Source: an optimization exercise on an open RTL-to-GDS flow (aim: small area, a short achievable clock period and few clock cycles). Production flows keep margins and buffers that such runs may drop.
At most, simulation tests tie the RTL to the original design; equivalence was not proved.
The series may have gaps, and a smaller design here may also do less where the tests do not look.
The RTL of runs 3 to 5 and 8 was laid out without a check of its function.

`flow/run.sh`:
```
#!/bin/bash
# synth_recipe.tcl (not shown) runs the flow's synth.tcl, then flattens the netlist and writes it again
# the make line also repeats each setting of config.mk as NAME=value (left out here)
make -C /OpenROAD-flow-scripts/flow DESIGN_CONFIG=/design/flow/config.mk WORK_HOME=/design/flow/orfs CLKGATE_MAP_FILE= SYNTH_SCRIPT=/design/flow/synth_recipe.tcl finish
```
`flow/config.mk`:
```
export PLATFORM = sky130hd
export DESIGN_NAME = draw_subsystem
export DESIGN_NICKNAME = draw_subsystem
export VERILOG_FILES = /design/flow/design.v
export SDC_FILE = /design/flow/constraint.sdc
export NUM_CORES = 4
export LEC_CHECK = 0
export CAP_MARGIN = 20
export CORE_MARGIN = 2
export CORE_UTILIZATION = 40
export SLEW_MARGIN = 20
```
`flow/constraint.sdc`:
```
create_clock -name core_clock -period 10.0 [get_ports {clk}]
set_input_delay 2.0000 -clock core_clock [delete_from_list [all_inputs] [get_ports {clk}]]
set_output_delay 2.0000 -clock core_clock [all_outputs]
set_load 0.01 [all_outputs]
```
`flow/design.v`:
```
`timescale 1ns / 1ps
module fifo(
clk,
rst_,
in_data,
in_rts,
in_rtr,
out_data,
out_rts,
out_rtr,
in_xfc,
out_xfc,
rd_addr, 
wr_addr
);
    parameter DATA_WIDTH    = 12;
    parameter DEPTH         = 8;
    parameter LOG2DEPTH     = 3;
    input   clk;
    input   rst_;                        
    input   [DATA_WIDTH-1:0] in_data;
    input   in_rts;                         
    output  in_rtr;                         
    output  [DATA_WIDTH-1:0] out_data;
    output  out_rts;                        
    input   out_rtr;                        
    wire [LOG2DEPTH-1:0] next_wr_addr;
    reg [DATA_WIDTH-1:0] queue [(DEPTH-1):0];
    output wire in_xfc;
    output wire out_xfc;
    output reg [LOG2DEPTH-1:0] rd_addr, wr_addr;  
    assign in_xfc   = in_rts  & in_rtr;
    assign out_xfc  = out_rts & out_rtr;
    assign out_data = queue[rd_addr]; 
    assign next_wr_addr = wr_addr + 1;
    assign in_rtr       = (next_wr_addr != rd_addr);
    assign out_rts      = (rd_addr != wr_addr);
    always @ (posedge clk or negedge rst_)
    begin
        if (!rst_)
        begin
            rd_addr <= 0;
            wr_addr <= 0;
        end
        else
        begin
            if (in_xfc)
            begin    
                queue[wr_addr] <= in_data;
                wr_addr <= next_wr_addr;
            end    
            if (out_xfc)
            begin
                rd_addr <= rd_addr + 1;
            end
        end
    end   
endmodule
`timescale 1ns / 1ps
module line_drawer (
    input clk,
    input rst_,
    input [9:0] x1_in, y1_in,
    input [9:0] x2_in, y2_in,
    input [11:0] color,
    input  in_rts,
    output in_rtr,
    output  out_rts,
    input   out_rtr,
    output reg [9:0] draw_x, draw_y,
    output reg [11:0] color_hold
);
    reg [9:0] x1_hold, y1_hold, x2_hold, y2_hold;
    wire [9:0] dx, dy;
    assign dx = (x2_hold >= x1_hold) ? (x2_hold - x1_hold) : (x1_hold - x2_hold);
    assign dy = (y2_hold >= y1_hold) ? (y2_hold - y1_hold) : (y1_hold - y2_hold);
    wire [9:0] x1, x2, y1, y2;
    assign x1 = (dx >= dy) ?
        ((x1_hold <= x2_hold)  ? (x1_hold) : (x2_hold)) :
        ((y1_hold <= y2_hold)  ? (x1_hold) : (x2_hold)) ;
    assign y1 = (dx >= dy) ?
        ((x1_hold <= x2_hold)  ? (y1_hold) : (y2_hold)) :
        ((y1_hold <= y2_hold)  ? (y1_hold) : (y2_hold)) ;
    assign x2 = (dx >= dy) ?
        ((x1_hold <= x2_hold)  ? (x2_hold) : (x1_hold)) :
        ((y1_hold <= y2_hold)  ? (x2_hold) : (x1_hold)) ;
    assign y2 = (dx >= dy) ?
        ((x1_hold <= x2_hold)  ? (y2_hold) : (y1_hold)) :
        ((y1_hold <= y2_hold)  ? (y2_hold) : (y1_hold)) ;
    reg [2:0] state;
    reg signed [9:0] error;
    wire in_xfc, out_xfc;
    assign in_xfc  = in_rts  & in_rtr;
    assign out_xfc = out_rts & out_rtr;
    assign in_rtr  = (state == 0) ? 1 : 0;
    assign out_rts = (state == 3 || state == 4) ? 1 : 0;
    always @ (posedge clk or negedge rst_)
    begin
        if (!rst_)
            state <= 0;
        else
        begin
            case (state)
                0:
                begin
                    if (in_xfc)
                        state <= 1;
                end
                1:
                    state <= 2;
                2:
                    state <= (dx >= dy) ? 3 : 4;
                3:
                begin
                    if (out_xfc)
                        state <= (draw_x < x2) ? 3 : 5;
                end
                4:
                begin
                    if (out_xfc)
                        state <= (draw_y < y2) ? 4 : 5;
                end
                5:
                    state <= 0;
                default:
                    state <= 0;
            endcase
         end
    end
    always @ (posedge clk or negedge rst_)
    begin
        if (!rst_)
        begin
            x1_hold <= 0;
            y1_hold <= 0;
            x2_hold <= 0;
            y2_hold <= 0;
            color_hold <= 0;
            draw_x <= 0;
            draw_y <= 0;
            error <= 0;
        end
        else
        begin
            case (state)
                0:
                begin
                    if (in_xfc)
                    begin
                        x1_hold <= x1_in;
                        y1_hold <= y1_in;
                        x2_hold <= x2_in;
                        y2_hold <= y2_in;
                        color_hold <= color;
                        draw_x <= 0;
                        draw_y <= 0;
                    end
                end
                1:
                begin
                    draw_y <= y1;
                    draw_x <= x1;
                end
                2:
                    error <= (dx >= dy) ? (dy - dx) : (dx - dy);
                3:
                begin
                    if (out_xfc)
                    begin
                        if (error >= 0)
                            draw_y <= (y1 >= y2) ? (draw_y - 1) : (draw_y + 1);
                        error  <= (error >= 0) ? (error - dx + dy) : (error + dy);
                        draw_x <= draw_x + 1;
                    end
                end
                4:
                begin
                    if (out_xfc)
                    begin
                        if (error >= 0)
                            draw_x <= (x1 >= x2) ? (draw_x - 1) : (draw_x + 1);
                        error  <= (error >= 0) ? (error - dy + dx) : (error + dx);
                        draw_y <= draw_y + 1;
                    end
                end
                default:
                begin
                    x1_hold <= 0;
                    y1_hold <= 0;
                    x2_hold <= 0;
                    y2_hold <= 0;
                    color_hold <= 0;
                    draw_x <= 0;
                    draw_y <= 0;
                    error <= 0;
                end
            endcase
        end
    end
endmodule
`timescale 1ns / 1ps
module line_drawing_engine(
    input clk,
    input rst_,
    input [51:0] in_op,
    input  in_rts,
    output in_rtr,
    output out_rts,
    input  out_rtr,
    input bcast_xfc,
    input [31:0] arb_data_in,
    output [31:0] arb_data_out,
    output [16:0] arb_addr_out,
    output [3:0] wr_op,
    output idle
);
    wire [51:0] current_op;
    wire fi_rts_ld, ld_rtr_fi;
    fifo #(52, 4, 2) fi (
        .clk(clk),
        .rst_(rst_),
        .in_data(in_op),
        .in_rts(in_rts),
        .in_rtr(in_rtr),
        .out_data(current_op),
        .out_rts(fi_rts_ld),
        .out_rtr(ld_rtr_fi)
    );
    wire fo_rts_ae, ae_rtr_fo;
    wire ae_rts_rmw, rmw_rtr_ae;
    assign idle = !fi_rts_ld && ld_rtr_fi && !fo_rts_ae && ae_rtr_fo && rmw_rtr_ae;
    wire [ 9:0] x_out, y_out;
    wire [31:0] f_out;
    reg [ 9:0] x1, y1, x2, y2;
    wire [11:0] color_out;
    wire ld_rts_fx, rx_rtr_ld;
    line_drawer ld (
        .clk(clk),
        .rst_(rst_),
        .x1_in(current_op[51:42]),
        .y1_in(current_op[41:32]),
        .x2_in(current_op[31:22]),
        .y2_in(current_op[21:12]),
        .color(current_op[11:0]),
        .in_rts(fi_rts_ld),
        .in_rtr(ld_rtr_fi),
        .out_rts(ld_rts_fx),
        .out_rtr(rx_rtr_ld),
        .draw_x(x_out),
        .draw_y(y_out),
        .color_hold(color_out)
    );
    fifo #(32, 32, 5) fo (
        .clk(clk),
        .rst_(rst_),
        .in_data({x_out, y_out, color_out}),
        .in_rts(ld_rts_fx),
        .in_rtr(rx_rtr_ld),
        .out_data(f_out),
        .out_rts(fo_rts_ae),
        .out_rtr(ae_rtr_fo)
    );
    wire [16:0] addr_base;
    wire [ 2:0] addr_offset;
    wire [11:0] color_rmw;
    addressing_engine ae (
        .clk(clk),
        .rst_(rst_),
        .cmd_data_origx(f_out[31:22]),
        .cmd_data_origy(f_out[21:12]),
        .in_color(f_out[11:0]),
        .init_addr(addr_base),
        .addr_offset(addr_offset),
        .out_color(color_rmw),
        .in_rts(fo_rts_ae),
        .in_rtr(ae_rtr_fo),
        .out_rts(ae_rts_rmw),
        .out_rtr(rmw_rtr_ae)
    );
    read_modify_write_engine rmw (
        .clk(clk),
        .rst_(rst_),
        .addr_base(addr_base),
        .addr_offset(addr_offset),
        .color(color_rmw),
        .addr_rts(ae_rts_rmw),
        .addr_rtr(rmw_rtr_ae),
        .in_data(arb_data_in),
        .out_data(arb_data_out),
        .out_addr(arb_addr_out),
        .arb_rts(out_rts),
        .arb_rtr(out_rtr),
        .bcast_xfc(bcast_xfc),
        .wr_op(wr_op)
    );
endmodule
`timescale 1ns / 1ps
module circle_drawer(
    input clk,
    input rst_,
    input [9:0] x0_in,
    input [9:0] y0_in,
    input [9:0] r_in,
    input [11:0] color,
    input  in_rts,
    output in_rtr,
    output  out_rts,
    input   out_rtr,
    output reg [9:0] draw_x_0, draw_x_1, draw_x_2, draw_x_3,
    output reg [9:0] draw_x_4, draw_x_5, draw_x_6, draw_x_7,
    output reg [9:0] draw_y_0, draw_y_1, draw_y_2, draw_y_3,
    output reg [9:0] draw_y_4, draw_y_5, draw_y_6, draw_y_7,
    output reg [11:0] color_hold
);
    reg [9:0] x0_hold;
    reg [9:0] y0_hold;
    reg [9:0] r_hold;
    reg [9:0] x, y;
    reg [2:0] state;
    reg signed [9:0] dx, dy;
    reg signed [9:0] error;
    wire in_xfc, out_xfc;
    assign in_xfc  = in_rts  & in_rtr;
    assign out_xfc = out_rts & out_rtr;
    assign in_rtr  = (state == 0) ? (1) : (0);
    assign out_rts = (state == 3) ? (1) : (0);
    always @ (posedge clk or negedge rst_)
    begin
        if (!rst_)
            state <= 0;
        else
        begin
            case (state)
                0:
                begin
                    if (in_xfc)
                        state <= 1;
                end
                1:
                    state <= 2;
                2:
                    state <= (x >= y) ? 3 : 5;
                3:
                begin
                    if (out_xfc)
                        state <= 4;
                end
                4:
                    state <= 2;
                5:
                    state <= 0;
            endcase
        end
    end
    always @ (posedge clk or negedge rst_)
    begin
        if (!rst_)
        begin
            x <= 0;
            y <= 0;
            dx <= 0;
            dy <= 0;
            error <= 0;
            x0_hold <= 0;
            y0_hold <= 0;
            r_hold <= 0;
            color_hold <= 0;
        end
        else
        begin
            case (state)
                0:
                begin
                    x0_hold <= x0_in;
                    y0_hold <= y0_in;
                    r_hold <= r_in;
                    color_hold <= color;
                end
                1:
                begin
                    x  <= r_hold;
                    y  <= 0;
                    dx <= 1 - (r_hold << 1);
                    dy <= 1;
                    error <= 0;
                end
                2:
                begin
                    draw_x_0 <= x0_hold + x; draw_y_0 <= y0_hold + y;
                    draw_x_1 <= x0_hold + y; draw_y_1 <= y0_hold + x;
                    draw_x_2 <= x0_hold - y; draw_y_2 <= y0_hold + x;
                    draw_x_3 <= x0_hold - x; draw_y_3 <= y0_hold + y;
                    draw_x_4 <= x0_hold - x; draw_y_4 <= y0_hold - y;
                    draw_x_5 <= x0_hold - y; draw_y_5 <= y0_hold - x;
                    draw_x_6 <= x0_hold + y; draw_y_6 <= y0_hold - x;
                    draw_x_7 <= x0_hold + x; draw_y_7 <= y0_hold - y;
                end
                4:
                begin
                    if ( (((error + dy) << 1) + dx) > 0 )
                    begin
                        x <= x - 1;
                        error <= error + dx;
                        dx <= dx + 2;
                    end
                    else
                    begin
                        y <= y + 1;
                        error <= error + dy;
                        dy <= dy + 2;
                    end
                end
            endcase
        end
    end
endmodule
`timescale 1ns / 1ps
module circle_buffer_out(
    input clk,
    input rst_,
    input [31:0] in_px_0,
    input [31:0] in_px_1,
    input [31:0] in_px_2,
    input [31:0] in_px_3,
    input [31:0] in_px_4,
    input [31:0] in_px_5,
    input [31:0] in_px_6,
    input [31:0] in_px_7,
    input in_rts,
    output in_rtr,
    output [31:0] out_data,
    output out_rts,
    input  out_rtr
);
    parameter DATA_WIDTH    = 12;
    parameter DEPTH         = 64;
    parameter LOG2DEPTH     = 6;
    reg  [LOG2DEPTH-1:0] rd_addr;
    reg  [LOG2DEPTH-1:0] wr_addr;
    wire [LOG2DEPTH-1:0] next_wr_addr_8, next_wr_addr_7, next_wr_addr_6, next_wr_addr_5;
    wire [LOG2DEPTH-1:0] next_wr_addr_4, next_wr_addr_3, next_wr_addr_2, next_wr_addr_1;
    reg [DATA_WIDTH-1:0] queue [0:(DEPTH-1)];
    wire in_xfc;
    wire out_xfc;
    assign in_xfc   = in_rtr & in_rts;
    assign out_xfc  = out_rts & out_rtr;
    assign next_wr_addr_8 = wr_addr + 8;
    assign next_wr_addr_7 = wr_addr + 7;
    assign next_wr_addr_6 = wr_addr + 6;
    assign next_wr_addr_5 = wr_addr + 5;
    assign next_wr_addr_4 = wr_addr + 4;
    assign next_wr_addr_3 = wr_addr + 3;
    assign next_wr_addr_2 = wr_addr + 2;
    assign next_wr_addr_1 = wr_addr + 1;
    assign in_rtr       = (in_rts) & ((next_wr_addr_8 != rd_addr) &
                                      (next_wr_addr_7 != rd_addr) &
                                      (next_wr_addr_6 != rd_addr) &
                                      (next_wr_addr_5 != rd_addr) &
                                      (next_wr_addr_4 != rd_addr) &
                                      (next_wr_addr_3 != rd_addr) &
                                      (next_wr_addr_2 != rd_addr) &
                                      (next_wr_addr_1 != rd_addr));
    assign out_rts      = (rd_addr != wr_addr);
    assign out_data = queue[rd_addr];
    always@(posedge clk or negedge rst_)
    begin
        if (!rst_)
        begin
            rd_addr <= 0;
            wr_addr <= 0;
        end
        else
        begin
            if (in_xfc)
            begin
                queue[wr_addr+0] <= in_px_0;
                queue[wr_addr+1] <= in_px_1;
                queue[wr_addr+2] <= in_px_2;
                queue[wr_addr+3] <= in_px_3;
                queue[wr_addr+4] <= in_px_4;
                queue[wr_addr+5] <= in_px_5;
                queue[wr_addr+6] <= in_px_6;
                queue[wr_addr+7] <= in_px_7;
                wr_addr <= next_wr_addr_8;
             end
            if (out_xfc)
                rd_addr <= rd_addr + 1;
        end
    end
endmodule
`timescale 1ns / 1ps
module circle_drawing_engine(
    input clk,
    input rst_,
    input [41:0] in_op,
    input  in_rts,
    output in_rtr,
    output out_rts,
    input  out_rtr,
    input bcast_xfc,
    input [31:0] arb_data_in,
    output [31:0] arb_data_out,
    output [16:0] arb_addr_out,
    output [3:0] wr_op,
    output idle
);
    wire [41:0] current_op;
    wire fi_rts_cd, cd_rtr_fi;
    fifo #(42, 4, 2) fi (
        .clk(clk),
        .rst_(rst_),
        .in_data(in_op),
        .in_rts(in_rts),
        .in_rtr(in_rtr),
        .out_data(current_op),
        .out_rts(fi_rts_cd),
        .out_rtr(cd_rtr_fi)
    );
    reg [11:0] color;
    always @ (posedge clk or negedge rst_)
    begin
        if (!rst_)
            color <= 0;
        else
        begin
            if (fi_rts_cd && cd_rtr_fi)
                color <= current_op[11:0];
        end
    end
    wire fo_rts_ae, ae_rtr_fo;
    wire ae_rts_rmw, rmw_rtr_ae;
    assign idle = !fi_rts_cd && cd_rtr_fi && !fo_rts_ae && ae_rtr_fo && rmw_rtr_ae;
    wire cd_rts_fx, rx_rtr_cd;
    wire [9:0] draw_x [0:7];
    wire [9:0] draw_y [0:7];
    circle_drawer cd (
        .clk(clk),
        .rst_(rst_),
        .x0_in(current_op[41:32]),
        .y0_in(current_op[31:22]),
        .r_in(current_op[21:12]),
        .color(color),
        .in_rts(fi_rts_cd),
        .in_rtr(cd_rtr_fi),
        .out_rts(cd_rts_fx),
        .out_rtr(rx_rtr_cd),
        .draw_x_0(draw_x[0]),
        .draw_x_1(draw_x[1]),
        .draw_x_2(draw_x[2]),
        .draw_x_3(draw_x[3]),
        .draw_x_4(draw_x[4]),
        .draw_x_5(draw_x[5]),
        .draw_x_6(draw_x[6]),
        .draw_x_7(draw_x[7]),
        .draw_y_0(draw_y[0]),
        .draw_y_1(draw_y[1]),
        .draw_y_2(draw_y[2]),
        .draw_y_3(draw_y[3]),
        .draw_y_4(draw_y[4]),
        .draw_y_5(draw_y[5]),
        .draw_y_6(draw_y[6]),
        .draw_y_7(draw_y[7])
    );
    wire [31:0] f_out;
    circle_buffer_out #(32, 128, 7) fo (
        .clk(clk),
        .rst_(rst_),
        .in_px_0({ draw_x[0], draw_y[0], color}),
        .in_px_1({ draw_x[1], draw_y[1], color}),
        .in_px_2({ draw_x[2], draw_y[2], color}),
        .in_px_3({ draw_x[3], draw_y[3], color}),
        .in_px_4({ draw_x[4], draw_y[4], color}),
        .in_px_5({ draw_x[5], draw_y[5], color}),
        .in_px_6({ draw_x[6], draw_y[6], color}),
        .in_px_7({ draw_x[7], draw_y[7], color}),
        .in_rts(cd_rts_fx),
        .in_rtr(rx_rtr_cd),
        .out_data(f_out),
        .out_rts(fo_rts_ae),
        .out_rtr(ae_rtr_fo)
    );
    wire [16:0] addr_base;
    wire [ 2:0] addr_offset;
    wire [11:0] color_rmw;
    addressing_engine ae (
        .clk(clk),
        .rst_(rst_),
        .cmd_data_origx(f_out[31:22]),
        .cmd_data_origy(f_out[21:12]),
        .in_color(f_out[11:0]),
        .init_addr(addr_base),
        .addr_offset(addr_offset),
        .out_color(color_rmw),
        .in_rts(fo_rts_ae),
        .in_rtr(ae_rtr_fo),
        .out_rts(ae_rts_rmw),
        .out_rtr(rmw_rtr_ae)
    );
    read_modify_write_engine rmw (
        .clk(clk),
        .rst_(rst_),
        .addr_base(addr_base),
        .addr_offset(addr_offset),
        .color(color_rmw),
        .addr_rts(ae_rts_rmw),
        .addr_rtr(rmw_rtr_ae),
        .in_data(arb_data_in),
        .out_data(arb_data_out),
        .out_addr(arb_addr_out),
        .arb_rts(out_rts),
        .arb_rtr(out_rtr),
        .bcast_xfc(bcast_xfc),
        .wr_op(wr_op)
    );
endmodule
`timescale 1ns / 1ps
module addressing_engine(
    input           clk,
    input           rst_,
    input   [9:0]  cmd_data_origx,
    input   [9:0]  cmd_data_origy,
    input   [11:0] in_color, 
    output reg [16:0] init_addr,
    output reg [ 2:0] addr_offset, 
    output reg [11:0] out_color,
    input  in_rts,
    output in_rtr, 
    output  out_rts,                       
    input   out_rtr 
);
    wire in_xfc, out_xfc;
    assign in_xfc  = in_rts  & in_rtr;
    assign out_xfc = out_rts & out_rtr;
    reg    [ 3:0]   addr_eng_state;
    reg    [31:0]   temp_addr; 
    assign in_rtr  = (addr_eng_state == 0) ? (1) : (0);
    assign out_rts = (addr_eng_state == 3) ? (1) : (0);
    reg [15:0] in_x, in_y;
    reg [11:0] in_c;
    always @(posedge clk or negedge rst_)
    begin
        if (!rst_)
        begin
            addr_eng_state <= 0;
            init_addr <= 16'h00;
            temp_addr <= 0;
            addr_offset <= 0;
            out_color <= 0;
            in_x <= 0;
            in_y <= 0;
            in_c <= 0;
        end
        else
        begin
            case (addr_eng_state)
                0:
                begin
                    if (in_xfc)
                    begin
                        addr_eng_state <= 1;
                        in_x <= cmd_data_origx;
                        in_y <= cmd_data_origy;
                        in_c <= in_color;
                    end
                end
                1:
                begin
                    temp_addr <= in_y * 640;
                    addr_eng_state <= 2;
                end
                2:
                begin
                    init_addr <= ((temp_addr + in_x) >> 3) * 3;
                    addr_offset <= (temp_addr + in_x) % 8;
                    out_color <= in_c;
                    addr_eng_state <= 3; 
                end
                3:
                begin
                    if (out_xfc) 
                        addr_eng_state <= 0;
                end
            endcase
        end
    end
endmodule
`timescale 1ns / 1ps
module read_modify_write_engine(
    input clk,
    input rst_,
    input [16:0] addr_base,
    input [ 2:0] addr_offset,
    input [11:0] color,
    input  addr_rts,
    output addr_rtr, 
    input [31:0] in_data,
    output reg [31:0] out_data,
    output reg [16:0] out_addr,
    output arb_rts,
    input  arb_rtr,
    input  bcast_xfc,
    output [3:0] wr_op   
);
    reg [ 3:0] state;
    reg [31:0] data_0, data_1, data_2;
    wire addr_xfc;
    assign addr_xfc = addr_rts & addr_rtr;
    assign addr_rtr = (state == 0);
    wire arb_xfc;
    assign arb_xfc = arb_rtr & arb_rts;
    assign arb_rts = (state == 2) || (state == 4) || (state == 6)
                  || (state == 8) || (state == 10) || (state == 12);
    assign wr_op = (state == 8 || state == 10 || state == 12) ? (4'b1111) : (4'b0000);
    reg [16:0] hold_addr_base;
    reg [ 2:0] hold_addr_offset;
    reg [11:0] hold_color;
    always @ (posedge clk or negedge rst_)
    begin
        if (!rst_)
        begin
            hold_addr_base <= 0;
            hold_addr_offset <= 0;
            hold_color <= 0;
        end
        else
        begin
            if (addr_xfc)
            begin
                hold_addr_base <= addr_base;
                hold_addr_offset <= addr_offset;
                hold_color <= color;
            end 
        end
    end
    always @ (posedge clk or negedge rst_)
    begin
        if (!rst_)
        begin
            state    <= 0;
            data_0   <= 0;
            data_1   <= 0;
            data_2   <= 0;
        end
        else
        begin
            case (state)
                0: 
                begin
                    if (addr_xfc)
                        state <= 1;
                end
                1:
                begin
                    state <= 2;
                end
                2: 
                begin
                    if (arb_xfc) 
                        state <= 3;   
                end
                3: 
                begin
                    if (bcast_xfc)
                    begin
                        state <= 4;
                        data_0 <= in_data;    
                    end
                end 
                4: 
                begin
                    if (arb_xfc) 
                        state <= 5;   
                end
                5: 
                begin
                    if (bcast_xfc)
                    begin
                        state <= 6;
                        data_1 <= in_data;    
                    end
                end
                6: 
                begin
                    if (arb_xfc) 
                        state <= 7;   
                end
                7: 
                begin
                    if (bcast_xfc)
                    begin
                        state <= 9;
                        data_2 <= in_data;    
                    end
                end
                9: 
                    state <= 8; 
                8: 
                begin
                    if (arb_xfc)
                        state <= 11;
                end
                11: 
                    state <= 10; 
                10: 
                begin   
                    if (arb_xfc)
                        state <= 13;  
                end
                13: 
                    state <= 12;
                12: 
                begin
                    if (arb_xfc)
                        state <= 14;
                end
                14: 
                    state <= 0;
            endcase
        end
    end
    always @ (posedge clk or negedge rst_)
    begin
        if (!rst_)
        begin            
            out_data <= 0;
            out_addr <= 0;
        end
        else
        begin
            case (state) 
                0: 
                    out_addr <= hold_addr_base + 0;
                1:
                    out_addr <= hold_addr_base + 0;
                3:
                begin
                    if (bcast_xfc)
                        out_addr <= hold_addr_base + 1;
                end
                4:
                    out_data <= 0;
                5:
                begin
                    if (bcast_xfc)
                        out_addr <= hold_addr_base + 2;
                end
                6:
                    out_data <= 0;
                9:
                begin
                    out_addr <= hold_addr_base + 0;
                    case (hold_addr_offset)
                        0: out_data <= (data_0 & 32'hffff_fff0) | {28'b0,hold_color[11:8]};                     
                        1: out_data <= (data_0 & 32'hffff_ff0f) | {24'b0,hold_color[11:8],4'b0};
                        2: out_data <= (data_0 & 32'hffff_f0ff) | {20'b0,hold_color[11:8],8'b0};
                        3: out_data <= (data_0 & 32'hffff_0fff) | {16'b0,hold_color[11:8],12'b0};
                        4: out_data <= (data_0 & 32'hfff0_ffff) | {12'b0,hold_color[11:8],16'b0};
                        5: out_data <= (data_0 & 32'hff0f_ffff) | {8'b0,hold_color[11:8],20'b0};
                        6: out_data <= (data_0 & 32'hf0ff_ffff) | {4'b0,hold_color[11:8],24'b0};
                        7: out_data <= (data_0 & 32'h0fff_ffff) | {hold_color[11:8],28'b0};
                    endcase
                end
                11:
                begin
                    out_addr <= hold_addr_base + 1;
                    case (hold_addr_offset)
                        0: out_data <= (data_1 & 32'hffff_fff0) | {28'b0,hold_color[7:4]};  
                        1: out_data <= (data_1 & 32'hffff_ff0f) | {24'b0,hold_color[7:4],4'b0};
                        2: out_data <= (data_1 & 32'hffff_f0ff) | {20'b0,hold_color[7:4],8'b0};
                        3: out_data <= (data_1 & 32'hffff_0fff) | {16'b0,hold_color[7:4],12'b0};
                        4: out_data <= (data_1 & 32'hfff0_ffff) | {12'b0,hold_color[7:4],16'b0};
                        5: out_data <= (data_1 & 32'hff0f_ffff) | {8'b0,hold_color[7:4],20'b0};
                        6: out_data <= (data_1 & 32'hf0ff_ffff) | {4'b0,hold_color[7:4],24'b0};
                        7: out_data <= (data_1 & 32'h0fff_ffff) | {hold_color[7:4],28'b0};
                    endcase
                end
                13:
                begin
                    out_addr <= hold_addr_base + 2;
                    case (hold_addr_offset)
                        0: out_data <= (data_2 & 32'hffff_fff0) | {28'b0,hold_color[3:0]};  
                        1: out_data <= (data_2 & 32'hffff_ff0f) | {24'b0,hold_color[3:0],4'b0};
                        2: out_data <= (data_2 & 32'hffff_f0ff) | {20'b0,hold_color[3:0],8'b0};
                        3: out_data <= (data_2 & 32'hffff_0fff) | {16'b0,hold_color[3:0],12'b0};
                        4: out_data <= (data_2 & 32'hfff0_ffff) | {12'b0,hold_color[3:0],16'b0};
                        5: out_data <= (data_2 & 32'hff0f_ffff) | {8'b0,hold_color[3:0],20'b0};
                        6: out_data <= (data_2 & 32'hf0ff_ffff) | {4'b0,hold_color[3:0],24'b0};
                        7: out_data <= (data_2 & 32'h0fff_ffff) | {hold_color[3:0],28'b0};
                    endcase
                end
            endcase
        end
    end
endmodule
`timescale 1ns / 1ps
module arbitor_v2(
    input clk,
    input rst_,
    output [31:0] bcast_data,
    output reg [2:0] bcast_xfc_out,
    input en_fetching,
    output reg [3:0] wben,
    output reg [16:0] mem_addr,
    input [31:0] mem_data_in,
    output reg [31:0] mem_data_out,
    input [16:0] fetch_addr,
    input [31:0] fetch_wrdata,
    input fetch_rts_in,
    output fetch_rtr_out,
    input [3:0] fetch_op,
    input [16:0] linedrawer_addr,
    input [31:0] linedrawer_wrdata,
    input linedrawer_rts_in,
    output linedrawer_rtr_out, 
    input [3:0] linedrawer_op,
    input [16:0] circledrawer_addr,
    input [31:0] circledrawer_wrdata,
    input circledrawer_rts_in,
    output circledrawer_rtr_out, 
    input [3:0] circledrawer_op
);
    reg [2:0] select;
    wire fetch_xfc; 
    assign fetch_rtr_out = select[0];
    assign fetch_xfc = fetch_rts_in & fetch_rtr_out; 
    wire linedrawer_xfc;
    assign linedrawer_rtr_out = select[1];
    assign linedrawer_xfc = linedrawer_rts_in & linedrawer_rtr_out;
    wire circledrawer_xfc;
    assign circledrawer_rtr_out = select[2];
    assign circledrawer_xfc = circledrawer_rts_in & circledrawer_rtr_out;
    reg [1:0] df_priority;
    reg [2-1:0] round_robin;
    assign bcast_data = mem_data_in;    
    always @ (posedge clk or negedge rst_)
    begin
        if (!rst_)
        begin
            df_priority <= 0;
            round_robin <= 2'b01;
        end
        else
        begin
            if (df_priority != 0 || fetch_rts_in != 1) 
                round_robin <= (round_robin[2-1] == 1) ? (1) : (round_robin << 1);
            df_priority <= (df_priority + 1) % 2;
        end
    end
    always @ (posedge clk or negedge rst_)
    begin      
        if (!rst_)
        begin
           select <= 0;
        end
        else
        begin
            if (df_priority == 0 && fetch_rts_in == 1)
            begin
                select <= 3'b001;
            end
            else
            begin
                case (round_robin)
                    2'b01:
                        select <= 3'b010; 
                    2'b10:
                        select <= 3'b100; 
                    default:
                        select <= 3'b000; 
                endcase 
            end 
        end                         
    end
    reg [2:0] bcast_delay_1, bcast_delay_2;
    always @ (posedge clk or negedge rst_)
    begin
        if (!rst_)
        begin
            bcast_delay_2 <= 0;
            bcast_xfc_out <= 0;
        end
        else
        begin
            bcast_delay_2 <= bcast_delay_1;
            bcast_xfc_out <= bcast_delay_2;
        end
    end
    always @ (posedge clk or negedge rst_)
        begin
            if (!rst_)
            begin
                wben <= 0;
                mem_addr <= 0;
                mem_data_out <= 0;
                bcast_delay_1 <= 0;
            end
            else
            begin
                if (fetch_xfc)
                begin
                    wben <= fetch_op;
                    mem_addr <= fetch_addr;
                    mem_data_out <= fetch_wrdata;
                    bcast_delay_1 <= 3'b001;
                end
                else if (linedrawer_xfc)
                begin
                    wben <= linedrawer_op;
                    mem_addr <= linedrawer_addr;
                    mem_data_out <= linedrawer_wrdata;
                    bcast_delay_1 <= (linedrawer_op == 4'b1111) ? 0 : 3'b010; 
                end
                else if (circledrawer_xfc)
                begin
                    wben <= circledrawer_op;
                    mem_addr <= circledrawer_addr;
                    mem_data_out <= circledrawer_wrdata;
                    bcast_delay_1 <= (circledrawer_op == 4'b1111) ? 0 : 3'b100;
                end
                 else
                 begin
                    wben <= wben;
                    mem_addr <= mem_addr;
                    mem_data_out <= mem_data_out;
                    bcast_delay_1 <= 3'b000;    
                end
            end
        end
endmodule
`timescale 1ns / 1ps
module draw_subsystem(
    input               clk,
    input               rst_,
    input  [51:0]       line_op,
    input               line_rts,
    output              line_rtr,
    input  [41:0]       circle_op,
    input               circle_rts,
    output              circle_rtr,
    output [16:0]       mem_addr,
    output [3:0]        mem_wben,
    output [31:0]       mem_wdata,
    input  [31:0]       mem_rdata,
    output              idle
    );
    wire [31:0] arb_bcast_data;
    wire [2:0] bcast_xfc;
    wire [16:0] lindrawer_arb_addr;
    wire [31:0] linedrawer_wr_data;
    wire linedrawer_rtr_out, linedrawer_rts_arb;
    wire [3:0] linedrawer_wr_op;
    wire line_idle;
    wire [16:0] circledrawer_arb_addr;
    wire [31:0] circledrawer_wr_data;
    wire circledrawer_rtr_out, circledrawer_rts_arb;
    wire [3:0] circledrawer_wr_op;
    wire circle_idle;
    assign idle = line_idle & circle_idle;
    arbitor_v2 arb(
        .clk(clk),
        .rst_(rst_),
        .en_fetching(1'b0),
        .fetch_addr(17'b0),
        .fetch_wrdata(32'b0),
        .fetch_rts_in(1'b0),
        .fetch_rtr_out(),
        .fetch_op(4'b0),
        .linedrawer_addr(lindrawer_arb_addr),
        .linedrawer_wrdata(linedrawer_wr_data),
        .linedrawer_rts_in(linedrawer_rts_arb),
        .linedrawer_rtr_out(linedrawer_rtr_out),
        .linedrawer_op(linedrawer_wr_op),
        .circledrawer_addr(circledrawer_arb_addr),
        .circledrawer_wrdata(circledrawer_wr_data),
        .circledrawer_rts_in(circledrawer_rts_arb),
        .circledrawer_rtr_out(circledrawer_rtr_out),
        .circledrawer_op(circledrawer_wr_op),
        .mem_data_in(mem_rdata),
        .wben(mem_wben),
        .mem_addr(mem_addr),
        .mem_data_out(mem_wdata),
        .bcast_data(arb_bcast_data),
        .bcast_xfc_out(bcast_xfc)
    );
    line_drawing_engine lde(
        .clk(clk),
        .rst_(rst_),
        .in_op(line_op),
        .in_rts(line_rts),
        .in_rtr(line_rtr),
        .out_rts(linedrawer_rts_arb),
        .out_rtr(linedrawer_rtr_out),
        .bcast_xfc(bcast_xfc[1]),
        .arb_data_in(arb_bcast_data),
        .arb_data_out(linedrawer_wr_data),
        .arb_addr_out(lindrawer_arb_addr),
        .wr_op(linedrawer_wr_op),
        .idle(line_idle)
    );
    circle_drawing_engine cde(
        .clk(clk),
        .rst_(rst_),
        .in_op(circle_op),
        .in_rts(circle_rts),
        .in_rtr(circle_rtr),
        .out_rts(circledrawer_rts_arb),
        .out_rtr(circledrawer_rtr_out),
        .bcast_xfc(bcast_xfc[2]),
        .arb_data_in(arb_bcast_data),
        .arb_data_out(circledrawer_wr_data),
        .arb_addr_out(circledrawer_arb_addr),
        .wr_op(circledrawer_wr_op),
        .idle(circle_idle)
    );
endmodule
```
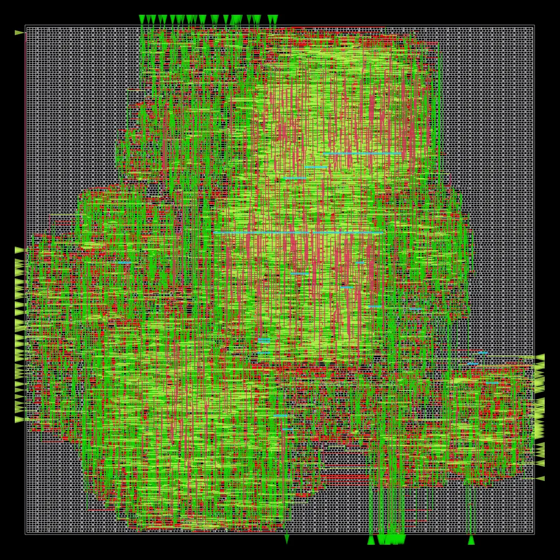
run_1/final_routing.png
detailed-route wire length per cell: 30.7 µm
highest routed layer: met5
met3 wire len: 70.6 mm
wire length on met2: 247 mm

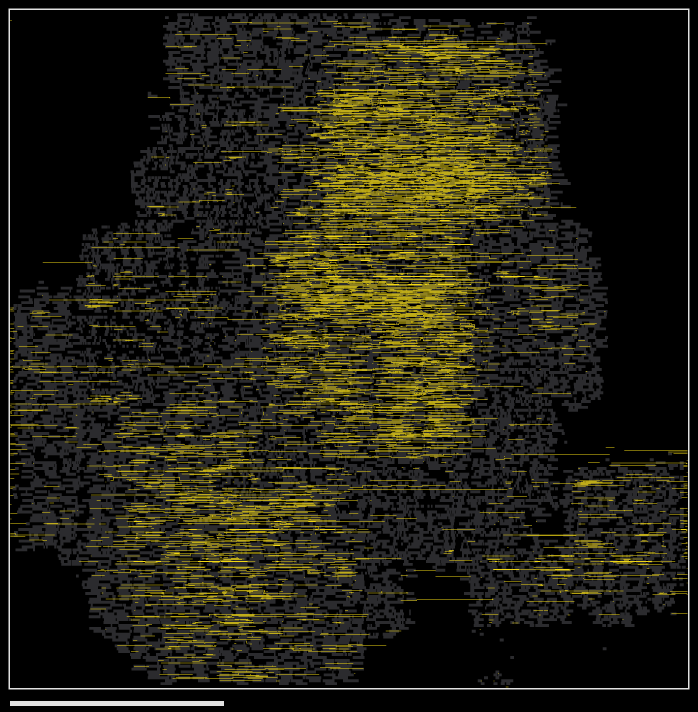
run_1/met3.png
The bar under the picture is 200 µm long.
nets with wire on the layer	1221
share of all routed wire	13%
main direction	horizontal
total via count after detailed routing: 111564
routed wire length: 561 mm
met3 Track Usage GR: 7.30%

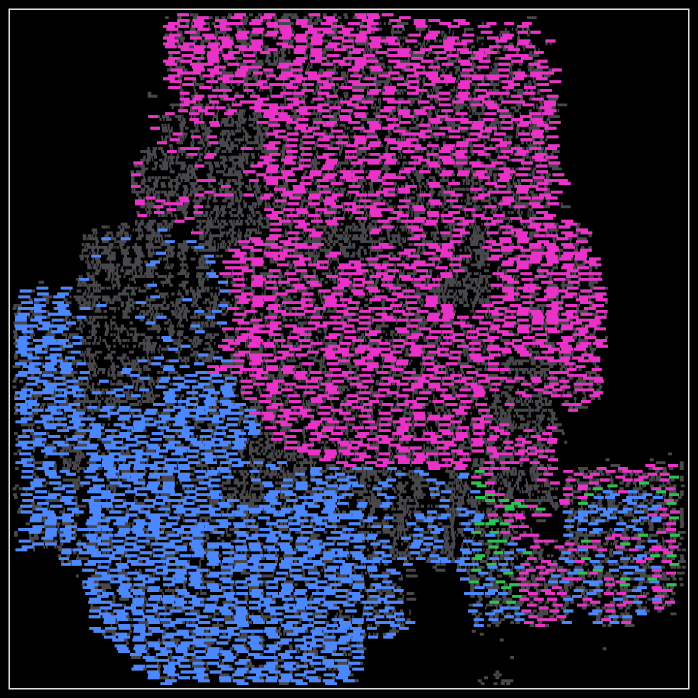
run_1/hierarchy.png
Other cells in gray.
scope	color	sequential cells
arb	green	59
lde	blue	1591
cde	magenta	2021
final non-filler cell total: 18236
Die Footprint: 402000 µm²

==> run notes, run 1 <==
Run status
The run finished with no timing, DRC or antenna violations.

Synthesis
The area share of the largest cell type after synthesis is 54.5%. The synthesized-area fraction occupied by xor and xnor cells is 1.63%. The most instantiated flip-flop cell in the synthesis netlist is sky130_fd_sc_hd__edfxtp_1.

Among all cell types in the netlist, the one instantiated most often is sky130_fd_sc_hd__edfxtp_1. The fraction of synthesis flops using an asynchronous set or reset pin is 21.4%. The cell area that synthesis handed to floorplanning was 159000 µm². The post-synthesis adder-cell area fraction is 3.33%. The net count of the mapped netlist is 12931.

Global routing
Global routing consumed, on the met2 layer, 41.8% of the routing resources. After global routing, the most crowded layer is met2.

Setup path
The total number of cells along the worst setup path is 27. The count of cells along the worst register-to-register path is 27. STA classifies the critical path endpoint as a register. The required time at the worst-slack endpoint is 10.98 ns.

Timing
The number of pins exceeding their max-slew limit in the final report is 0. After routing, the total negative slack on setup checks comes to 0 ns. The smallest clock period supported by the final layout is computed as 8.71 ns.

Clock network
The number of gates resized after CTS was 0. The clock root buffer is sky130_fd_sc_hd__clkbuf_16. The maximum buffer depth of the clock tree is 4.

Finish
The multi-input combinational cell count is 7727. In the finished layout, the clock tree contains a buffer count of 543. The area taken by multi-input logic gates is 49600 µm².

The antenna cell count is 19. cde.fo.queue holds more flip-flops than any other register. The share of cell area taken by multi-input logic gates is 27.4%. In the final layout, flip-flops and latches take up 58.7% of the cell area.

Placement
The congestion estimate from routability-driven global placement came to 0.931.

Routing
The detailed router finished its first iteration with 17127 violations.
Testbench counts for the RTL of run 1, summed over its fixed seeds: cycles 445,008.
--- run 2 (changed files replaced; the others as in run 1) ---
==> flow/design.v <==
`timescale 1ns / 1ps
module line_drawer (
    input             clk,
    input             rst_,
    input      [51:0] in_op,
    input             in_rts,
    output            in_rtr,
    output            v_valid,
    output     [8:0]  v_y,
    output     [6:0]  v_xg,
    output     [7:0]  v_mask,
    output     [11:0] v_col,
    input             v_take,
    output            busy
);
    localparam S_IDLE = 2'd0, S_DIFF = 2'd1, S_ORDER = 2'd2, S_DRAW = 2'd3;
    reg [1:0]  state;
    reg [9:0]  x1, x2;
    reg [7:0]  y1, y2;
    reg [11:0] col;
    reg [7:0]  adx, ady;
    reg        xgt, xlt, ygt, ylt;
    reg        xmaj, mdec;
    reg [7:0]  cnt, m;
    reg signed [8:0] d;
    reg signed [9:0] err;
    assign in_rtr = (state == S_IDLE);
    reg        gval, gclosed;
    reg [7:0]  gy;
    reg [6:0]  gxg;
    reg [7:0]  gmask;
    reg [11:0] gcol;
    wire drawing = (state == S_DRAW);
    wire last    = (cnt == 8'd0);
    wire same    = (gy == y1) && (gxg == x1[9:3]);
    wire [7:0] pbit = 8'd1 << x1[2:0];
    wire load_new = !gval || (gclosed && v_take);
    wire pix_ok  = drawing && (load_new || (gval && !gclosed && same));
    assign v_valid = gval && gclosed;
    assign v_y     = {1'b0, gy};
    assign v_xg    = gxg;
    assign v_mask  = gmask;
    assign v_col   = gcol;
    assign busy    = (state != S_IDLE) || gval;
    wire [9:0] ddx = x2 - x1;
    wire [9:0] ndx = x1 - x2;
    wire [7:0] ddy = y2 - y1;
    wire [7:0] ndy = y1 - y2;
    wire       dxge = (adx >= ady);
    wire       swp  = dxge ? xgt : ygt;
    always @(posedge clk or negedge rst_) begin
        if (!rst_) begin
            state <= S_IDLE;
        end else begin
            case (state)
                S_IDLE:  if (in_rts) state <= S_DIFF;
                S_DIFF:  state <= S_ORDER;
                S_ORDER: state <= S_DRAW;
                S_DRAW:  if (pix_ok && last) state <= S_IDLE;
            endcase
        end
    end
    always @(posedge clk) begin
        case (state)
            S_IDLE: if (in_rts) begin
                x1  <= in_op[51:42];
                y1  <= in_op[39:32];
                x2  <= in_op[31:22];
                y2  <= in_op[19:12];
                col <= in_op[11:0];
            end
            S_DIFF: begin
                xgt <= (x1 > x2);
                xlt <= (x1 < x2);
                ygt <= (y1 > y2);
                ylt <= (y1 < y2);
                adx <= (x1 > x2) ? ndx[7:0] : ddx[7:0];
                ady <= (y1 > y2) ? ndy : ddy;
            end
            S_ORDER: begin
                xmaj <= dxge;
                if (swp) begin
                    x1 <= x2;
                    y1 <= y2;
                end
                mdec <= dxge ? (swp ? !ygt : !ylt) : (swp ? !xgt : !xlt);
                cnt  <= dxge ? adx : ady;
                m    <= dxge ? ady : adx;
                d    <= dxge ? ({1'b0, ady} - {1'b0, adx}) : ({1'b0, adx} - {1'b0, ady});
                err  <= dxge ? ({2'b0, ady} - {2'b0, adx}) : ({2'b0, adx} - {2'b0, ady});
            end
            S_DRAW: if (pix_ok && !last) begin
                cnt <= cnt - 8'd1;
                if (xmaj) begin
                    x1 <= x1 + 10'd1;
                    if (!err[9]) y1 <= mdec ? y1 - 8'd1 : y1 + 8'd1;
                end else begin
                    y1 <= y1 + 8'd1;
                    if (!err[9]) x1 <= mdec ? x1 - 10'd1 : x1 + 10'd1;
                end
                err <= err + (err[9] ? {2'b0, m} : {d[8], d});
            end
        endcase
    end
    always @(posedge clk or negedge rst_) begin
        if (!rst_) begin
            gval    <= 1'b0;
            gclosed <= 1'b0;
        end else begin
            if (pix_ok) begin
                gval    <= 1'b1;
                gclosed <= last;
            end else if (drawing && gval && !gclosed) begin
                gclosed <= 1'b1;             
            end else if (v_take) begin
                gval    <= 1'b0;
                gclosed <= 1'b0;
            end
        end
    end
    always @(posedge clk) begin
        if (pix_ok) begin
            gy  <= y1;
            gxg <= x1[9:3];
            gcol <= col;
            gmask <= load_new ? pbit : (gmask | pbit);
        end
    end
endmodule
`timescale 1ns / 1ps
module circle_drawer (
    input             clk,
    input             rst_,
    input      [41:0] in_op,
    input             in_rts,
    output            in_rtr,
    output            v_valid,
    output     [8:0]  v_y,
    output     [6:0]  v_xg,
    output     [7:0]  v_mask,
    output     [11:0] v_col,
    input             v_take,
    output            busy
);
    localparam S_IDLE = 2'd0, S_OCT = 2'd1, S_DRAW = 2'd2;
    reg [1:0]  state;
    reg [9:0]  x0;
    reg [8:0]  y0;
    reg [6:0]  r;
    reg [11:0] col;
    reg [2:0]  oct;
    reg [6:0]  cx, cy;      
    reg [6:0]  k;           
    reg signed [8:0] t;
    reg [9:0]  px;
    reg [8:0]  py;
    assign in_rtr = (state == S_IDLE);
    reg        gval, gclosed;
    reg [8:0]  gy;
    reg [6:0]  gxg;
    reg [7:0]  gmask;
    reg [11:0] gcol;
    wire drawing = (state == S_DRAW);
    wire lastpx  = (k == 7'd0);
    wire last    = lastpx && (oct == 3'd7);
    wire same    = (gy == py) && (gxg == px[9:3]);
    wire [7:0] pbit = 8'd1 << px[2:0];
    wire load_new = !gval || (gclosed && v_take);
    wire pix_ok  = drawing && (load_new || (gval && !gclosed && same));
    assign v_valid = gval && gclosed;
    assign v_y     = gy;
    assign v_xg    = gxg;
    assign v_mask  = gmask;
    assign v_col   = gcol;
    assign busy    = (state != S_IDLE) || gval;
    wire       sx_p = (oct == 3'd0) || (oct == 3'd7);
    wire       sx_m = (oct == 3'd3) || (oct == 3'd4);
    wire       sy_p = (oct == 3'd1) || (oct == 3'd2);
    wire       sy_m = (oct == 3'd5) || (oct == 3'd6);
    wire [9:0] rx   = (sx_p || sx_m) ? {3'b0, r} : 10'd0;
    wire [8:0] ry   = (sy_p || sy_m) ? {2'b0, r} : 9'd0;
    wire xdec = !t[8];
    wire mv_x  = xdec ? (oct == 3'd0 || oct == 3'd3 || oct == 3'd4 || oct == 3'd7)
                      : (oct == 3'd1 || oct == 3'd2 || oct == 3'd5 || oct == 3'd6);
    wire mv_dn = xdec ? (oct == 3'd0 || oct == 3'd1 || oct == 3'd2 || oct == 3'd7)
                      : (oct == 3'd2 || oct == 3'd4 || oct == 3'd5 || oct == 3'd7);
    always @(posedge clk or negedge rst_) begin
        if (!rst_) begin
            state <= S_IDLE;
            oct   <= 3'd0;
        end else begin
            case (state)
                S_IDLE: if (in_rts) begin
                    state <= S_OCT;
                    oct   <= 3'd0;
                end
                S_OCT: state <= S_DRAW;
                S_DRAW: if (pix_ok && lastpx) begin
                    state <= (oct == 3'd7) ? S_IDLE : S_OCT;
                    oct   <= oct + 3'd1;
                end
            endcase
        end
    end
    always @(posedge clk) begin
        case (state)
            S_IDLE: if (in_rts) begin
                x0  <= in_op[41:32];
                y0  <= in_op[30:22];
                r   <= in_op[18:12];
                col <= in_op[11:0];
            end
            S_OCT: begin
                cx <= r;
                cy <= 7'd0;
                k  <= r;
                t  <= 9'd1 - {2'b0, r};
                px <= sx_m ? x0 - rx : x0 + rx;
                py <= sy_m ? y0 - ry : y0 + ry;
            end
            S_DRAW: if (pix_ok && !lastpx) begin
                k <= k - 7'd1;
                if (xdec) begin
                    cx <= cx - 7'd1;
                    t  <= t + 9'd2 - {1'b0, cx, 1'b0};
                end else begin
                    cy <= cy + 7'd1;
                    t  <= t + {1'b0, cy, 1'b0} + 9'd3;
                end
                if (mv_x) px <= mv_dn ? px - 10'd1 : px + 10'd1;
                else      py <= mv_dn ? py - 9'd1 : py + 9'd1;
            end
            default: ;
        endcase
    end
    always @(posedge clk or negedge rst_) begin
        if (!rst_) begin
            gval    <= 1'b0;
            gclosed <= 1'b0;
        end else begin
            if (pix_ok) begin
                gval    <= 1'b1;
                gclosed <= last;
            end else if (drawing && gval && !gclosed) begin
                gclosed <= 1'b1;
            end else if (v_take) begin
                gval    <= 1'b0;
                gclosed <= 1'b0;
            end
        end
    end
    always @(posedge clk) begin
        if (pix_ok) begin
            gy   <= py;
            gxg  <= px[9:3];
            gcol <= col;
            gmask <= load_new ? pbit : (gmask | pbit);
        end
    end
endmodule
`timescale 1ns / 1ps
module read_modify_write_engine (
    input             clk,
    input             rst_,
    input             l_valid,
    input      [8:0]  l_y,
    input      [6:0]  l_xg,
    input      [7:0]  l_mask,
    input      [11:0] l_col,
    output            l_take,
    input             c_valid,
    input      [8:0]  c_y,
    input      [6:0]  c_xg,
    input      [7:0]  c_mask,
    input      [11:0] c_col,
    output            c_take,
    output reg [16:0] mem_addr,
    output reg [3:0]  mem_wben,
    output reg [31:0] mem_wdata,
    input      [31:0] mem_rdata,
    output            busy
);
    reg        nv;
    reg [16:0] nB;
    reg [7:0]  nmask;
    reg [11:0] ncol;
    reg        nrd;
    reg        prio_c;
    wire pick_c = c_valid && (prio_c || !l_valid);
    assign c_take = !nv && pick_c;
    assign l_take = !nv && l_valid && !pick_c;
    wire [8:0]  sy    = pick_c ? c_y    : l_y;
    wire [6:0]  sxg   = pick_c ? c_xg   : l_xg;
    wire [7:0]  smask = pick_c ? c_mask : l_mask;
    wire [11:0] scol  = pick_c ? c_col  : l_col;
    wire [16:0] sB    = {sy, 8'b0} - {4'b0, sy, 4'b0} + {9'b0, sxg, 1'b0} + {10'b0, sxg};
    wire        spart = (smask[0] ^ smask[1]) | (smask[2] ^ smask[3])
                      | (smask[4] ^ smask[5]) | (smask[6] ^ smask[7]);
    reg        cv;
    reg [16:0] cA;
    reg [1:0]  cidx;
    reg [7:0]  cmask;
    reg [11:0] ccol;
    reg        crd;
    reg        p0_rd;
    reg [7:0]  p0_mask;
    reg [3:0]  p0_nib;
    reg        t1_v, t2_v, t3_v;
    reg [16:0] t1_a, t2_a, t3_a;
    reg [7:0]  t1_m, t2_m, t3_m;
    reg [3:0]  t1_n, t2_n, t3_n;
    reg [31:0] rd_q;
    wire hazard = (p0_rd && mem_addr == cA) || (t1_v && t1_a == cA) || (t2_v && t2_a == cA);
    wire issue  = cv && !t3_v && !hazard;
    wire cdone  = issue && (cidx == 2'd2);
    wire cload  = nv && (!cv || cdone);
    wire [3:0] cnib = (cidx == 2'd0) ? ccol[11:8] : (cidx == 2'd1) ? ccol[7:4] : ccol[3:0];
    function [3:0] bytes_of;
        input [7:0] m;
        bytes_of = {m[7] | m[6], m[5] | m[4], m[3] | m[2], m[1] | m[0]};
    endfunction
    function [31:0] merge;
        input [31:0] old;
        input [7:0]  m;
        input [3:0]  n;
        integer i;
        begin
            for (i = 0; i < 8; i = i + 1)
                merge[4*i +: 4] = m[i] ? n : old[4*i +: 4];
        end
    endfunction
    assign busy = nv || cv || p0_rd || t1_v || t2_v || t3_v || (mem_wben != 4'b0);
    always @(posedge clk or negedge rst_) begin
        if (!rst_) begin
            nv     <= 1'b0;
            prio_c <= 1'b0;
            cv     <= 1'b0;
            p0_rd  <= 1'b0;
            t1_v   <= 1'b0;
            t2_v   <= 1'b0;
            t3_v   <= 1'b0;
            mem_wben <= 4'b0;
        end else begin
            if (!nv && (l_valid || c_valid)) begin
                nv     <= 1'b1;
                prio_c <= !pick_c;
            end else if (cload) begin
                nv <= 1'b0;
            end
            if (cload)      cv <= 1'b1;
            else if (cdone) cv <= 1'b0;
            t1_v <= p0_rd;
            t2_v <= t1_v;
            t3_v <= t2_v;
            if (t3_v) begin
                mem_wben <= bytes_of(t3_m);
                p0_rd    <= 1'b0;
            end else if (issue) begin
                mem_wben <= crd ? 4'b0 : bytes_of(cmask);
                p0_rd    <= crd;
            end else begin
                mem_wben <= 4'b0;
                p0_rd    <= 1'b0;
            end
        end
    end
    always @(posedge clk) begin
        rd_q <= mem_rdata;
        if (!nv) begin
            nB    <= sB;
            nmask <= smask;
            ncol  <= scol;
            nrd   <= spart;
        end
        if (cload) begin
            cA    <= nB;
            cidx  <= 2'd0;
            cmask <= nmask;
            ccol  <= ncol;
            crd   <= nrd;
        end else if (issue) begin
            cA    <= cA + 17'd1;
            cidx  <= cidx + 2'd1;
        end
        t1_a <= mem_addr; t1_m <= p0_mask; t1_n <= p0_nib;
        t2_a <= t1_a;     t2_m <= t1_m;    t2_n <= t1_n;
        t3_a <= t2_a;     t3_m <= t2_m;    t3_n <= t2_n;
        if (t3_v) begin
            mem_addr  <= t3_a;
            mem_wdata <= merge(rd_q, t3_m, t3_n);
        end else if (issue) begin
            mem_addr  <= cA;
            mem_wdata <= {8{cnib}};
            p0_mask   <= cmask;
            p0_nib    <= cnib;
        end
    end
endmodule
`timescale 1ns / 1ps
module draw_subsystem(
    input               clk,
    input               rst_,
    input  [51:0]       line_op,
    input               line_rts,
    output              line_rtr,
    input  [41:0]       circle_op,
    input               circle_rts,
    output              circle_rtr,
    output [16:0]       mem_addr,
    output [3:0]        mem_wben,
    output [31:0]       mem_wdata,
    input  [31:0]       mem_rdata,
    output              idle
    );
    wire        l_valid, l_take, l_busy;
    wire [8:0]  l_y;
    wire [6:0]  l_xg;
    wire [7:0]  l_mask;
    wire [11:0] l_col;
    wire        c_valid, c_take, c_busy;
    wire [8:0]  c_y;
    wire [6:0]  c_xg;
    wire [7:0]  c_mask;
    wire [11:0] c_col;
    wire        m_busy;
    assign idle = !l_busy && !c_busy && !m_busy;
    line_drawer ld (
        .clk(clk), .rst_(rst_),
        .in_op(line_op), .in_rts(line_rts), .in_rtr(line_rtr),
        .v_valid(l_valid), .v_y(l_y), .v_xg(l_xg), .v_mask(l_mask), .v_col(l_col),
        .v_take(l_take), .busy(l_busy)
    );
    circle_drawer cd (
        .clk(clk), .rst_(rst_),
        .in_op(circle_op), .in_rts(circle_rts), .in_rtr(circle_rtr),
        .v_valid(c_valid), .v_y(c_y), .v_xg(c_xg), .v_mask(c_mask), .v_col(c_col),
        .v_take(c_take), .busy(c_busy)
    );
    read_modify_write_engine rmw (
        .clk(clk), .rst_(rst_),
        .l_valid(l_valid), .l_y(l_y), .l_xg(l_xg), .l_mask(l_mask), .l_col(l_col), .l_take(l_take),
        .c_valid(c_valid), .c_y(c_y), .c_xg(c_xg), .c_mask(c_mask), .c_col(c_col), .c_take(c_take),
        .mem_addr(mem_addr), .mem_wben(mem_wben), .mem_wdata(mem_wdata), .mem_rdata(mem_rdata),
        .busy(m_busy)
    );
endmodule
==> run notes, run 2 <==
Run status
Run status: complete, no violations (unchanged).

Global routing
The global routing usage on met2 was 28.5% (was 41.8%). The layer carrying the most global-route usage is met2 (unchanged).

Placement
The number of placed instances, taps included was 3194 (was 17493). The weighted congestion reported at the end of routability-driven placement is 0.874 (was 0.931). The post-place setup slack is 5.40 ns (was 1.42 ns).

Clock network
The clock root buffer is sky130_fd_sc_hd__clkbuf_16 (unchanged). The post-cts gate resize count is 0 (unchanged). The maximum buffer depth of the clock tree came to 3 (was 4).

The number of buffers inserted for hold repair after clock tree synthesis came to 0 (unchanged).

Routing
The initial detailed-routing violation count is 1021 (was 17127). The number of nets with antenna violations after routing is 0 (unchanged). The final routed wire length divided by cell count is 17.5 µm (was 30.7 µm). The vias per cell was 5.04 (was 6.12). The DRC violation count after routing is 0 (unchanged).

The amount of wire on met3 after detailed routing was 2.27 mm (was 70.6 mm).

Finish
The number of fillers in the final layout is 5836 (was 35035). The antenna cell count is 0 (was 19). The share of cell area taken by multi-input logic gates was 34.0% (was 27.4%). The number of clock buffers in the layout is 81 (was 543). The multi-input combinational cell count is 1448 (was 7727). The sequential cell count of the final layout was 543 (was 3671). The most common cell after layout, fill and taps aside is sky130_fd_sc_hd__edfxtp_1 (unchanged). The area taken by multi-input logic gates was 10700 µm² (was 49600 µm²).

Die
The full die area is 68600 µm² (was 402000 µm²).

Timing
The clock period minus final worst setup slack came to 5.27 ns (was 8.71 ns). The number of pins exceeding their max-slew limit in the final report is 0 (unchanged). The setup TNS was 0 ns (unchanged).

Synthesis
The most instantiated flip-flop cell in the synthesis netlist is sky130_fd_sc_hd__edfxtp_1 (unchanged). The library cell with the highest instance count after synthesis was sky130_fd_sc_hd__edfxtp_1 (unchanged). The mux cell area share after synthesis is 5.24% (was 3.14%). The post-synthesis adder-cell area fraction is 9.47% (was 3.33%).

The synthesized-area fraction occupied by xor and xnor cells is 7.31% (was 1.63%). The main combinational cell family by area after synthesis is adder cells (was compound AO/OA/AOI/OAI gates). The net count of the mapped netlist is 2553 (was 12931).

Setup path
The required time at the worst-slack endpoint is 8.00 ns (was 10.98 ns). The critical path capture point type was an output pin (was register). The total number of cells along the worst setup path is 5 (was 27). The count of cells along the worst register-to-register path is 15 (was 27).
Testbench counts for the RTL of run 2, summed over its fixed seeds: cycles 95,429.
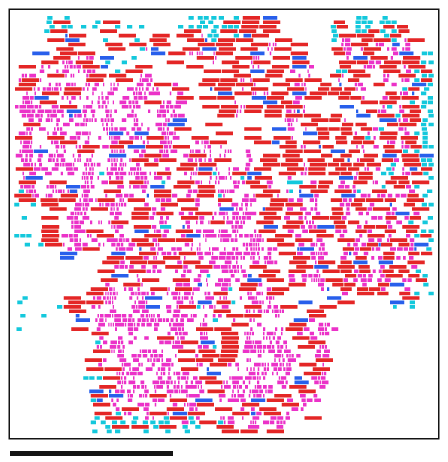
run_2/cell_classes.png
The bar under the picture is 100 µm long.
class	color	cells	share of their area
clock drivers and dummy loads	blue	112	7.2%
all other logic	magenta	1597	37%
flops	red	543	49%
other buffers and delay cells	cyan	192	6.3%
core utilization of the finished layout: 47.8%
fraction of area in registers: 47.7%
cell area after layout: 31400 µm²
FP Rows: 94

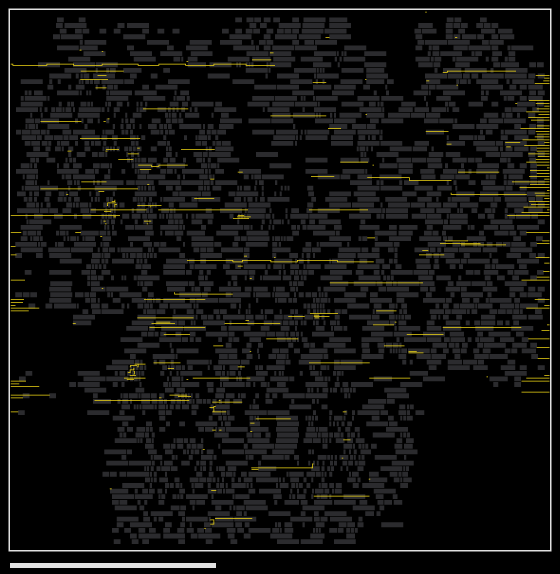
run_2/met3.png
The bar under the picture is 100 µm long.
wire length on this layer	2270 µm
nets with wire on the layer	163
longest straight run	52.7 µm
main direction	horizontal
total via count after detailed routing: 16664
routed wire length: 57.8 mm
met3 Track Usage GR: 2.36%

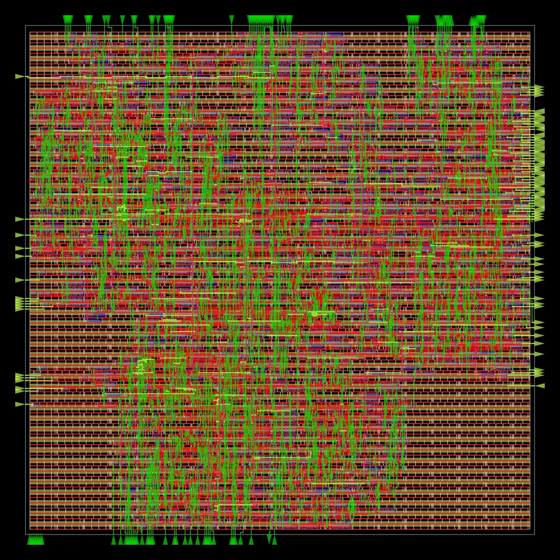
run_2/final_routing.png
wire length on met2: 27.6 mm
highest routed layer: met4
wire length on met1: 26.4 mm

## Run 3: files that changed since run 2, shown whole
==> flow/design.v <==
`timescale 1ns / 1ps
module line_drawer (
    input             clk,
    input             rst_,
    input      [51:0] in_op,
    input             in_rts,
    output            in_rtr,
    output            v_valid,
    output     [16:0] v_addr,
    output     [7:0]  v_mask,
    output     [11:0] v_col,
    input             v_take,
    output            busy
);
    localparam S_DIFF = 2'd1, S_ORDER = 2'd2, S_DRAW = 2'd3;
    reg        rdy;             
    reg [1:0]  state;
    reg [9:0]  x1, x2;
    reg [7:0]  y1, y2;
    reg [11:0] col;
    reg        xgt, xlt, ygt, ylt;
    reg        xmaj, mdec;
    reg [7:0]  cnt, m;          
    reg signed [8:0] d;
    reg signed [8:0] err;
    reg        newgrp;          
    assign in_rtr = rdy;
    reg        gval, gclosed;
    reg [16:0] gaddr;
    reg [7:0]  gmask;
    reg [11:0] gcol;
    wire drawing = !rdy && (state == S_DRAW);
    wire last    = (cnt == 8'd0);
    wire [7:0] pbit = 8'd1 << x1[2:0];
    wire load_new = !gval || (gclosed && v_take);
    wire pix_ok  = drawing && (load_new || (gval && !gclosed && !newgrp));
    wire [16:0] paddr = {1'b0, y1, 8'b0} - {5'b0, y1, 4'b0} + {9'b0, x1[9:3], 1'b0} + {10'b0, x1[9:3]};
    assign v_valid = gval && gclosed;
    assign v_addr  = gaddr;
    assign v_mask  = gmask;
    assign v_col   = gcol;
    assign busy    = !rdy || gval;
    wire [9:0] ddx = x2 - x1;
    wire [9:0] ndx = x1 - x2;
    wire [7:0] ddy = y2 - y1;
    wire [7:0] ndy = y1 - y2;
    wire       dxge = (cnt >= m);
    wire       swp  = dxge ? xgt : ygt;
    always @(posedge clk or negedge rst_) begin
        if (!rst_) begin
            rdy   <= 1'b1;
            state <= S_DIFF;
        end else begin
            if (rdy) begin
                if (in_rts) begin
                    rdy   <= 1'b0;
                    state <= S_DIFF;
                end
            end else begin
                case (state)
                    S_DIFF:  state <= S_ORDER;
                    S_ORDER: state <= S_DRAW;
                    default: if (pix_ok && last) rdy <= 1'b1;
                endcase
            end
        end
    end
    always @(posedge clk) begin
        if (rdy) begin
            if (in_rts) begin
                x1  <= in_op[51:42];
                y1  <= in_op[39:32];
                x2  <= in_op[31:22];
                y2  <= in_op[19:12];
                col <= in_op[11:0];
            end
        end else begin
            case (state)
                S_DIFF: begin
                    xgt <= (x1 > x2);
                    xlt <= (x1 < x2);
                    ygt <= (y1 > y2);
                    ylt <= (y1 < y2);
                    cnt <= (x1 > x2) ? ndx[7:0] : ddx[7:0];
                    m   <= (y1 > y2) ? ndy : ddy;
                end
                S_ORDER: begin
                    xmaj <= dxge;
                    if (swp) begin
                        x1 <= x2;
                        y1 <= y2;
                    end
                    mdec <= dxge ? (swp ? !ygt : !ylt) : (swp ? !xgt : !xlt);
                    if (!dxge) begin
                        cnt <= m;
                        m   <= cnt;
                    end
                    d      <= dxge ? ({1'b0, m} - {1'b0, cnt}) : ({1'b0, cnt} - {1'b0, m});
                    err    <= dxge ? ({1'b0, m} - {1'b0, cnt}) : ({1'b0, cnt} - {1'b0, m});
                    newgrp <= 1'b1;
                end
                default: if (pix_ok && !last) begin
                    cnt <= cnt - 8'd1;
                    if (xmaj) begin
                        x1 <= x1 + 10'd1;
                        if (!err[8]) y1 <= mdec ? y1 - 8'd1 : y1 + 8'd1;
                    end else begin
                        y1 <= y1 + 8'd1;
                        if (!err[8]) x1 <= mdec ? x1 - 10'd1 : x1 + 10'd1;
                    end
                    err    <= err + (err[8] ? {1'b0, m} : d);
                    newgrp <= !xmaj || !err[8] || (x1[2:0] == 3'd7);
                end
            endcase
        end
    end
    always @(posedge clk or negedge rst_) begin
        if (!rst_) begin
            gval    <= 1'b0;
            gclosed <= 1'b0;
        end else begin
            if (pix_ok) begin
                gval    <= 1'b1;
                gclosed <= last;
            end else if (drawing && gval && !gclosed) begin
                gclosed <= 1'b1;             
            end else if (v_take) begin
                gval    <= 1'b0;
                gclosed <= 1'b0;
            end
        end
    end
    always @(posedge clk) begin
        if (pix_ok) begin
            gcol <= col;
            if (load_new) begin
                gaddr <= paddr;
                gmask <= pbit;
            end else begin
                gmask <= gmask | pbit;
            end
        end
    end
endmodule
`timescale 1ns / 1ps
module circle_drawer (
    input             clk,
    input             rst_,
    input      [41:0] in_op,
    input             in_rts,
    output            in_rtr,
    output            v_valid,
    output     [16:0] v_addr,
    output     [7:0]  v_mask,
    output     [11:0] v_col,
    input             v_take,
    output            busy
);
    reg        rdy;             
    reg        drawing;         
    reg [9:0]  x0;
    reg [8:0]  y0;
    reg [6:0]  r;
    reg [11:0] col;
    reg [2:0]  oct;
    reg [6:0]  cx, cy;          
    reg signed [8:0] t;
    reg [9:0]  px;
    reg [8:0]  py;
    reg        newgrp;
    assign in_rtr = rdy;
    reg        gval, gclosed;
    reg [16:0] gaddr;
    reg [7:0]  gmask;
    reg [11:0] gcol;
    wire draw_px = !rdy && drawing;
    wire lastpx  = (cx == cy);
    wire last    = lastpx && (oct == 3'd7);
    wire [7:0] pbit = 8'd1 << px[2:0];
    wire load_new = !gval || (gclosed && v_take);
    wire pix_ok  = draw_px && (load_new || (gval && !gclosed && !newgrp));
    wire [16:0] paddr = {py, 8'b0} - {4'b0, py, 4'b0} + {9'b0, px[9:3], 1'b0} + {10'b0, px[9:3]};
    assign v_valid = gval && gclosed;
    assign v_addr  = gaddr;
    assign v_mask  = gmask;
    assign v_col   = gcol;
    assign busy    = !rdy || gval;
    wire       sx_p = (oct == 3'd0) || (oct == 3'd7);
    wire       sx_m = (oct == 3'd3) || (oct == 3'd4);
    wire       sy_p = (oct == 3'd1) || (oct == 3'd2);
    wire       sy_m = (oct == 3'd5) || (oct == 3'd6);
    wire [9:0] rx   = (sx_p || sx_m) ? {3'b0, r} : 10'd0;
    wire [8:0] ry   = (sy_p || sy_m) ? {2'b0, r} : 9'd0;
    wire xdec = !t[8];
    wire mv_x  = xdec ? (oct == 3'd0 || oct == 3'd3 || oct == 3'd4 || oct == 3'd7)
                      : (oct == 3'd1 || oct == 3'd2 || oct == 3'd5 || oct == 3'd6);
    wire mv_dn = xdec ? (oct == 3'd0 || oct == 3'd1 || oct == 3'd2 || oct == 3'd7)
                      : (oct == 3'd2 || oct == 3'd4 || oct == 3'd5 || oct == 3'd7);
    always @(posedge clk or negedge rst_) begin
        if (!rst_) begin
            rdy     <= 1'b1;
            drawing <= 1'b0;
            oct     <= 3'd0;
        end else begin
            if (rdy) begin
                if (in_rts) begin
                    rdy     <= 1'b0;
                    drawing <= 1'b0;
                    oct     <= 3'd0;
                end
            end else if (!drawing) begin
                drawing <= 1'b1;
            end else if (pix_ok && lastpx) begin
                drawing <= 1'b0;
                oct     <= oct + 3'd1;
                if (oct == 3'd7) rdy <= 1'b1;
            end
        end
    end
    always @(posedge clk) begin
        if (rdy) begin
            if (in_rts) begin
                x0  <= in_op[41:32];
                y0  <= in_op[30:22];
                r   <= in_op[18:12];
                col <= in_op[11:0];
            end
        end else if (!drawing) begin
            cx <= r;
            cy <= 7'd0;
            t  <= 9'd1 - {2'b0, r};
            px <= sx_m ? x0 - rx : x0 + rx;
            py <= sy_m ? y0 - ry : y0 + ry;
            newgrp <= 1'b1;
        end else if (pix_ok && !lastpx) begin
            if (xdec) begin
                cx <= cx - 7'd1;
                t  <= t + 9'd2 - {1'b0, cx, 1'b0};
            end else begin
                cy <= cy + 7'd1;
                t  <= t + {1'b0, cy, 1'b0} + 9'd3;
            end
            if (mv_x) px <= mv_dn ? px - 10'd1 : px + 10'd1;
            else      py <= mv_dn ? py - 9'd1 : py + 9'd1;
            newgrp <= !mv_x || (mv_dn ? (px[2:0] == 3'd0) : (px[2:0] == 3'd7));
        end
    end
    always @(posedge clk or negedge rst_) begin
        if (!rst_) begin
            gval    <= 1'b0;
            gclosed <= 1'b0;
        end else begin
            if (pix_ok) begin
                gval    <= 1'b1;
                gclosed <= last;
            end else if (draw_px && gval && !gclosed) begin
                gclosed <= 1'b1;
            end else if (v_take) begin
                gval    <= 1'b0;
                gclosed <= 1'b0;
            end
        end
    end
    always @(posedge clk) begin
        if (pix_ok) begin
            gcol <= col;
            if (load_new) begin
                gaddr <= paddr;
                gmask <= pbit;
            end else begin
                gmask <= gmask | pbit;
            end
        end
    end
endmodule
`timescale 1ns / 1ps
module read_modify_write_engine (
    input             clk,
    input             rst_,
    input             l_valid,
    input      [16:0] l_addr,
    input      [7:0]  l_mask,
    input      [11:0] l_col,
    output            l_take,
    input             c_valid,
    input      [16:0] c_addr,
    input      [7:0]  c_mask,
    input      [11:0] c_col,
    output            c_take,
    output reg [16:0] mem_addr,
    output reg [3:0]  mem_wben,
    output reg [31:0] mem_wdata,
    input      [31:0] mem_rdata,
    output            busy
);
    reg        vval;         
    reg [2:0]  ph;           
    reg        vrd;          
    reg [7:0]  vmask;
    reg [11:0] vcol;
    reg        prio_c;
    wire free   = !vval || (ph == 3'd5);
    wire pick_c = c_valid && (prio_c || !l_valid);
    assign c_take = free && pick_c;
    assign l_take = free && l_valid && !pick_c;
    wire take   = free && (l_valid || c_valid);
    wire [7:0]  smask = pick_c ? c_mask : l_mask;
    wire [11:0] scol  = pick_c ? c_col  : l_col;
    wire [16:0] sB    = pick_c ? c_addr : l_addr;
    wire        spart = (smask[0] ^ smask[1]) | (smask[2] ^ smask[3])
                      | (smask[4] ^ smask[5]) | (smask[6] ^ smask[7]);
    wire [3:0] wnib = (ph == 3'd2) ? vcol[11:8] : (ph == 3'd3) ? vcol[7:4] : vcol[3:0];
    function [3:0] bytes_of;
        input [7:0] m;
        bytes_of = {m[7] | m[6], m[5] | m[4], m[3] | m[2], m[1] | m[0]};
    endfunction
    function [31:0] merge;
        input [31:0] old;
        input [7:0]  m;
        input [3:0]  n;
        integer i;
        begin
            for (i = 0; i < 8; i = i + 1)
                merge[4*i +: 4] = m[i] ? n : old[4*i +: 4];
        end
    endfunction
    assign busy = vval;
    always @(posedge clk or negedge rst_) begin
        if (!rst_) begin
            vval     <= 1'b0;
            ph       <= 3'd0;
            prio_c   <= 1'b0;
            mem_wben <= 4'b0;
        end else begin
            if (take) begin
                vval     <= 1'b1;
                ph       <= spart ? 3'd0 : 3'd3;
                prio_c   <= !pick_c;
                mem_wben <= spart ? 4'b0 : bytes_of(smask);
            end else if (free) begin
                vval     <= 1'b0;
                mem_wben <= 4'b0;
            end else begin
                ph       <= ph + 3'd1;
                mem_wben <= (ph >= 3'd2) ? bytes_of(vmask) : 4'b0;
            end
        end
    end
    always @(posedge clk) begin
        if (take) begin
            vrd       <= spart;
            vmask     <= smask;
            vcol      <= scol;
            mem_addr  <= sB;
            mem_wdata <= {8{scol[11:8]}};
        end else if (!free) begin
            mem_addr  <= (ph == 3'd2) ? mem_addr - 17'd2 : mem_addr + 17'd1;
            if (vrd)
                mem_wdata <= merge(mem_rdata, vmask, wnib);
            else
                mem_wdata <= {8{wnib}};
        end
    end
endmodule
`timescale 1ns / 1ps
module draw_subsystem(
    input               clk,
    input               rst_,
    input  [51:0]       line_op,
    input               line_rts,
    output              line_rtr,
    input  [41:0]       circle_op,
    input               circle_rts,
    output              circle_rtr,
    output [16:0]       mem_addr,
    output [3:0]        mem_wben,
    output [31:0]       mem_wdata,
    input  [31:0]       mem_rdata,
    output              idle
    );
    wire        l_valid, l_take, l_busy;
    wire [16:0] l_addr;
    wire [7:0]  l_mask;
    wire [11:0] l_col;
    wire        c_valid, c_take, c_busy;
    wire [16:0] c_addr;
    wire [7:0]  c_mask;
    wire [11:0] c_col;
    wire        m_busy;
    reg idle_q;
    assign idle = idle_q;
    always @(posedge clk or negedge rst_) begin
        if (!rst_)
            idle_q <= 1'b1;
        else
            idle_q <= !l_busy && !c_busy && !m_busy
                   && !(line_rts && line_rtr) && !(circle_rts && circle_rtr);
    end
    line_drawer ld (
        .clk(clk), .rst_(rst_),
        .in_op(line_op), .in_rts(line_rts), .in_rtr(line_rtr),
        .v_valid(l_valid), .v_addr(l_addr), .v_mask(l_mask), .v_col(l_col),
        .v_take(l_take), .busy(l_busy)
    );
    circle_drawer cd (
        .clk(clk), .rst_(rst_),
        .in_op(circle_op), .in_rts(circle_rts), .in_rtr(circle_rtr),
        .v_valid(c_valid), .v_addr(c_addr), .v_mask(c_mask), .v_col(c_col),
        .v_take(c_take), .busy(c_busy)
    );
    read_modify_write_engine rmw (
        .clk(clk), .rst_(rst_),
        .l_valid(l_valid), .l_addr(l_addr), .l_mask(l_mask), .l_col(l_col), .l_take(l_take),
        .c_valid(c_valid), .c_addr(c_addr), .c_mask(c_mask), .c_col(c_col), .c_take(c_take),
        .mem_addr(mem_addr), .mem_wben(mem_wben), .mem_wdata(mem_wdata), .mem_rdata(mem_rdata),
        .busy(m_busy)
    );
endmodule
==> run notes, run 3 <==
Run status
Run status: complete, no violations (unchanged).

Setup path
The count of cells along the worst register-to-register path is 18 (was 15). The required time at the worst-slack endpoint is 8.00 ns (about the same). The total number of cells along the worst setup path is 2 (was 5). The critical path capture point type was an output pin (unchanged). The buffers plus inverters on the worst setup path came to 2 (unchanged).

Finish
The multi-input combinational cell count was 1427 (was 1448). The number of nets at the end of the flow is 2535 (was 2714). The sequential cell count of the final layout is 336 (was 543). The register with the most flip-flops is rmw.mem_wdata.

The sequential share of cell area came to 39.1% (was 47.7%). The share of cell area taken by multi-input logic gates is 42.1% (was 34.0%). The area taken by flip-flops and latches is 9980 µm² (was 15000 µm²). The area taken by multi-input logic gates came to 10700 µm² (about the same). The number of fillers in the final layout is 4840 (was 5836).

Synthesis
The synthesized-area fraction occupied by xor and xnor cells is 6.13% (was 7.31%). The fraction of synthesis flops using an asynchronous set or reset pin is 6.55% (was 4.05%). The summed instance area of the synthesized netlist was 21700 µm² (was 26600 µm²). The post-synthesis adder-cell area fraction was 13.6% (was 9.47%). The library cell with the highest instance count after synthesis is sky130_fd_sc_hd__edfxtp_1 (unchanged). The mux cell area share after synthesis came to 6.21% (was 5.24%). The most instantiated flip-flop cell in the synthesis netlist is sky130_fd_sc_hd__edfxtp_1 (unchanged). The area share of the largest cell type after synthesis is 43.4% (was 45.2%). The main combinational cell family by area after synthesis is adder cells (unchanged).

The net count of the mapped netlist is 2378 (was 2553).

Placement
The number of placed instances, taps included came to 2834 (was 3194). The weighted congestion reported at the end of routability-driven placement is 0.873 (was 0.874). The post-place setup slack is 5.97 ns (was 5.40 ns).

Timing
The setup TNS came to 0 ns (unchanged). The number of pins exceeding their max-slew limit in the final report is 0 (unchanged).

Clock network
The clock root buffer is sky130_fd_sc_hd__clkbuf_16 (unchanged). The maximum buffer depth of the clock tree is 3 (unchanged). The number of buffers inserted for hold repair after clock tree synthesis came to 0 (unchanged). The post-cts gate resize count came to 0 (unchanged).

Global routing
The layer carrying the most global-route usage is met2 (unchanged). The global routing usage on met2 is 31.7% (was 28.5%).

Routing
The amount of wire on met3 after detailed routing is 2.53 mm (was 2.27 mm). The number of nets with antenna violations after routing was 0 (unchanged). The sum of routed wire length over all layers is 53.8 mm (was 57.8 mm). The initial detailed-routing violation count is 1063 (was 1021). The routed length on met1 is 24.3 mm (was 26.4 mm). The top layer reached by signal wires is met4 (unchanged). The vias per cell came to 5.32 (was 5.04). The DRC violation count after routing was 0 (unchanged). The final routed wire length divided by cell count came to 18.5 µm (was 17.5 µm).
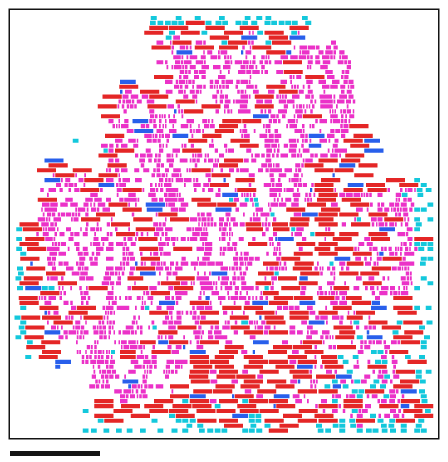
run_3/cell_classes.png
The bar under the picture is 50 µm long.
class	color	cells	share of their area
flops	red	336	41%
all other logic	magenta	1610	46%
clock drivers and dummy loads	blue	72	5.4%
other buffers and delay cells	cyan	193	7.7%
cell area after layout: 25500 µm²
FP Rows: 85
core utilization of the finished layout: 47.5%

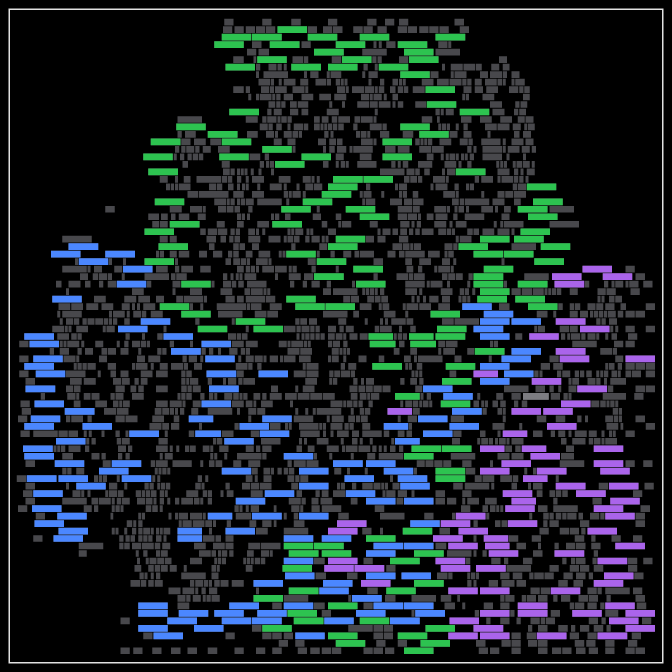
run_3/hierarchy.png
Other sequential cells in the stronger gray, the rest of the logic in the fainter gray.
scope	color	sequential cells
rmw	purple	79
ld	green	131
cd	blue	125
not colored	1
Die Footprint: 56200 µm²
final non-filler cell total: 2908

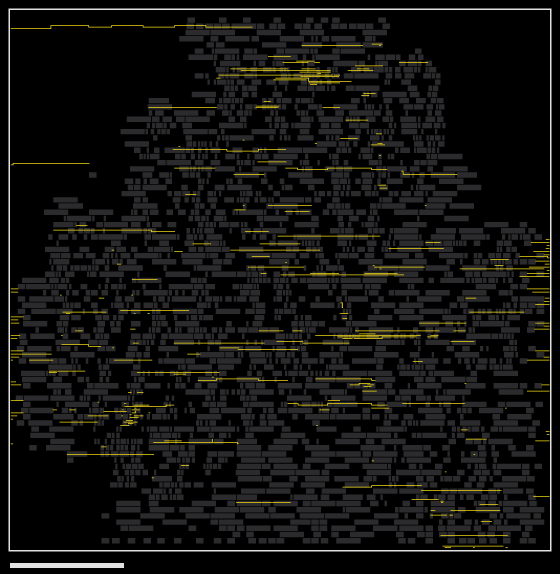
run_3/met3.png
The bar under the picture is 50 µm long.
longest straight run	53.8 µm
wire length on this layer	2530 µm
met3 Track Usage GR: 3.04%
total via count after detailed routing: 15466

==> run 3 -> run 4 <==
--- a/flow/design.v
+++ b/flow/design.v
@@ -16,2 +16,3 @@
     reg        rdy;             
+    reg        fin;             
     reg [1:0]  state;
@@ -20,3 +21,3 @@
     reg [11:0] col;
-    reg        xgt, xlt, ygt, ylt;
+    reg        xgt, ygt;
     reg        xmaj, mdec;
@@ -30,4 +31,3 @@
     reg [7:0]  gmask;
-    reg [11:0] gcol;
-    wire drawing = !rdy && (state == S_DRAW);
+    wire drawing = !rdy && !fin && (state == S_DRAW);
     wire last    = (cnt == 8'd0);
@@ -40,3 +40,3 @@
     assign v_mask  = gmask;
-    assign v_col   = gcol;
+    assign v_col   = col;        
     assign busy    = !rdy || gval;
@@ -51,5 +51,11 @@
             rdy   <= 1'b1;
+            fin   <= 1'b0;
             state <= S_DIFF;
         end else begin
-            if (rdy) begin
+            if (fin) begin
+                if (v_take) begin
+                    fin <= 1'b0;
+                    rdy <= 1'b1;
+                end
+            end else if (rdy) begin
                 if (in_rts) begin
@@ -62,3 +68,3 @@
                     S_ORDER: state <= S_DRAW;
-                    default: if (pix_ok && last) rdy <= 1'b1;
+                    default: if (pix_ok && last) fin <= 1'b1;
                 endcase
@@ -80,5 +86,3 @@
                     xgt <= (x1 > x2);
-                    xlt <= (x1 < x2);
                     ygt <= (y1 > y2);
-                    ylt <= (y1 < y2);
                     cnt <= (x1 > x2) ? ndx[7:0] : ddx[7:0];
@@ -92,3 +96,3 @@
                     end
-                    mdec <= dxge ? (swp ? !ygt : !ylt) : (swp ? !xgt : !xlt);
+                    mdec <= swp ^ (dxge ? ygt : xgt);
                     if (!dxge) begin
@@ -134,3 +138,2 @@
         if (pix_ok) begin
-            gcol <= col;
             if (load_new) begin
@@ -159,2 +162,3 @@
     reg        rdy;             
+    reg        fin;             
     reg        drawing;         
@@ -174,4 +178,3 @@
     reg [7:0]  gmask;
-    reg [11:0] gcol;
-    wire draw_px = !rdy && drawing;
+    wire draw_px = !rdy && !fin && drawing;
     wire lastpx  = (cx == cy);
@@ -185,3 +188,3 @@
     assign v_mask  = gmask;
-    assign v_col   = gcol;
+    assign v_col   = col;        
     assign busy    = !rdy || gval;
@@ -201,2 +204,3 @@
             rdy     <= 1'b1;
+            fin     <= 1'b0;
             drawing <= 1'b0;
@@ -204,3 +208,8 @@
         end else begin
-            if (rdy) begin
+            if (fin) begin
+                if (v_take) begin
+                    fin <= 1'b0;
+                    rdy <= 1'b1;
+                end
+            end else if (rdy) begin
                 if (in_rts) begin
@@ -215,3 +224,3 @@
                 oct     <= oct + 3'd1;
-                if (oct == 3'd7) rdy <= 1'b1;
+                if (oct == 3'd7) fin <= 1'b1;
             end
@@ -265,3 +274,2 @@
         if (pix_ok) begin
-            gcol <= col;
             if (load_new) begin
@@ -301,3 +309,3 @@
     reg        prio_c;
-    wire free   = !vval || (ph == 3'd5);
+    reg        free;         
     wire pick_c = c_valid && (prio_c || !l_valid);
@@ -330,2 +338,3 @@
             vval     <= 1'b0;
+            free     <= 1'b1;
             ph       <= 3'd0;
@@ -334,2 +343,3 @@
         end else begin
+            free <= !take && (!vval || ph == 3'd4 || ph == 3'd5);
             if (take) begin
==> flow/flow/run.sh (new file) <==
#!/bin/bash
# The standard layout (standard.sh) with two repair settings changed:
#  - the port buffers are sky130_fd_sc_hd__buf_4 (buffer_ports picks
#    clkdlybuf4s50_1 by default, a slow delay cell);
set -euo pipefail
sed "s|CLKGATE_MAP_FILE= |CLKGATE_MAP_FILE= SETUP_SLACK_MARGIN=7 'BUFFER_PORTS_ARGS=-buffer_cell sky130_fd_sc_hd__buf_4' |" standard.sh > standard_tuned.sh
bash standard_tuned.sh > flow.log 2>&1
==> flow/standard.sh (new file) <==
#!/bin/bash
# synth_recipe.tcl (not shown) runs the flow's synth.tcl, then flattens the netlist and writes it again
# the make line also repeats each setting of config.mk as NAME=value (left out here)
make -C /OpenROAD-flow-scripts/flow DESIGN_CONFIG=/design/flow/config.mk WORK_HOME=/design/flow/orfs CLKGATE_MAP_FILE= SYNTH_SCRIPT=/design/flow/synth_recipe.tcl "${@:-finish}"
removed: flow/run.sh
==> run notes, run 4 <==
Run status
Run status: complete, no violations (unchanged).

Setup path
The buffers plus inverters on the worst setup path is 2 (unchanged). The total number of cells along the worst setup path is 2 (unchanged).

Placement
The weighted congestion reported at the end of routability-driven placement came to 0.865 (was 0.873). The number of placed instances, taps included came to 2781 (was 2834).

Finish
The area taken by multi-input logic gates came to 11600 µm² (was 10700 µm²). The most common cell after layout, fill and taps aside is sky130_fd_sc_hd__edfxtp_1 (unchanged). The share of cell area taken by multi-input logic gates is 44.2% (was 42.1%). The sequential cell count of the final layout is 313 (was 336). The area taken by flip-flops and latches is 9290 µm² (was 9980 µm²). The number of fillers in the final layout came to 4613 (was 4840). The number of clock buffers in the layout is 48 (unchanged).

The number of nets at the end of the flow is 2599 (was 2535).

Synthesis
The library cell with the highest instance count after synthesis is sky130_fd_sc_hd__edfxtp_1 (unchanged). The net count of the mapped netlist is 2341 (was 2378). The post-synthesis adder-cell area fraction was 14.2% (was 13.6%). The main combinational cell family by area after synthesis is adder cells (unchanged).

Routing
The number of nets with antenna violations after routing is 0 (unchanged). The amount of wire on met3 after detailed routing is 2.16 mm (was 2.53 mm). The top layer reached by signal wires is met4 (unchanged).

The count of vias placed by the detailed router is 15630 (was 15466). The vias per cell came to 5.29 (was 5.32).

Global routing
The layer carrying the most global-route usage is met2 (unchanged).

Timing
The number of pins exceeding their max-slew limit in the final report is 0 (unchanged).
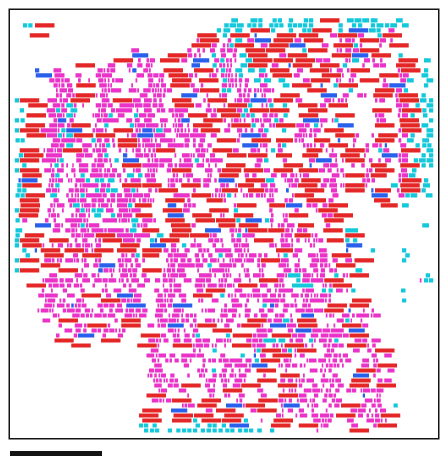
run_4/cell_classes.png
The bar under the picture is 50 µm long.
class	color	cells	share of their area
clock drivers and dummy loads	blue	74	5.3%
flops	red	313	37%
all other logic	magenta	1601	48%
other buffers and delay cells	cyan	288	9.8%
fraction of area in registers: 35.5%
Core ar.: 51500 µm²
cell area after layout: 26200 µm²
FP Rows: 83
core utilization of the finished layout: 50.8%

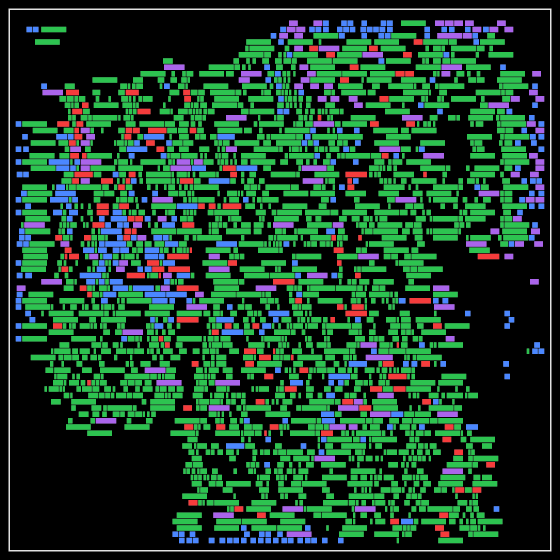
run_4/drive_strength.png
size	color	cells
drive 3 to 4	blue	285
drive 6 and up	purple	124
drive 1 or less	green	1729
drive 2	red	138
final worst slack: 6.68 ns
Buffers excl. clock: 288
area delta synth->final: 25.1%

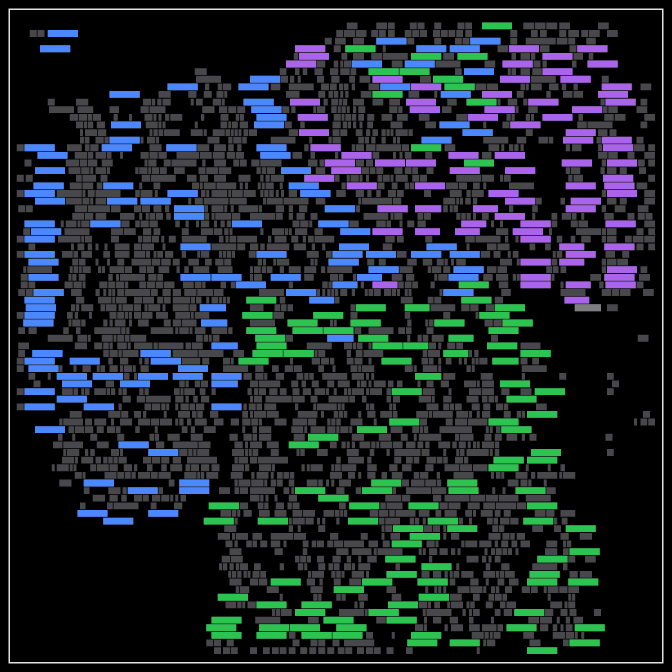
run_4/hierarchy.png
Other sequential cells in the stronger gray, the rest of the logic in the fainter gray.
scope	color	sequential cells
ld	green	118
cd	blue	114
rmw	purple	80
not colored	1
final non-filler cell total: 2956
Die Footprint: 54200 µm²

==> run 4 -> run 5 <==
==> flow/flow/run.sh (replaced) <==
#!/bin/bash
# The standard layout (standard.sh) with two repair settings changed:
#  - the port buffers are sky130_fd_sc_hd__buf_4 (buffer_ports picks
#    clkdlybuf4s50_1 by default, a slow delay cell);
set -euo pipefail
sed "s|CLKGATE_MAP_FILE= |CLKGATE_MAP_FILE= SETUP_SLACK_MARGIN=6 'BUFFER_PORTS_ARGS=-buffer_cell sky130_fd_sc_hd__buf_4' |" standard.sh > standard_tuned.sh
bash standard_tuned.sh > flow.log 2>&1
==> run notes, run 5 <==
Finish
The multi-input combinational cell count is 1432 (was 1434). The number of signal-net buffers in the layout was 189 (was 288). The number of clock buffers in the layout is 46 (was 48). The area taken by flip-flops and latches came to 9280 µm² (was 9290 µm²).

The area taken by multi-input logic gates is 10800 µm² (was 11600 µm²). The synthesis-to-finish area growth was 15.9% (was 25.1%). The sequential share of cell area came to 38.3% (was 35.5%). The number of fillers in the final layout was 4823 (was 4613).

The number of nets at the end of the flow was 2496 (was 2599). The register with the most flip-flops is rmw.mem_wdata (unchanged). The sequential cell count of the final layout was 313 (unchanged). The most common cell after layout, fill and taps aside is sky130_fd_sc_hd__edfxtp_1 (unchanged). The share of cell area taken by multi-input logic gates was 44.3% (was 44.2%).

Setup path
Among the stages of the critical path, the cell type that occurs most often is sky130_fd_sc_hd__a21oi_1. The required time at the worst-slack endpoint is 10.28 ns (was 8.00 ns). The total number of cells along the worst setup path was 16 (was 2). The buffers plus inverters on the worst setup path is 2 (unchanged). The count of cells along the worst register-to-register path is 16 (was 17).

Timing
The clock period minus final worst setup slack was 3.77 ns (was 3.32 ns). The number of pins exceeding their max-slew limit in the final report is 0 (unchanged). The setup TNS came to 0 ns (unchanged). The final cycle utilization of the critical path is 37.7% (was 33.2%).

The worst setup margin was 6.23 ns (was 6.68 ns).

Routing
The vias per cell was 5.27 (was 5.29). The number of nets with antenna violations after routing is 0 (unchanged). The DRC violation count after routing is 0 (unchanged).

The initial detailed-routing violation count is 859 (was 808). The top layer reached by signal wires is met4 (unchanged).

Synthesis
The gate count of the mapped netlist is 1986 (unchanged). The mux cell area share after synthesis is 6.91% (unchanged). The net count of the mapped netlist is 2341 (unchanged).

The summed instance area of the synthesized netlist is 20900 µm² (unchanged). The synthesized-area fraction occupied by xor and xnor cells is 6.48% (unchanged). The most instantiated flip-flop cell in the synthesis netlist is sky130_fd_sc_hd__edfxtp_1 (unchanged). The post-synthesis adder-cell area fraction is 14.2% (unchanged). The main combinational cell family by area after synthesis is adder cells (unchanged). The library cell with the highest instance count after synthesis is sky130_fd_sc_hd__edfxtp_1 (unchanged). The fraction of synthesis flops using an asynchronous set or reset pin is 7.99% (unchanged).

Die
The placement row count is 83 (unchanged). The full die area is 54200 µm² (unchanged). The core footprint is 51500 µm² (unchanged).

Run status
Run status: complete, no violations (unchanged).

Global routing
The layer carrying the most global-route usage is met2 (unchanged). The global routing met3 resource utilization is 2.40% (was 2.98%). The global routing usage on met2 came to 32.9% (was 34.0%).

Placement
The number of placed instances, taps included came to 2781 (unchanged). The weighted congestion reported at the end of routability-driven placement is 0.875 (was 0.865). The post-place setup slack is 5.70 ns (was 6.30 ns).

Clock network
The number of buffers inserted for hold repair after clock tree synthesis is 0 (unchanged). The maximum buffer depth of the clock tree is 3 (unchanged). The clock root buffer is sky130_fd_sc_hd__clkbuf_16 (unchanged). The post-cts gate resize count is 0 (was 132).
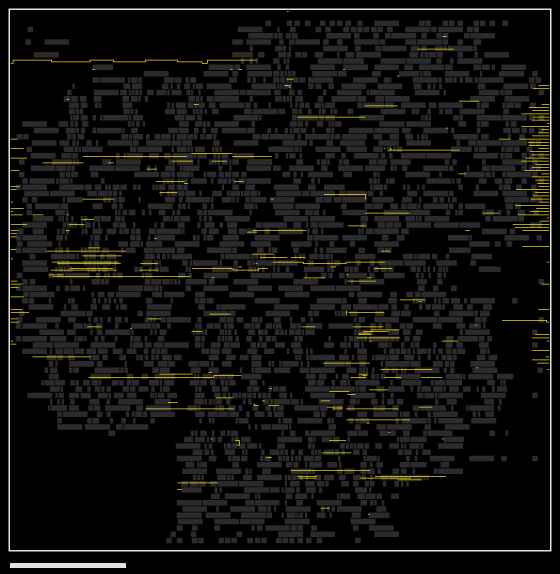
run_5/met3.png
The bar under the picture is 50 µm long.
wire length on this layer	1980 µm
nets with wire on the layer	167
longest straight run	58.9 µm
share of all routed wire	3.9%
total via count after detailed routing: 15028
routed wire length: 51.0 mm

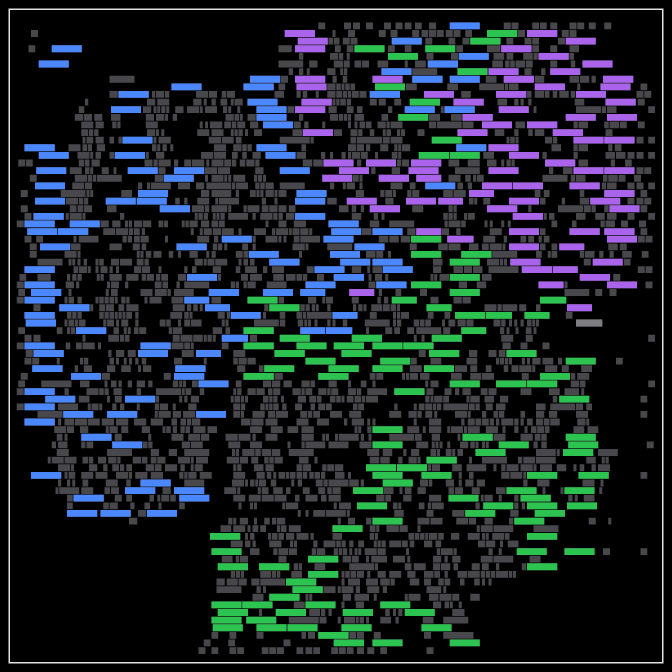
run_5/hierarchy.png
Other sequential cells in the stronger gray, the rest of the logic in the fainter gray.
scope	color	sequential cells
ld	green	118
rmw	purple	80
cd	blue	114
not colored	1
core utilization of the finished layout: 47.1%
final non-filler cell total: 2851

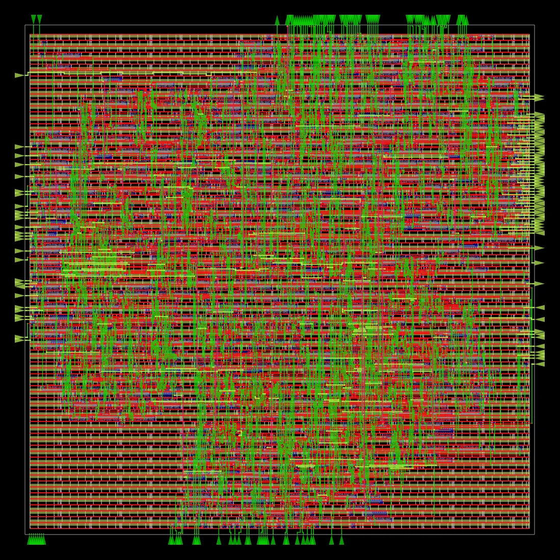
run_5/final_routing.png
wire length on met2: 25.0 mm
wire length on met1: 22.7 mm
detailed-route wire length per cell: 17.9 µm
met3 wire len: 1.98 mm

==> run 5 -> run 6 <==
--- a/flow/design.v
+++ b/flow/design.v
@@ -170,2 +170,4 @@
     reg [6:0]  cx, cy;          
+    reg [6:0]  k;               
+    reg        skip;            
     reg signed [8:0] t;
@@ -178,4 +180,4 @@
     reg [7:0]  gmask;
-    wire draw_px = !rdy && !fin && drawing;
-    wire lastpx  = (cx == cy);
+    wire draw_px = !rdy && !fin && drawing && !skip;
+    wire lastpx  = (k == 7'd0) || (swap && k == 7'd1);
     wire last    = lastpx && (oct == 3'd7);
@@ -190,13 +192,12 @@
     assign busy    = !rdy || gval;
-    wire       sx_p = (oct == 3'd0) || (oct == 3'd7);
-    wire       sx_m = (oct == 3'd3) || (oct == 3'd4);
-    wire       sy_p = (oct == 3'd1) || (oct == 3'd2);
-    wire       sy_m = (oct == 3'd5) || (oct == 3'd6);
-    wire [9:0] rx   = (sx_p || sx_m) ? {3'b0, r} : 10'd0;
-    wire [8:0] ry   = (sy_p || sy_m) ? {2'b0, r} : 9'd0;
-    wire xdec = !t[8];
-    wire mv_x  = xdec ? (oct == 3'd0 || oct == 3'd3 || oct == 3'd4 || oct == 3'd7)
-                      : (oct == 3'd1 || oct == 3'd2 || oct == 3'd5 || oct == 3'd6);
-    wire mv_dn = xdec ? (oct == 3'd0 || oct == 3'd1 || oct == 3'd2 || oct == 3'd7)
-                      : (oct == 3'd2 || oct == 3'd4 || oct == 3'd5 || oct == 3'd7);
+    wire       swap = oct[0];
+    wire       sxn  = oct[1];
+    wire       syn  = oct[2];
+    wire [9:0] x0pr = x0 + {3'b0, r};
+    wire [9:0] x0mr = x0 - {3'b0, r};
+    wire [8:0] y0pr = y0 + {2'b0, r};
+    wire [8:0] y0mr = y0 - {2'b0, r};
+    wire xdec  = !t[8];
+    wire mv_x  = xdec ^ swap;
+    wire mv_dn = mv_x ? (xdec ^ sxn) : (xdec ^ syn);
     always @(posedge clk or negedge rst_) begin
@@ -221,3 +222,3 @@
                 drawing <= 1'b1;
-            end else if (pix_ok && lastpx) begin
+            end else if ((pix_ok || skip) && lastpx) begin
                 drawing <= 1'b0;
@@ -239,7 +240,11 @@
             cy <= 7'd0;
+            k  <= r;
             t  <= 9'd1 - {2'b0, r};
-            px <= sx_m ? x0 - rx : x0 + rx;
-            py <= sy_m ? y0 - ry : y0 + ry;
+            px <= swap ? x0 : (sxn ? x0mr : x0pr);
+            py <= !swap ? y0 : (syn ? y0mr : y0pr);
             newgrp <= 1'b1;
-        end else if (pix_ok && !lastpx) begin
+            skip   <= !swap && syn;
+        end else if ((pix_ok || skip) && !lastpx) begin
+            skip <= 1'b0;
+            k <= k - 7'd1;
             if (xdec) begin
@@ -253,3 +258,3 @@
             else      py <= mv_dn ? py - 9'd1 : py + 9'd1;
-            newgrp <= !mv_x || (mv_dn ? (px[2:0] == 3'd0) : (px[2:0] == 3'd7));
+            newgrp <= skip || !mv_x || (mv_dn ? (px[2:0] == 3'd0) : (px[2:0] == 3'd7));
         end
==> flow/flow/run.sh (replaced) <==
#!/bin/bash
# The standard layout (standard.sh) with two repair settings changed:
#  - the port buffers are sky130_fd_sc_hd__buf_4 (buffer_ports picks
#    clkdlybuf4s50_1 by default, a slow delay cell);
set -euo pipefail
sed "s|CLKGATE_MAP_FILE= |CLKGATE_MAP_FILE= SETUP_SLACK_MARGIN=7 'BUFFER_PORTS_ARGS=-buffer_cell sky130_fd_sc_hd__buf_4' |" standard.sh > standard_tuned.sh
bash standard_tuned.sh > flow.log 2>&1
--- a/flow/config.mk
+++ b/flow/config.mk
@@ -9,3 +9,5 @@
 export CORE_MARGIN = 2
-export CORE_UTILIZATION = 40
+export CORE_UTILIZATION = 65
+export CTS_CLUSTER_DIAMETER = 120
+export CTS_CLUSTER_SIZE = 30
 export SLEW_MARGIN = 20
==> run notes, run 6 <==
Run status
Run status: complete, no violations (unchanged).

Clock network
The clock root buffer was sky130_fd_sc_hd__clkbuf_16 (unchanged). The number of buffers inserted for hold repair after clock tree synthesis is 0 (unchanged). The maximum buffer depth of the clock tree is 3 (unchanged).

The post-cts gate resize count came to 115 (was 0).

Synthesis
The post-synthesis adder-cell area fraction is 13.6% (was 14.2%). The main combinational cell family by area after synthesis is compound AO/OA/AOI/OAI gates (was adder cells). The gate count of the mapped netlist was 2096 (was 1986). The library cell with the highest instance count after synthesis is sky130_fd_sc_hd__edfxtp_1 (unchanged). The synthesized-area fraction occupied by xor and xnor cells is 5.79% (was 6.48%). The net count of the mapped netlist is 2448 (was 2341).

The summed instance area of the synthesized netlist is 21600 µm² (was 20900 µm²). The area share of the largest cell type after synthesis is 41.1% (was 41.3%).

Finish
The number of fillers in the final layout is 2101 (was 4823). The register with the most flip-flops is rmw.mem_wdata (unchanged). The area taken by multi-input logic gates is 11800 µm² (was 10800 µm²). The area taken by flip-flops and latches is 9540 µm² (was 9280 µm²). The multi-input combinational cell count is 1508 (was 1432). The sequential share of cell area is 36.9% (was 38.3%). The sequential cell count of the final layout is 321 (was 313).

Routing
The total met2 wirelength after detailed routing came to 27.1 mm (was 25.0 mm). The routed length on met1 is 21.8 mm (was 22.7 mm). The amount of wire on met3 after detailed routing is 3.59 mm (was 1.98 mm). The vias per cell is 6.07 (was 5.27).

Placement
The post-place setup slack came to 6.21 ns (was 5.70 ns).

Die
The placement row count is 66 (was 83). The core footprint is 32600 µm² (was 51500 µm²).

Timing
The clock period minus final worst setup slack is 3.30 ns (was 3.77 ns). The final cycle utilization of the critical path was 33.0% (was 37.7%).

Global routing
The layer carrying the most global-route usage is met2 (unchanged).

Setup path
The buffers plus inverters on the worst setup path was 1 (was 2).
Testbench counts for the RTL of run 6, summed over its fixed seeds: cycles 95,149.
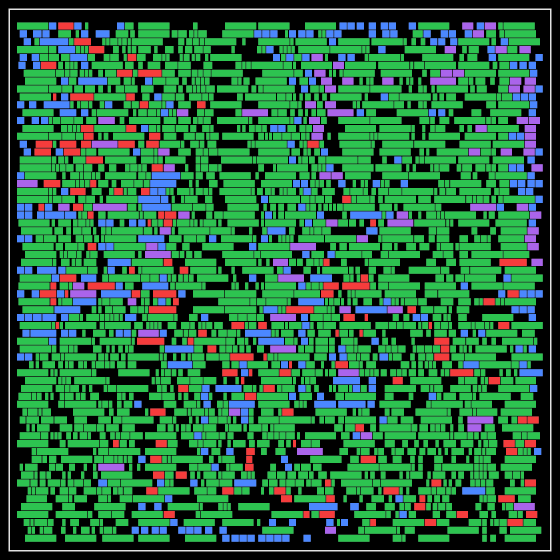
run_6/drive_strength.png
size	color	cells
drive 6 and up	purple	82
drive 1 or less	green	1839
drive 2	red	132
drive 3 to 4	blue	312
area delta synth->final: 19.4%
cell area after layout: 25800 µm²
final worst slack: 6.70 ns

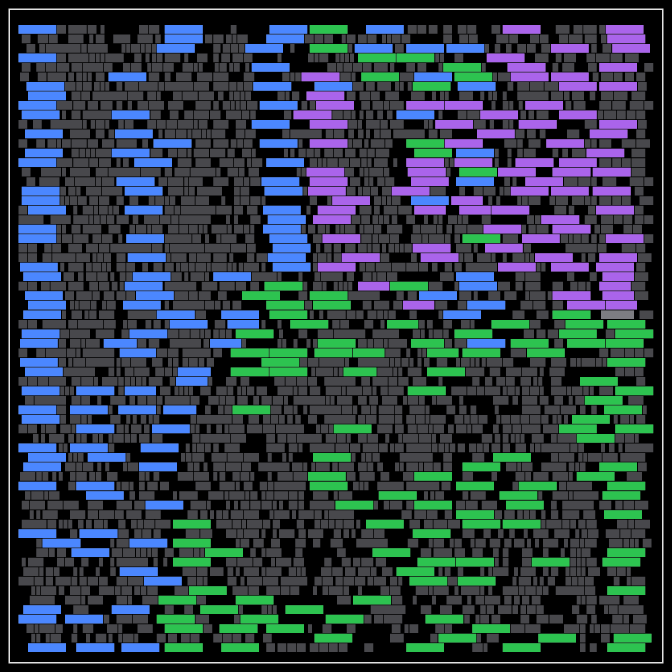
run_6/hierarchy.png
Other sequential cells in the stronger gray, the rest of the logic in the fainter gray.
scope	color	sequential cells
ld	green	118
rmw	purple	80
cd	blue	122
not colored	1
Die Footprint: 34700 µm²
final non-filler cell total: 2807
core utilization of the finished layout: 79.2%

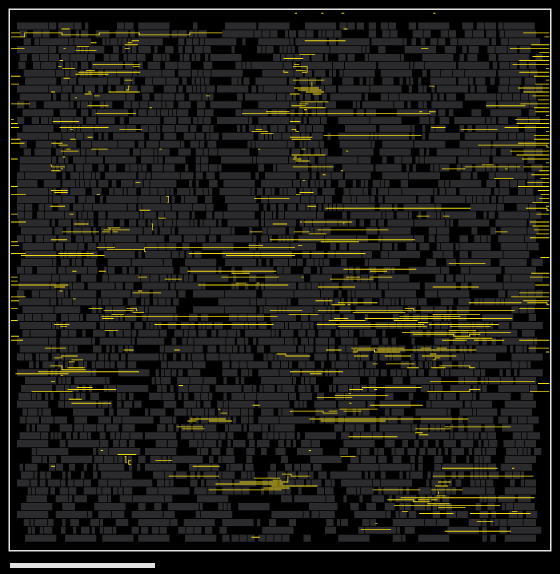
run_6/met3.png
The bar under the picture is 50 µm long.
wire length on this layer	3590 µm
share of all routed wire	6.6%
main direction	horizontal
nets with wire on the layer	313
longest straight run	64.6 µm
total via count after detailed routing: 17044
met3 Track Usage GR: 3.39%
routed wire length: 54.2 mm

==> run 6 -> run 7 <==
--- a/flow/config.mk
+++ b/flow/config.mk
@@ -9,5 +9,3 @@
 export CORE_MARGIN = 2
-export CORE_UTILIZATION = 65
-export CTS_CLUSTER_DIAMETER = 120
-export CTS_CLUSTER_SIZE = 30
+export CORE_UTILIZATION = 40
 export SLEW_MARGIN = 20
==> run notes, run 7 <==
Die
The placement row count is 85 (was 66).

Routing
The vias per cell came to 5.30 (was 6.07). The DRC violation count after routing is 0 (unchanged). The number of nets with antenna violations after routing came to 0 (unchanged).

Setup path
The required time at the worst-slack endpoint is 8.00 ns (about the same). The critical path capture point type is an output pin (unchanged).

Finish
The non-filler instance count after layout is 3089 (was 2807). The number of clock buffers in the layout is 49 (was 23). The number of nets at the end of the flow came to 2714 (was 2709). The share of cell area taken by multi-input logic gates is 43.8% (was 45.8%). The area taken by flip-flops and latches is 9530 µm² (was 9540 µm²). The register with the most flip-flops is rmw.mem_wdata (unchanged). The multi-input combinational cell count is 1508 (unchanged). The most common cell after layout, fill and taps aside is sky130_fd_sc_hd__edfxtp_1 (unchanged). The sequential share of cell area is 35.7% (was 36.9%). The area taken by multi-input logic gates was 11700 µm² (was 11800 µm²). The number of fillers in the final layout is 4874 (was 2101).

Synthesis
The main combinational cell family by area after synthesis is compound AO/OA/AOI/OAI gates (unchanged). The fraction of synthesis flops using an asynchronous set or reset pin came to 7.79% (unchanged). The mux cell area share after synthesis was 5.28% (unchanged). The most instantiated flip-flop cell in the synthesis netlist is sky130_fd_sc_hd__edfxtp_1 (unchanged). The library cell with the highest instance count after synthesis was sky130_fd_sc_hd__edfxtp_1 (unchanged). The synthesized-area fraction occupied by xor and xnor cells was 5.79% (unchanged). The area share of the largest cell type after synthesis was 41.1% (unchanged). The post-synthesis adder-cell area fraction is 13.6% (unchanged).

Placement
The post-place setup slack is 6.14 ns (was 6.21 ns). The number of placed instances, taps included was 2908 (was 2652).

Timing
The final cycle utilization of the critical path is 33.0% (about the same). The number of pins exceeding their max-slew limit in the final report came to 0 (unchanged). The clock period minus final worst setup slack is 3.30 ns (about the same). The setup TNS was 0 ns (unchanged).

Global routing
The layer carrying the most global-route usage is met2 (unchanged). The global routing usage on met2 is 35.1% (was 52.2%).

Clock network
The clock root buffer is sky130_fd_sc_hd__clkbuf_16 (unchanged).

Run status
Run status: complete, no violations (unchanged).
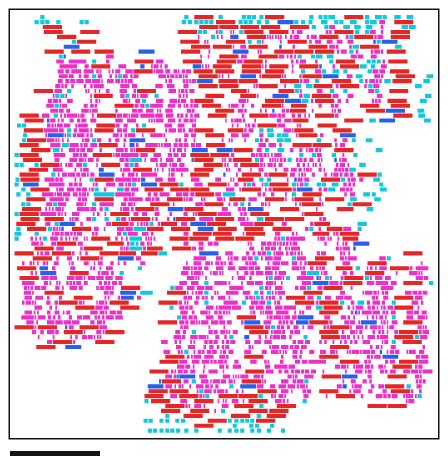
run_7/cell_classes.png
The bar under the picture is 50 µm long.
class	color	cells	share of their area
other buffers and delay cells	cyan	304	10%
clock drivers and dummy loads	blue	72	4.8%
flops	red	321	37%
all other logic	magenta	1696	48%
Core ar.: 53600 µm²
core utilization of the finished layout: 49.8%

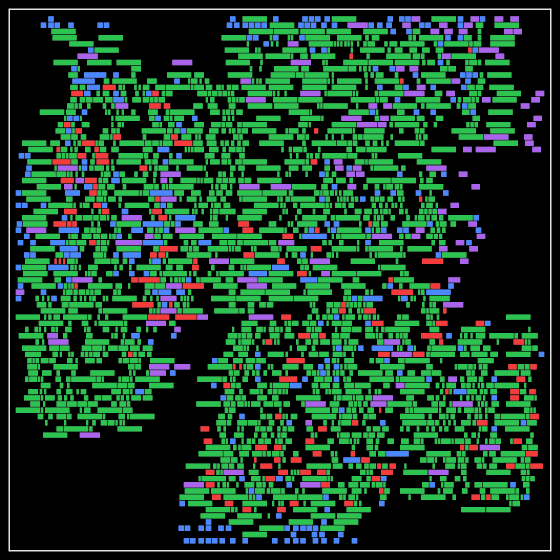
run_7/drive_strength.png
size	color	cells
drive 1 or less	green	1856
drive 6 and up	purple	118
drive 3 to 4	blue	279
drive 2	red	140
final worst slack: 6.70 ns
cell area after layout: 26700 µm²
Buffers excl. clock: 304
area delta synth->final: 23.5%

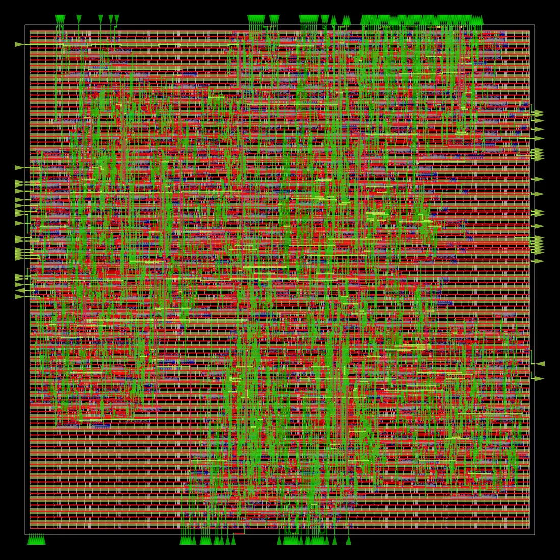
run_7/final_routing.png
detailed-route wire length per cell: 18.1 µm
routed wire length: 55.9 mm
met3 wire len: 1.63 mm
wire length on met1: 24.5 mm
wire length on met2: 28.3 mm

==> run 7 -> run 8 <==
--- a/flow/design.v
+++ b/flow/design.v
@@ -27,3 +27,4 @@
     reg        newgrp;          
-    assign in_rtr = rdy;
+    reg  nrdy_o;
+    assign in_rtr = !nrdy_o;
     reg        gval, gclosed;
@@ -51,2 +52,3 @@
             rdy   <= 1'b1;
+            nrdy_o <= 1'b0;
             fin   <= 1'b0;
@@ -56,4 +58,5 @@
                 if (v_take) begin
-                    fin <= 1'b0;
-                    rdy <= 1'b1;
+                    fin    <= 1'b0;
+                    rdy    <= 1'b1;
+                    nrdy_o <= 1'b0;
                 end
@@ -61,4 +64,5 @@
                 if (in_rts) begin
-                    rdy   <= 1'b0;
-                    state <= S_DIFF;
+                    rdy    <= 1'b0;
+                    nrdy_o <= 1'b1;
+                    state  <= S_DIFF;
                 end
@@ -176,3 +180,4 @@
     reg        newgrp;
-    assign in_rtr = rdy;
+    reg  nrdy_o;
+    assign in_rtr = !nrdy_o;
     reg        gval, gclosed;
@@ -205,2 +210,3 @@
             rdy     <= 1'b1;
+            nrdy_o  <= 1'b0;
             fin     <= 1'b0;
@@ -211,4 +217,5 @@
                 if (v_take) begin
-                    fin <= 1'b0;
-                    rdy <= 1'b1;
+                    fin    <= 1'b0;
+                    rdy    <= 1'b1;
+                    nrdy_o <= 1'b0;
                 end
@@ -217,2 +224,3 @@
                     rdy     <= 1'b0;
+                    nrdy_o  <= 1'b1;
                     drawing <= 1'b0;
@@ -365,14 +373,16 @@
         if (take) begin
-            vrd       <= spart;
-            vmask     <= smask;
-            vcol      <= scol;
-            mem_addr  <= sB;
-            mem_wdata <= {8{scol[11:8]}};
-        end else if (!free) begin
-            mem_addr  <= (ph == 3'd2) ? mem_addr - 17'd2 : mem_addr + 17'd1;
-            if (vrd)
-                mem_wdata <= merge(mem_rdata, vmask, wnib);
-            else
-                mem_wdata <= {8{wnib}};
+            vrd   <= spart;
+            vmask <= smask;
+            vcol  <= scol;
         end
+        if (take)
+            mem_addr <= sB;
+        else
+            mem_addr <= (ph == 3'd2) ? mem_addr - 17'd2 : mem_addr + 17'd1;
+        if (take)
+            mem_wdata <= {8{scol[11:8]}};
+        else if (vrd)
+            mem_wdata <= merge(mem_rdata, vmask, wnib);
+        else
+            mem_wdata <= {8{wnib}};
     end
@@ -404,10 +414,10 @@
     wire        m_busy;
-    reg idle_q;
-    assign idle = idle_q;
+    reg busy_q;
+    assign idle = !busy_q;
     always @(posedge clk or negedge rst_) begin
         if (!rst_)
-            idle_q <= 1'b1;
+            busy_q <= 1'b0;
         else
-            idle_q <= !l_busy && !c_busy && !m_busy
-                   && !(line_rts && line_rtr) && !(circle_rts && circle_rtr);
+            busy_q <= l_busy || c_busy || m_busy
+                   || (line_rts && line_rtr) || (circle_rts && circle_rtr);
     end
==> flow/flow/run.sh (replaced) <==
#!/bin/bash
# The standard layout (standard.sh) with two repair settings changed:
#  - the port buffers are sky130_fd_sc_hd__buf_1 (buffer_ports picks
#    clkdlybuf4s50_1 by default, a slow delay cell);
set -euo pipefail
sed "s|CLKGATE_MAP_FILE= |CLKGATE_MAP_FILE= SETUP_SLACK_MARGIN=7 'BUFFER_PORTS_ARGS=-buffer_cell sky130_fd_sc_hd__buf_1' |" standard.sh > standard_tuned.sh
bash standard_tuned.sh > flow.log 2>&1
==> run notes, run 8 <==
Run status
Run status: complete, no violations (unchanged).

Finish
The sequential share of cell area was 35.9% (was 35.7%). The most common cell after layout, fill and taps aside is sky130_fd_sc_hd__edfxtp_1 (unchanged). The register with the most flip-flops is rmw.mem_wdata (unchanged).

The antenna cell count is 0 (unchanged). The area taken by multi-input logic gates is 11700 µm² (about the same). The share of cell area taken by multi-input logic gates was 45.7% (was 43.8%). The number of nets at the end of the flow is 2712 (was 2714). The multi-input combinational cell count is 1534 (was 1508).

Placement
The weighted congestion reported at the end of routability-driven placement is 0.870 (was 0.896). The number of placed instances, taps included was 2912 (was 2908).

Synthesis
The net count of the mapped netlist came to 2468 (was 2448). The mux cell area share after synthesis is 4.75% (was 5.28%). The main combinational cell family by area after synthesis was compound AO/OA/AOI/OAI gates (unchanged). The gate count of the mapped netlist is 2115 (was 2096). The synthesized-area fraction occupied by xor and xnor cells is 6.39% (was 5.79%).

The fraction of synthesis flops using an asynchronous set or reset pin is 8.36% (was 7.79%). The library cell with the highest instance count after synthesis is sky130_fd_sc_hd__edfxtp_1 (unchanged).

Setup path
The count of cells along the worst register-to-register path is 13 (was 11). The critical path capture point type was an output pin (unchanged). The total number of cells along the worst setup path came to 2 (was 1).

Clock network
The number of buffers inserted for hold repair after clock tree synthesis is 0 (unchanged). The maximum buffer depth of the clock tree is 3 (unchanged). The post-cts gate resize count came to 197 (was 137).

Die
The placement row count is 84 (was 85). The full die area is 54600 µm² (was 55900 µm²). The core footprint was 52300 µm² (was 53600 µm²).

Timing
The number of pins exceeding their max-slew limit in the final report is 0 (unchanged).
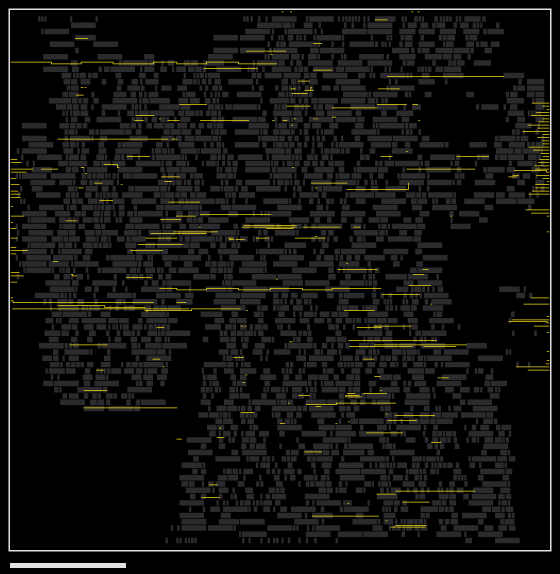
run_8/met3.png
The bar under the picture is 50 µm long.
nets with wire on the layer	161
share of all routed wire	3.8%
total via count after detailed routing: 16239
met3 Track Usage GR: 2.64%
routed wire length: 54.1 mm

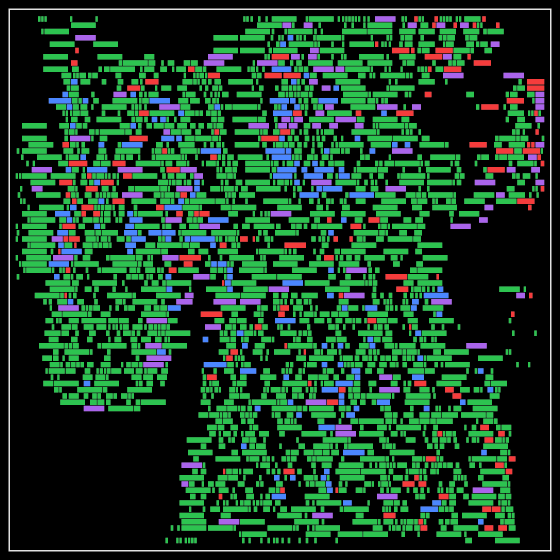
run_8/drive_strength.png
size	color	cells
drive 2	red	141
drive 1 or less	green	1995
drive 3 to 4	blue	158
drive 6 and up	purple	97
final worst slack: 6.85 ns
cell area after layout: 25600 µm²
Buffers excl. clock: 275
area delta synth->final: 21.1%

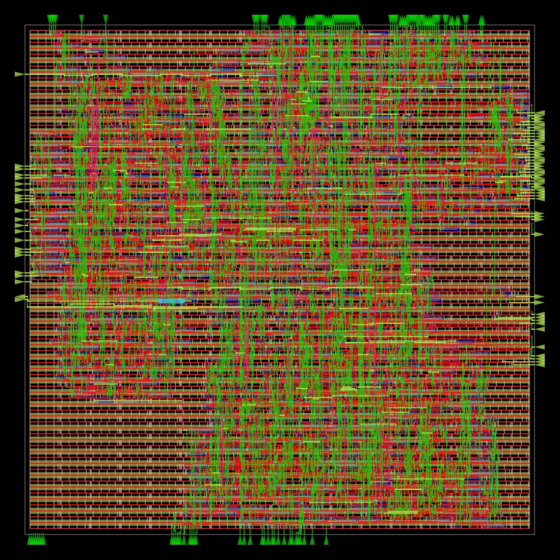
run_8/final_routing.png
aggregate global-route resource usage: 19.4%
met3 wire len: 2.07 mm
wire length on met1: 23.9 mm
wire length on met2: 26.7 mm


==> gallery <==
Flops by top-level scope.
picture 1
Other cells in gray.
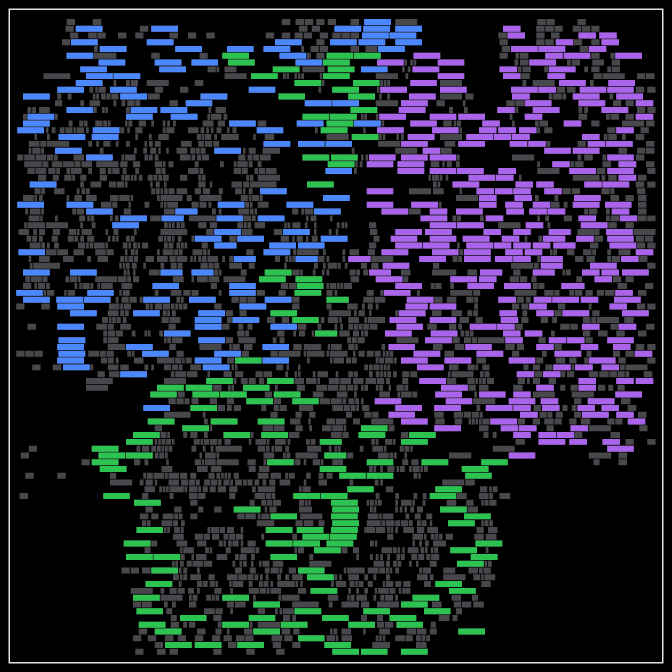
picture 2
Other sequential cells in the stronger gray, the rest of the logic in the fainter gray.
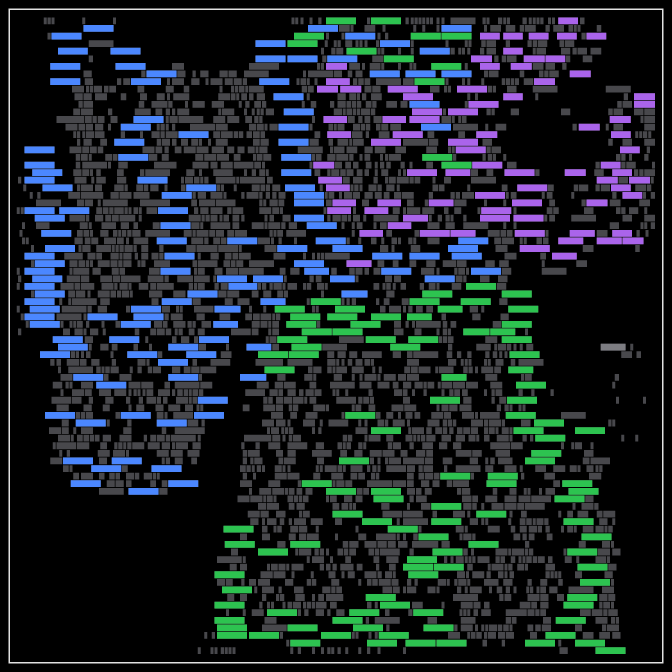
For run 8, see picture 2.
For run 2, see picture 1.

Key to picture 2:
scope	color	sequential cells
cd	blue	123
rmw	purple	80
ld	green	119
not colored	1

==> separate check: timing with driven ports <==
In the flow no input, the clock included, has a driving cell. The finished layouts below were timed again as built, in two steps. Step 1 sets driving cells, clkbuf_16 on the clock port and buf_2 on the other inputs (assumed; they add their load-dependent delay and slew). Step 2, shift: input delay + t, output delay - t, t = (earliest + latest rising clock arrival at the registers) / 2. This alone moves slack from input paths to output paths. a / b / c = no drivers / after step 1 / after step 2; a / b = the first two.
run	t, ns	setup slack, ns	worst setup path after step 2	latest minus earliest clock arrival (ns)	slew at the worst register clock pin (ns)
run 1	1.118	1.288 / 1.288 / 1.288	register to register	0.151 / 0.151	0.07 / 0.07
run 2	0.692	4.733 / 4.673 / 5.365	register to output	0.062 / 0.062	0.07 / 0.07
run 3	0.613	5.868 / 5.813 / 5.934	register to register	0.042 / 0.041	0.07 / 0.07
run 4	0.628	6.678 / 6.620 / 6.550	input to register	0.029 / 0.030	0.06 / 0.06
run 5	0.621	6.228 / 6.228 / 5.769	input to register	0.023 / 0.022	0.07 / 0.07
run 6	0.568	6.702 / 6.648 / 6.562	input to register	0.027 / 0.027	0.12 / 0.12
run 7	0.624	6.705 / 6.649 / 6.787	input to register	0.017 / 0.016	0.06 / 0.06
run 8	0.626	6.853 / 6.795 / 6.444	input to register	0.020 / 0.020	0.06 / 0.06
After both steps setup and hold are still met in every run listed. The setup slack of run 5, which loses most, moves by 0.000 ns with the drivers and by -0.459 ns with both steps.
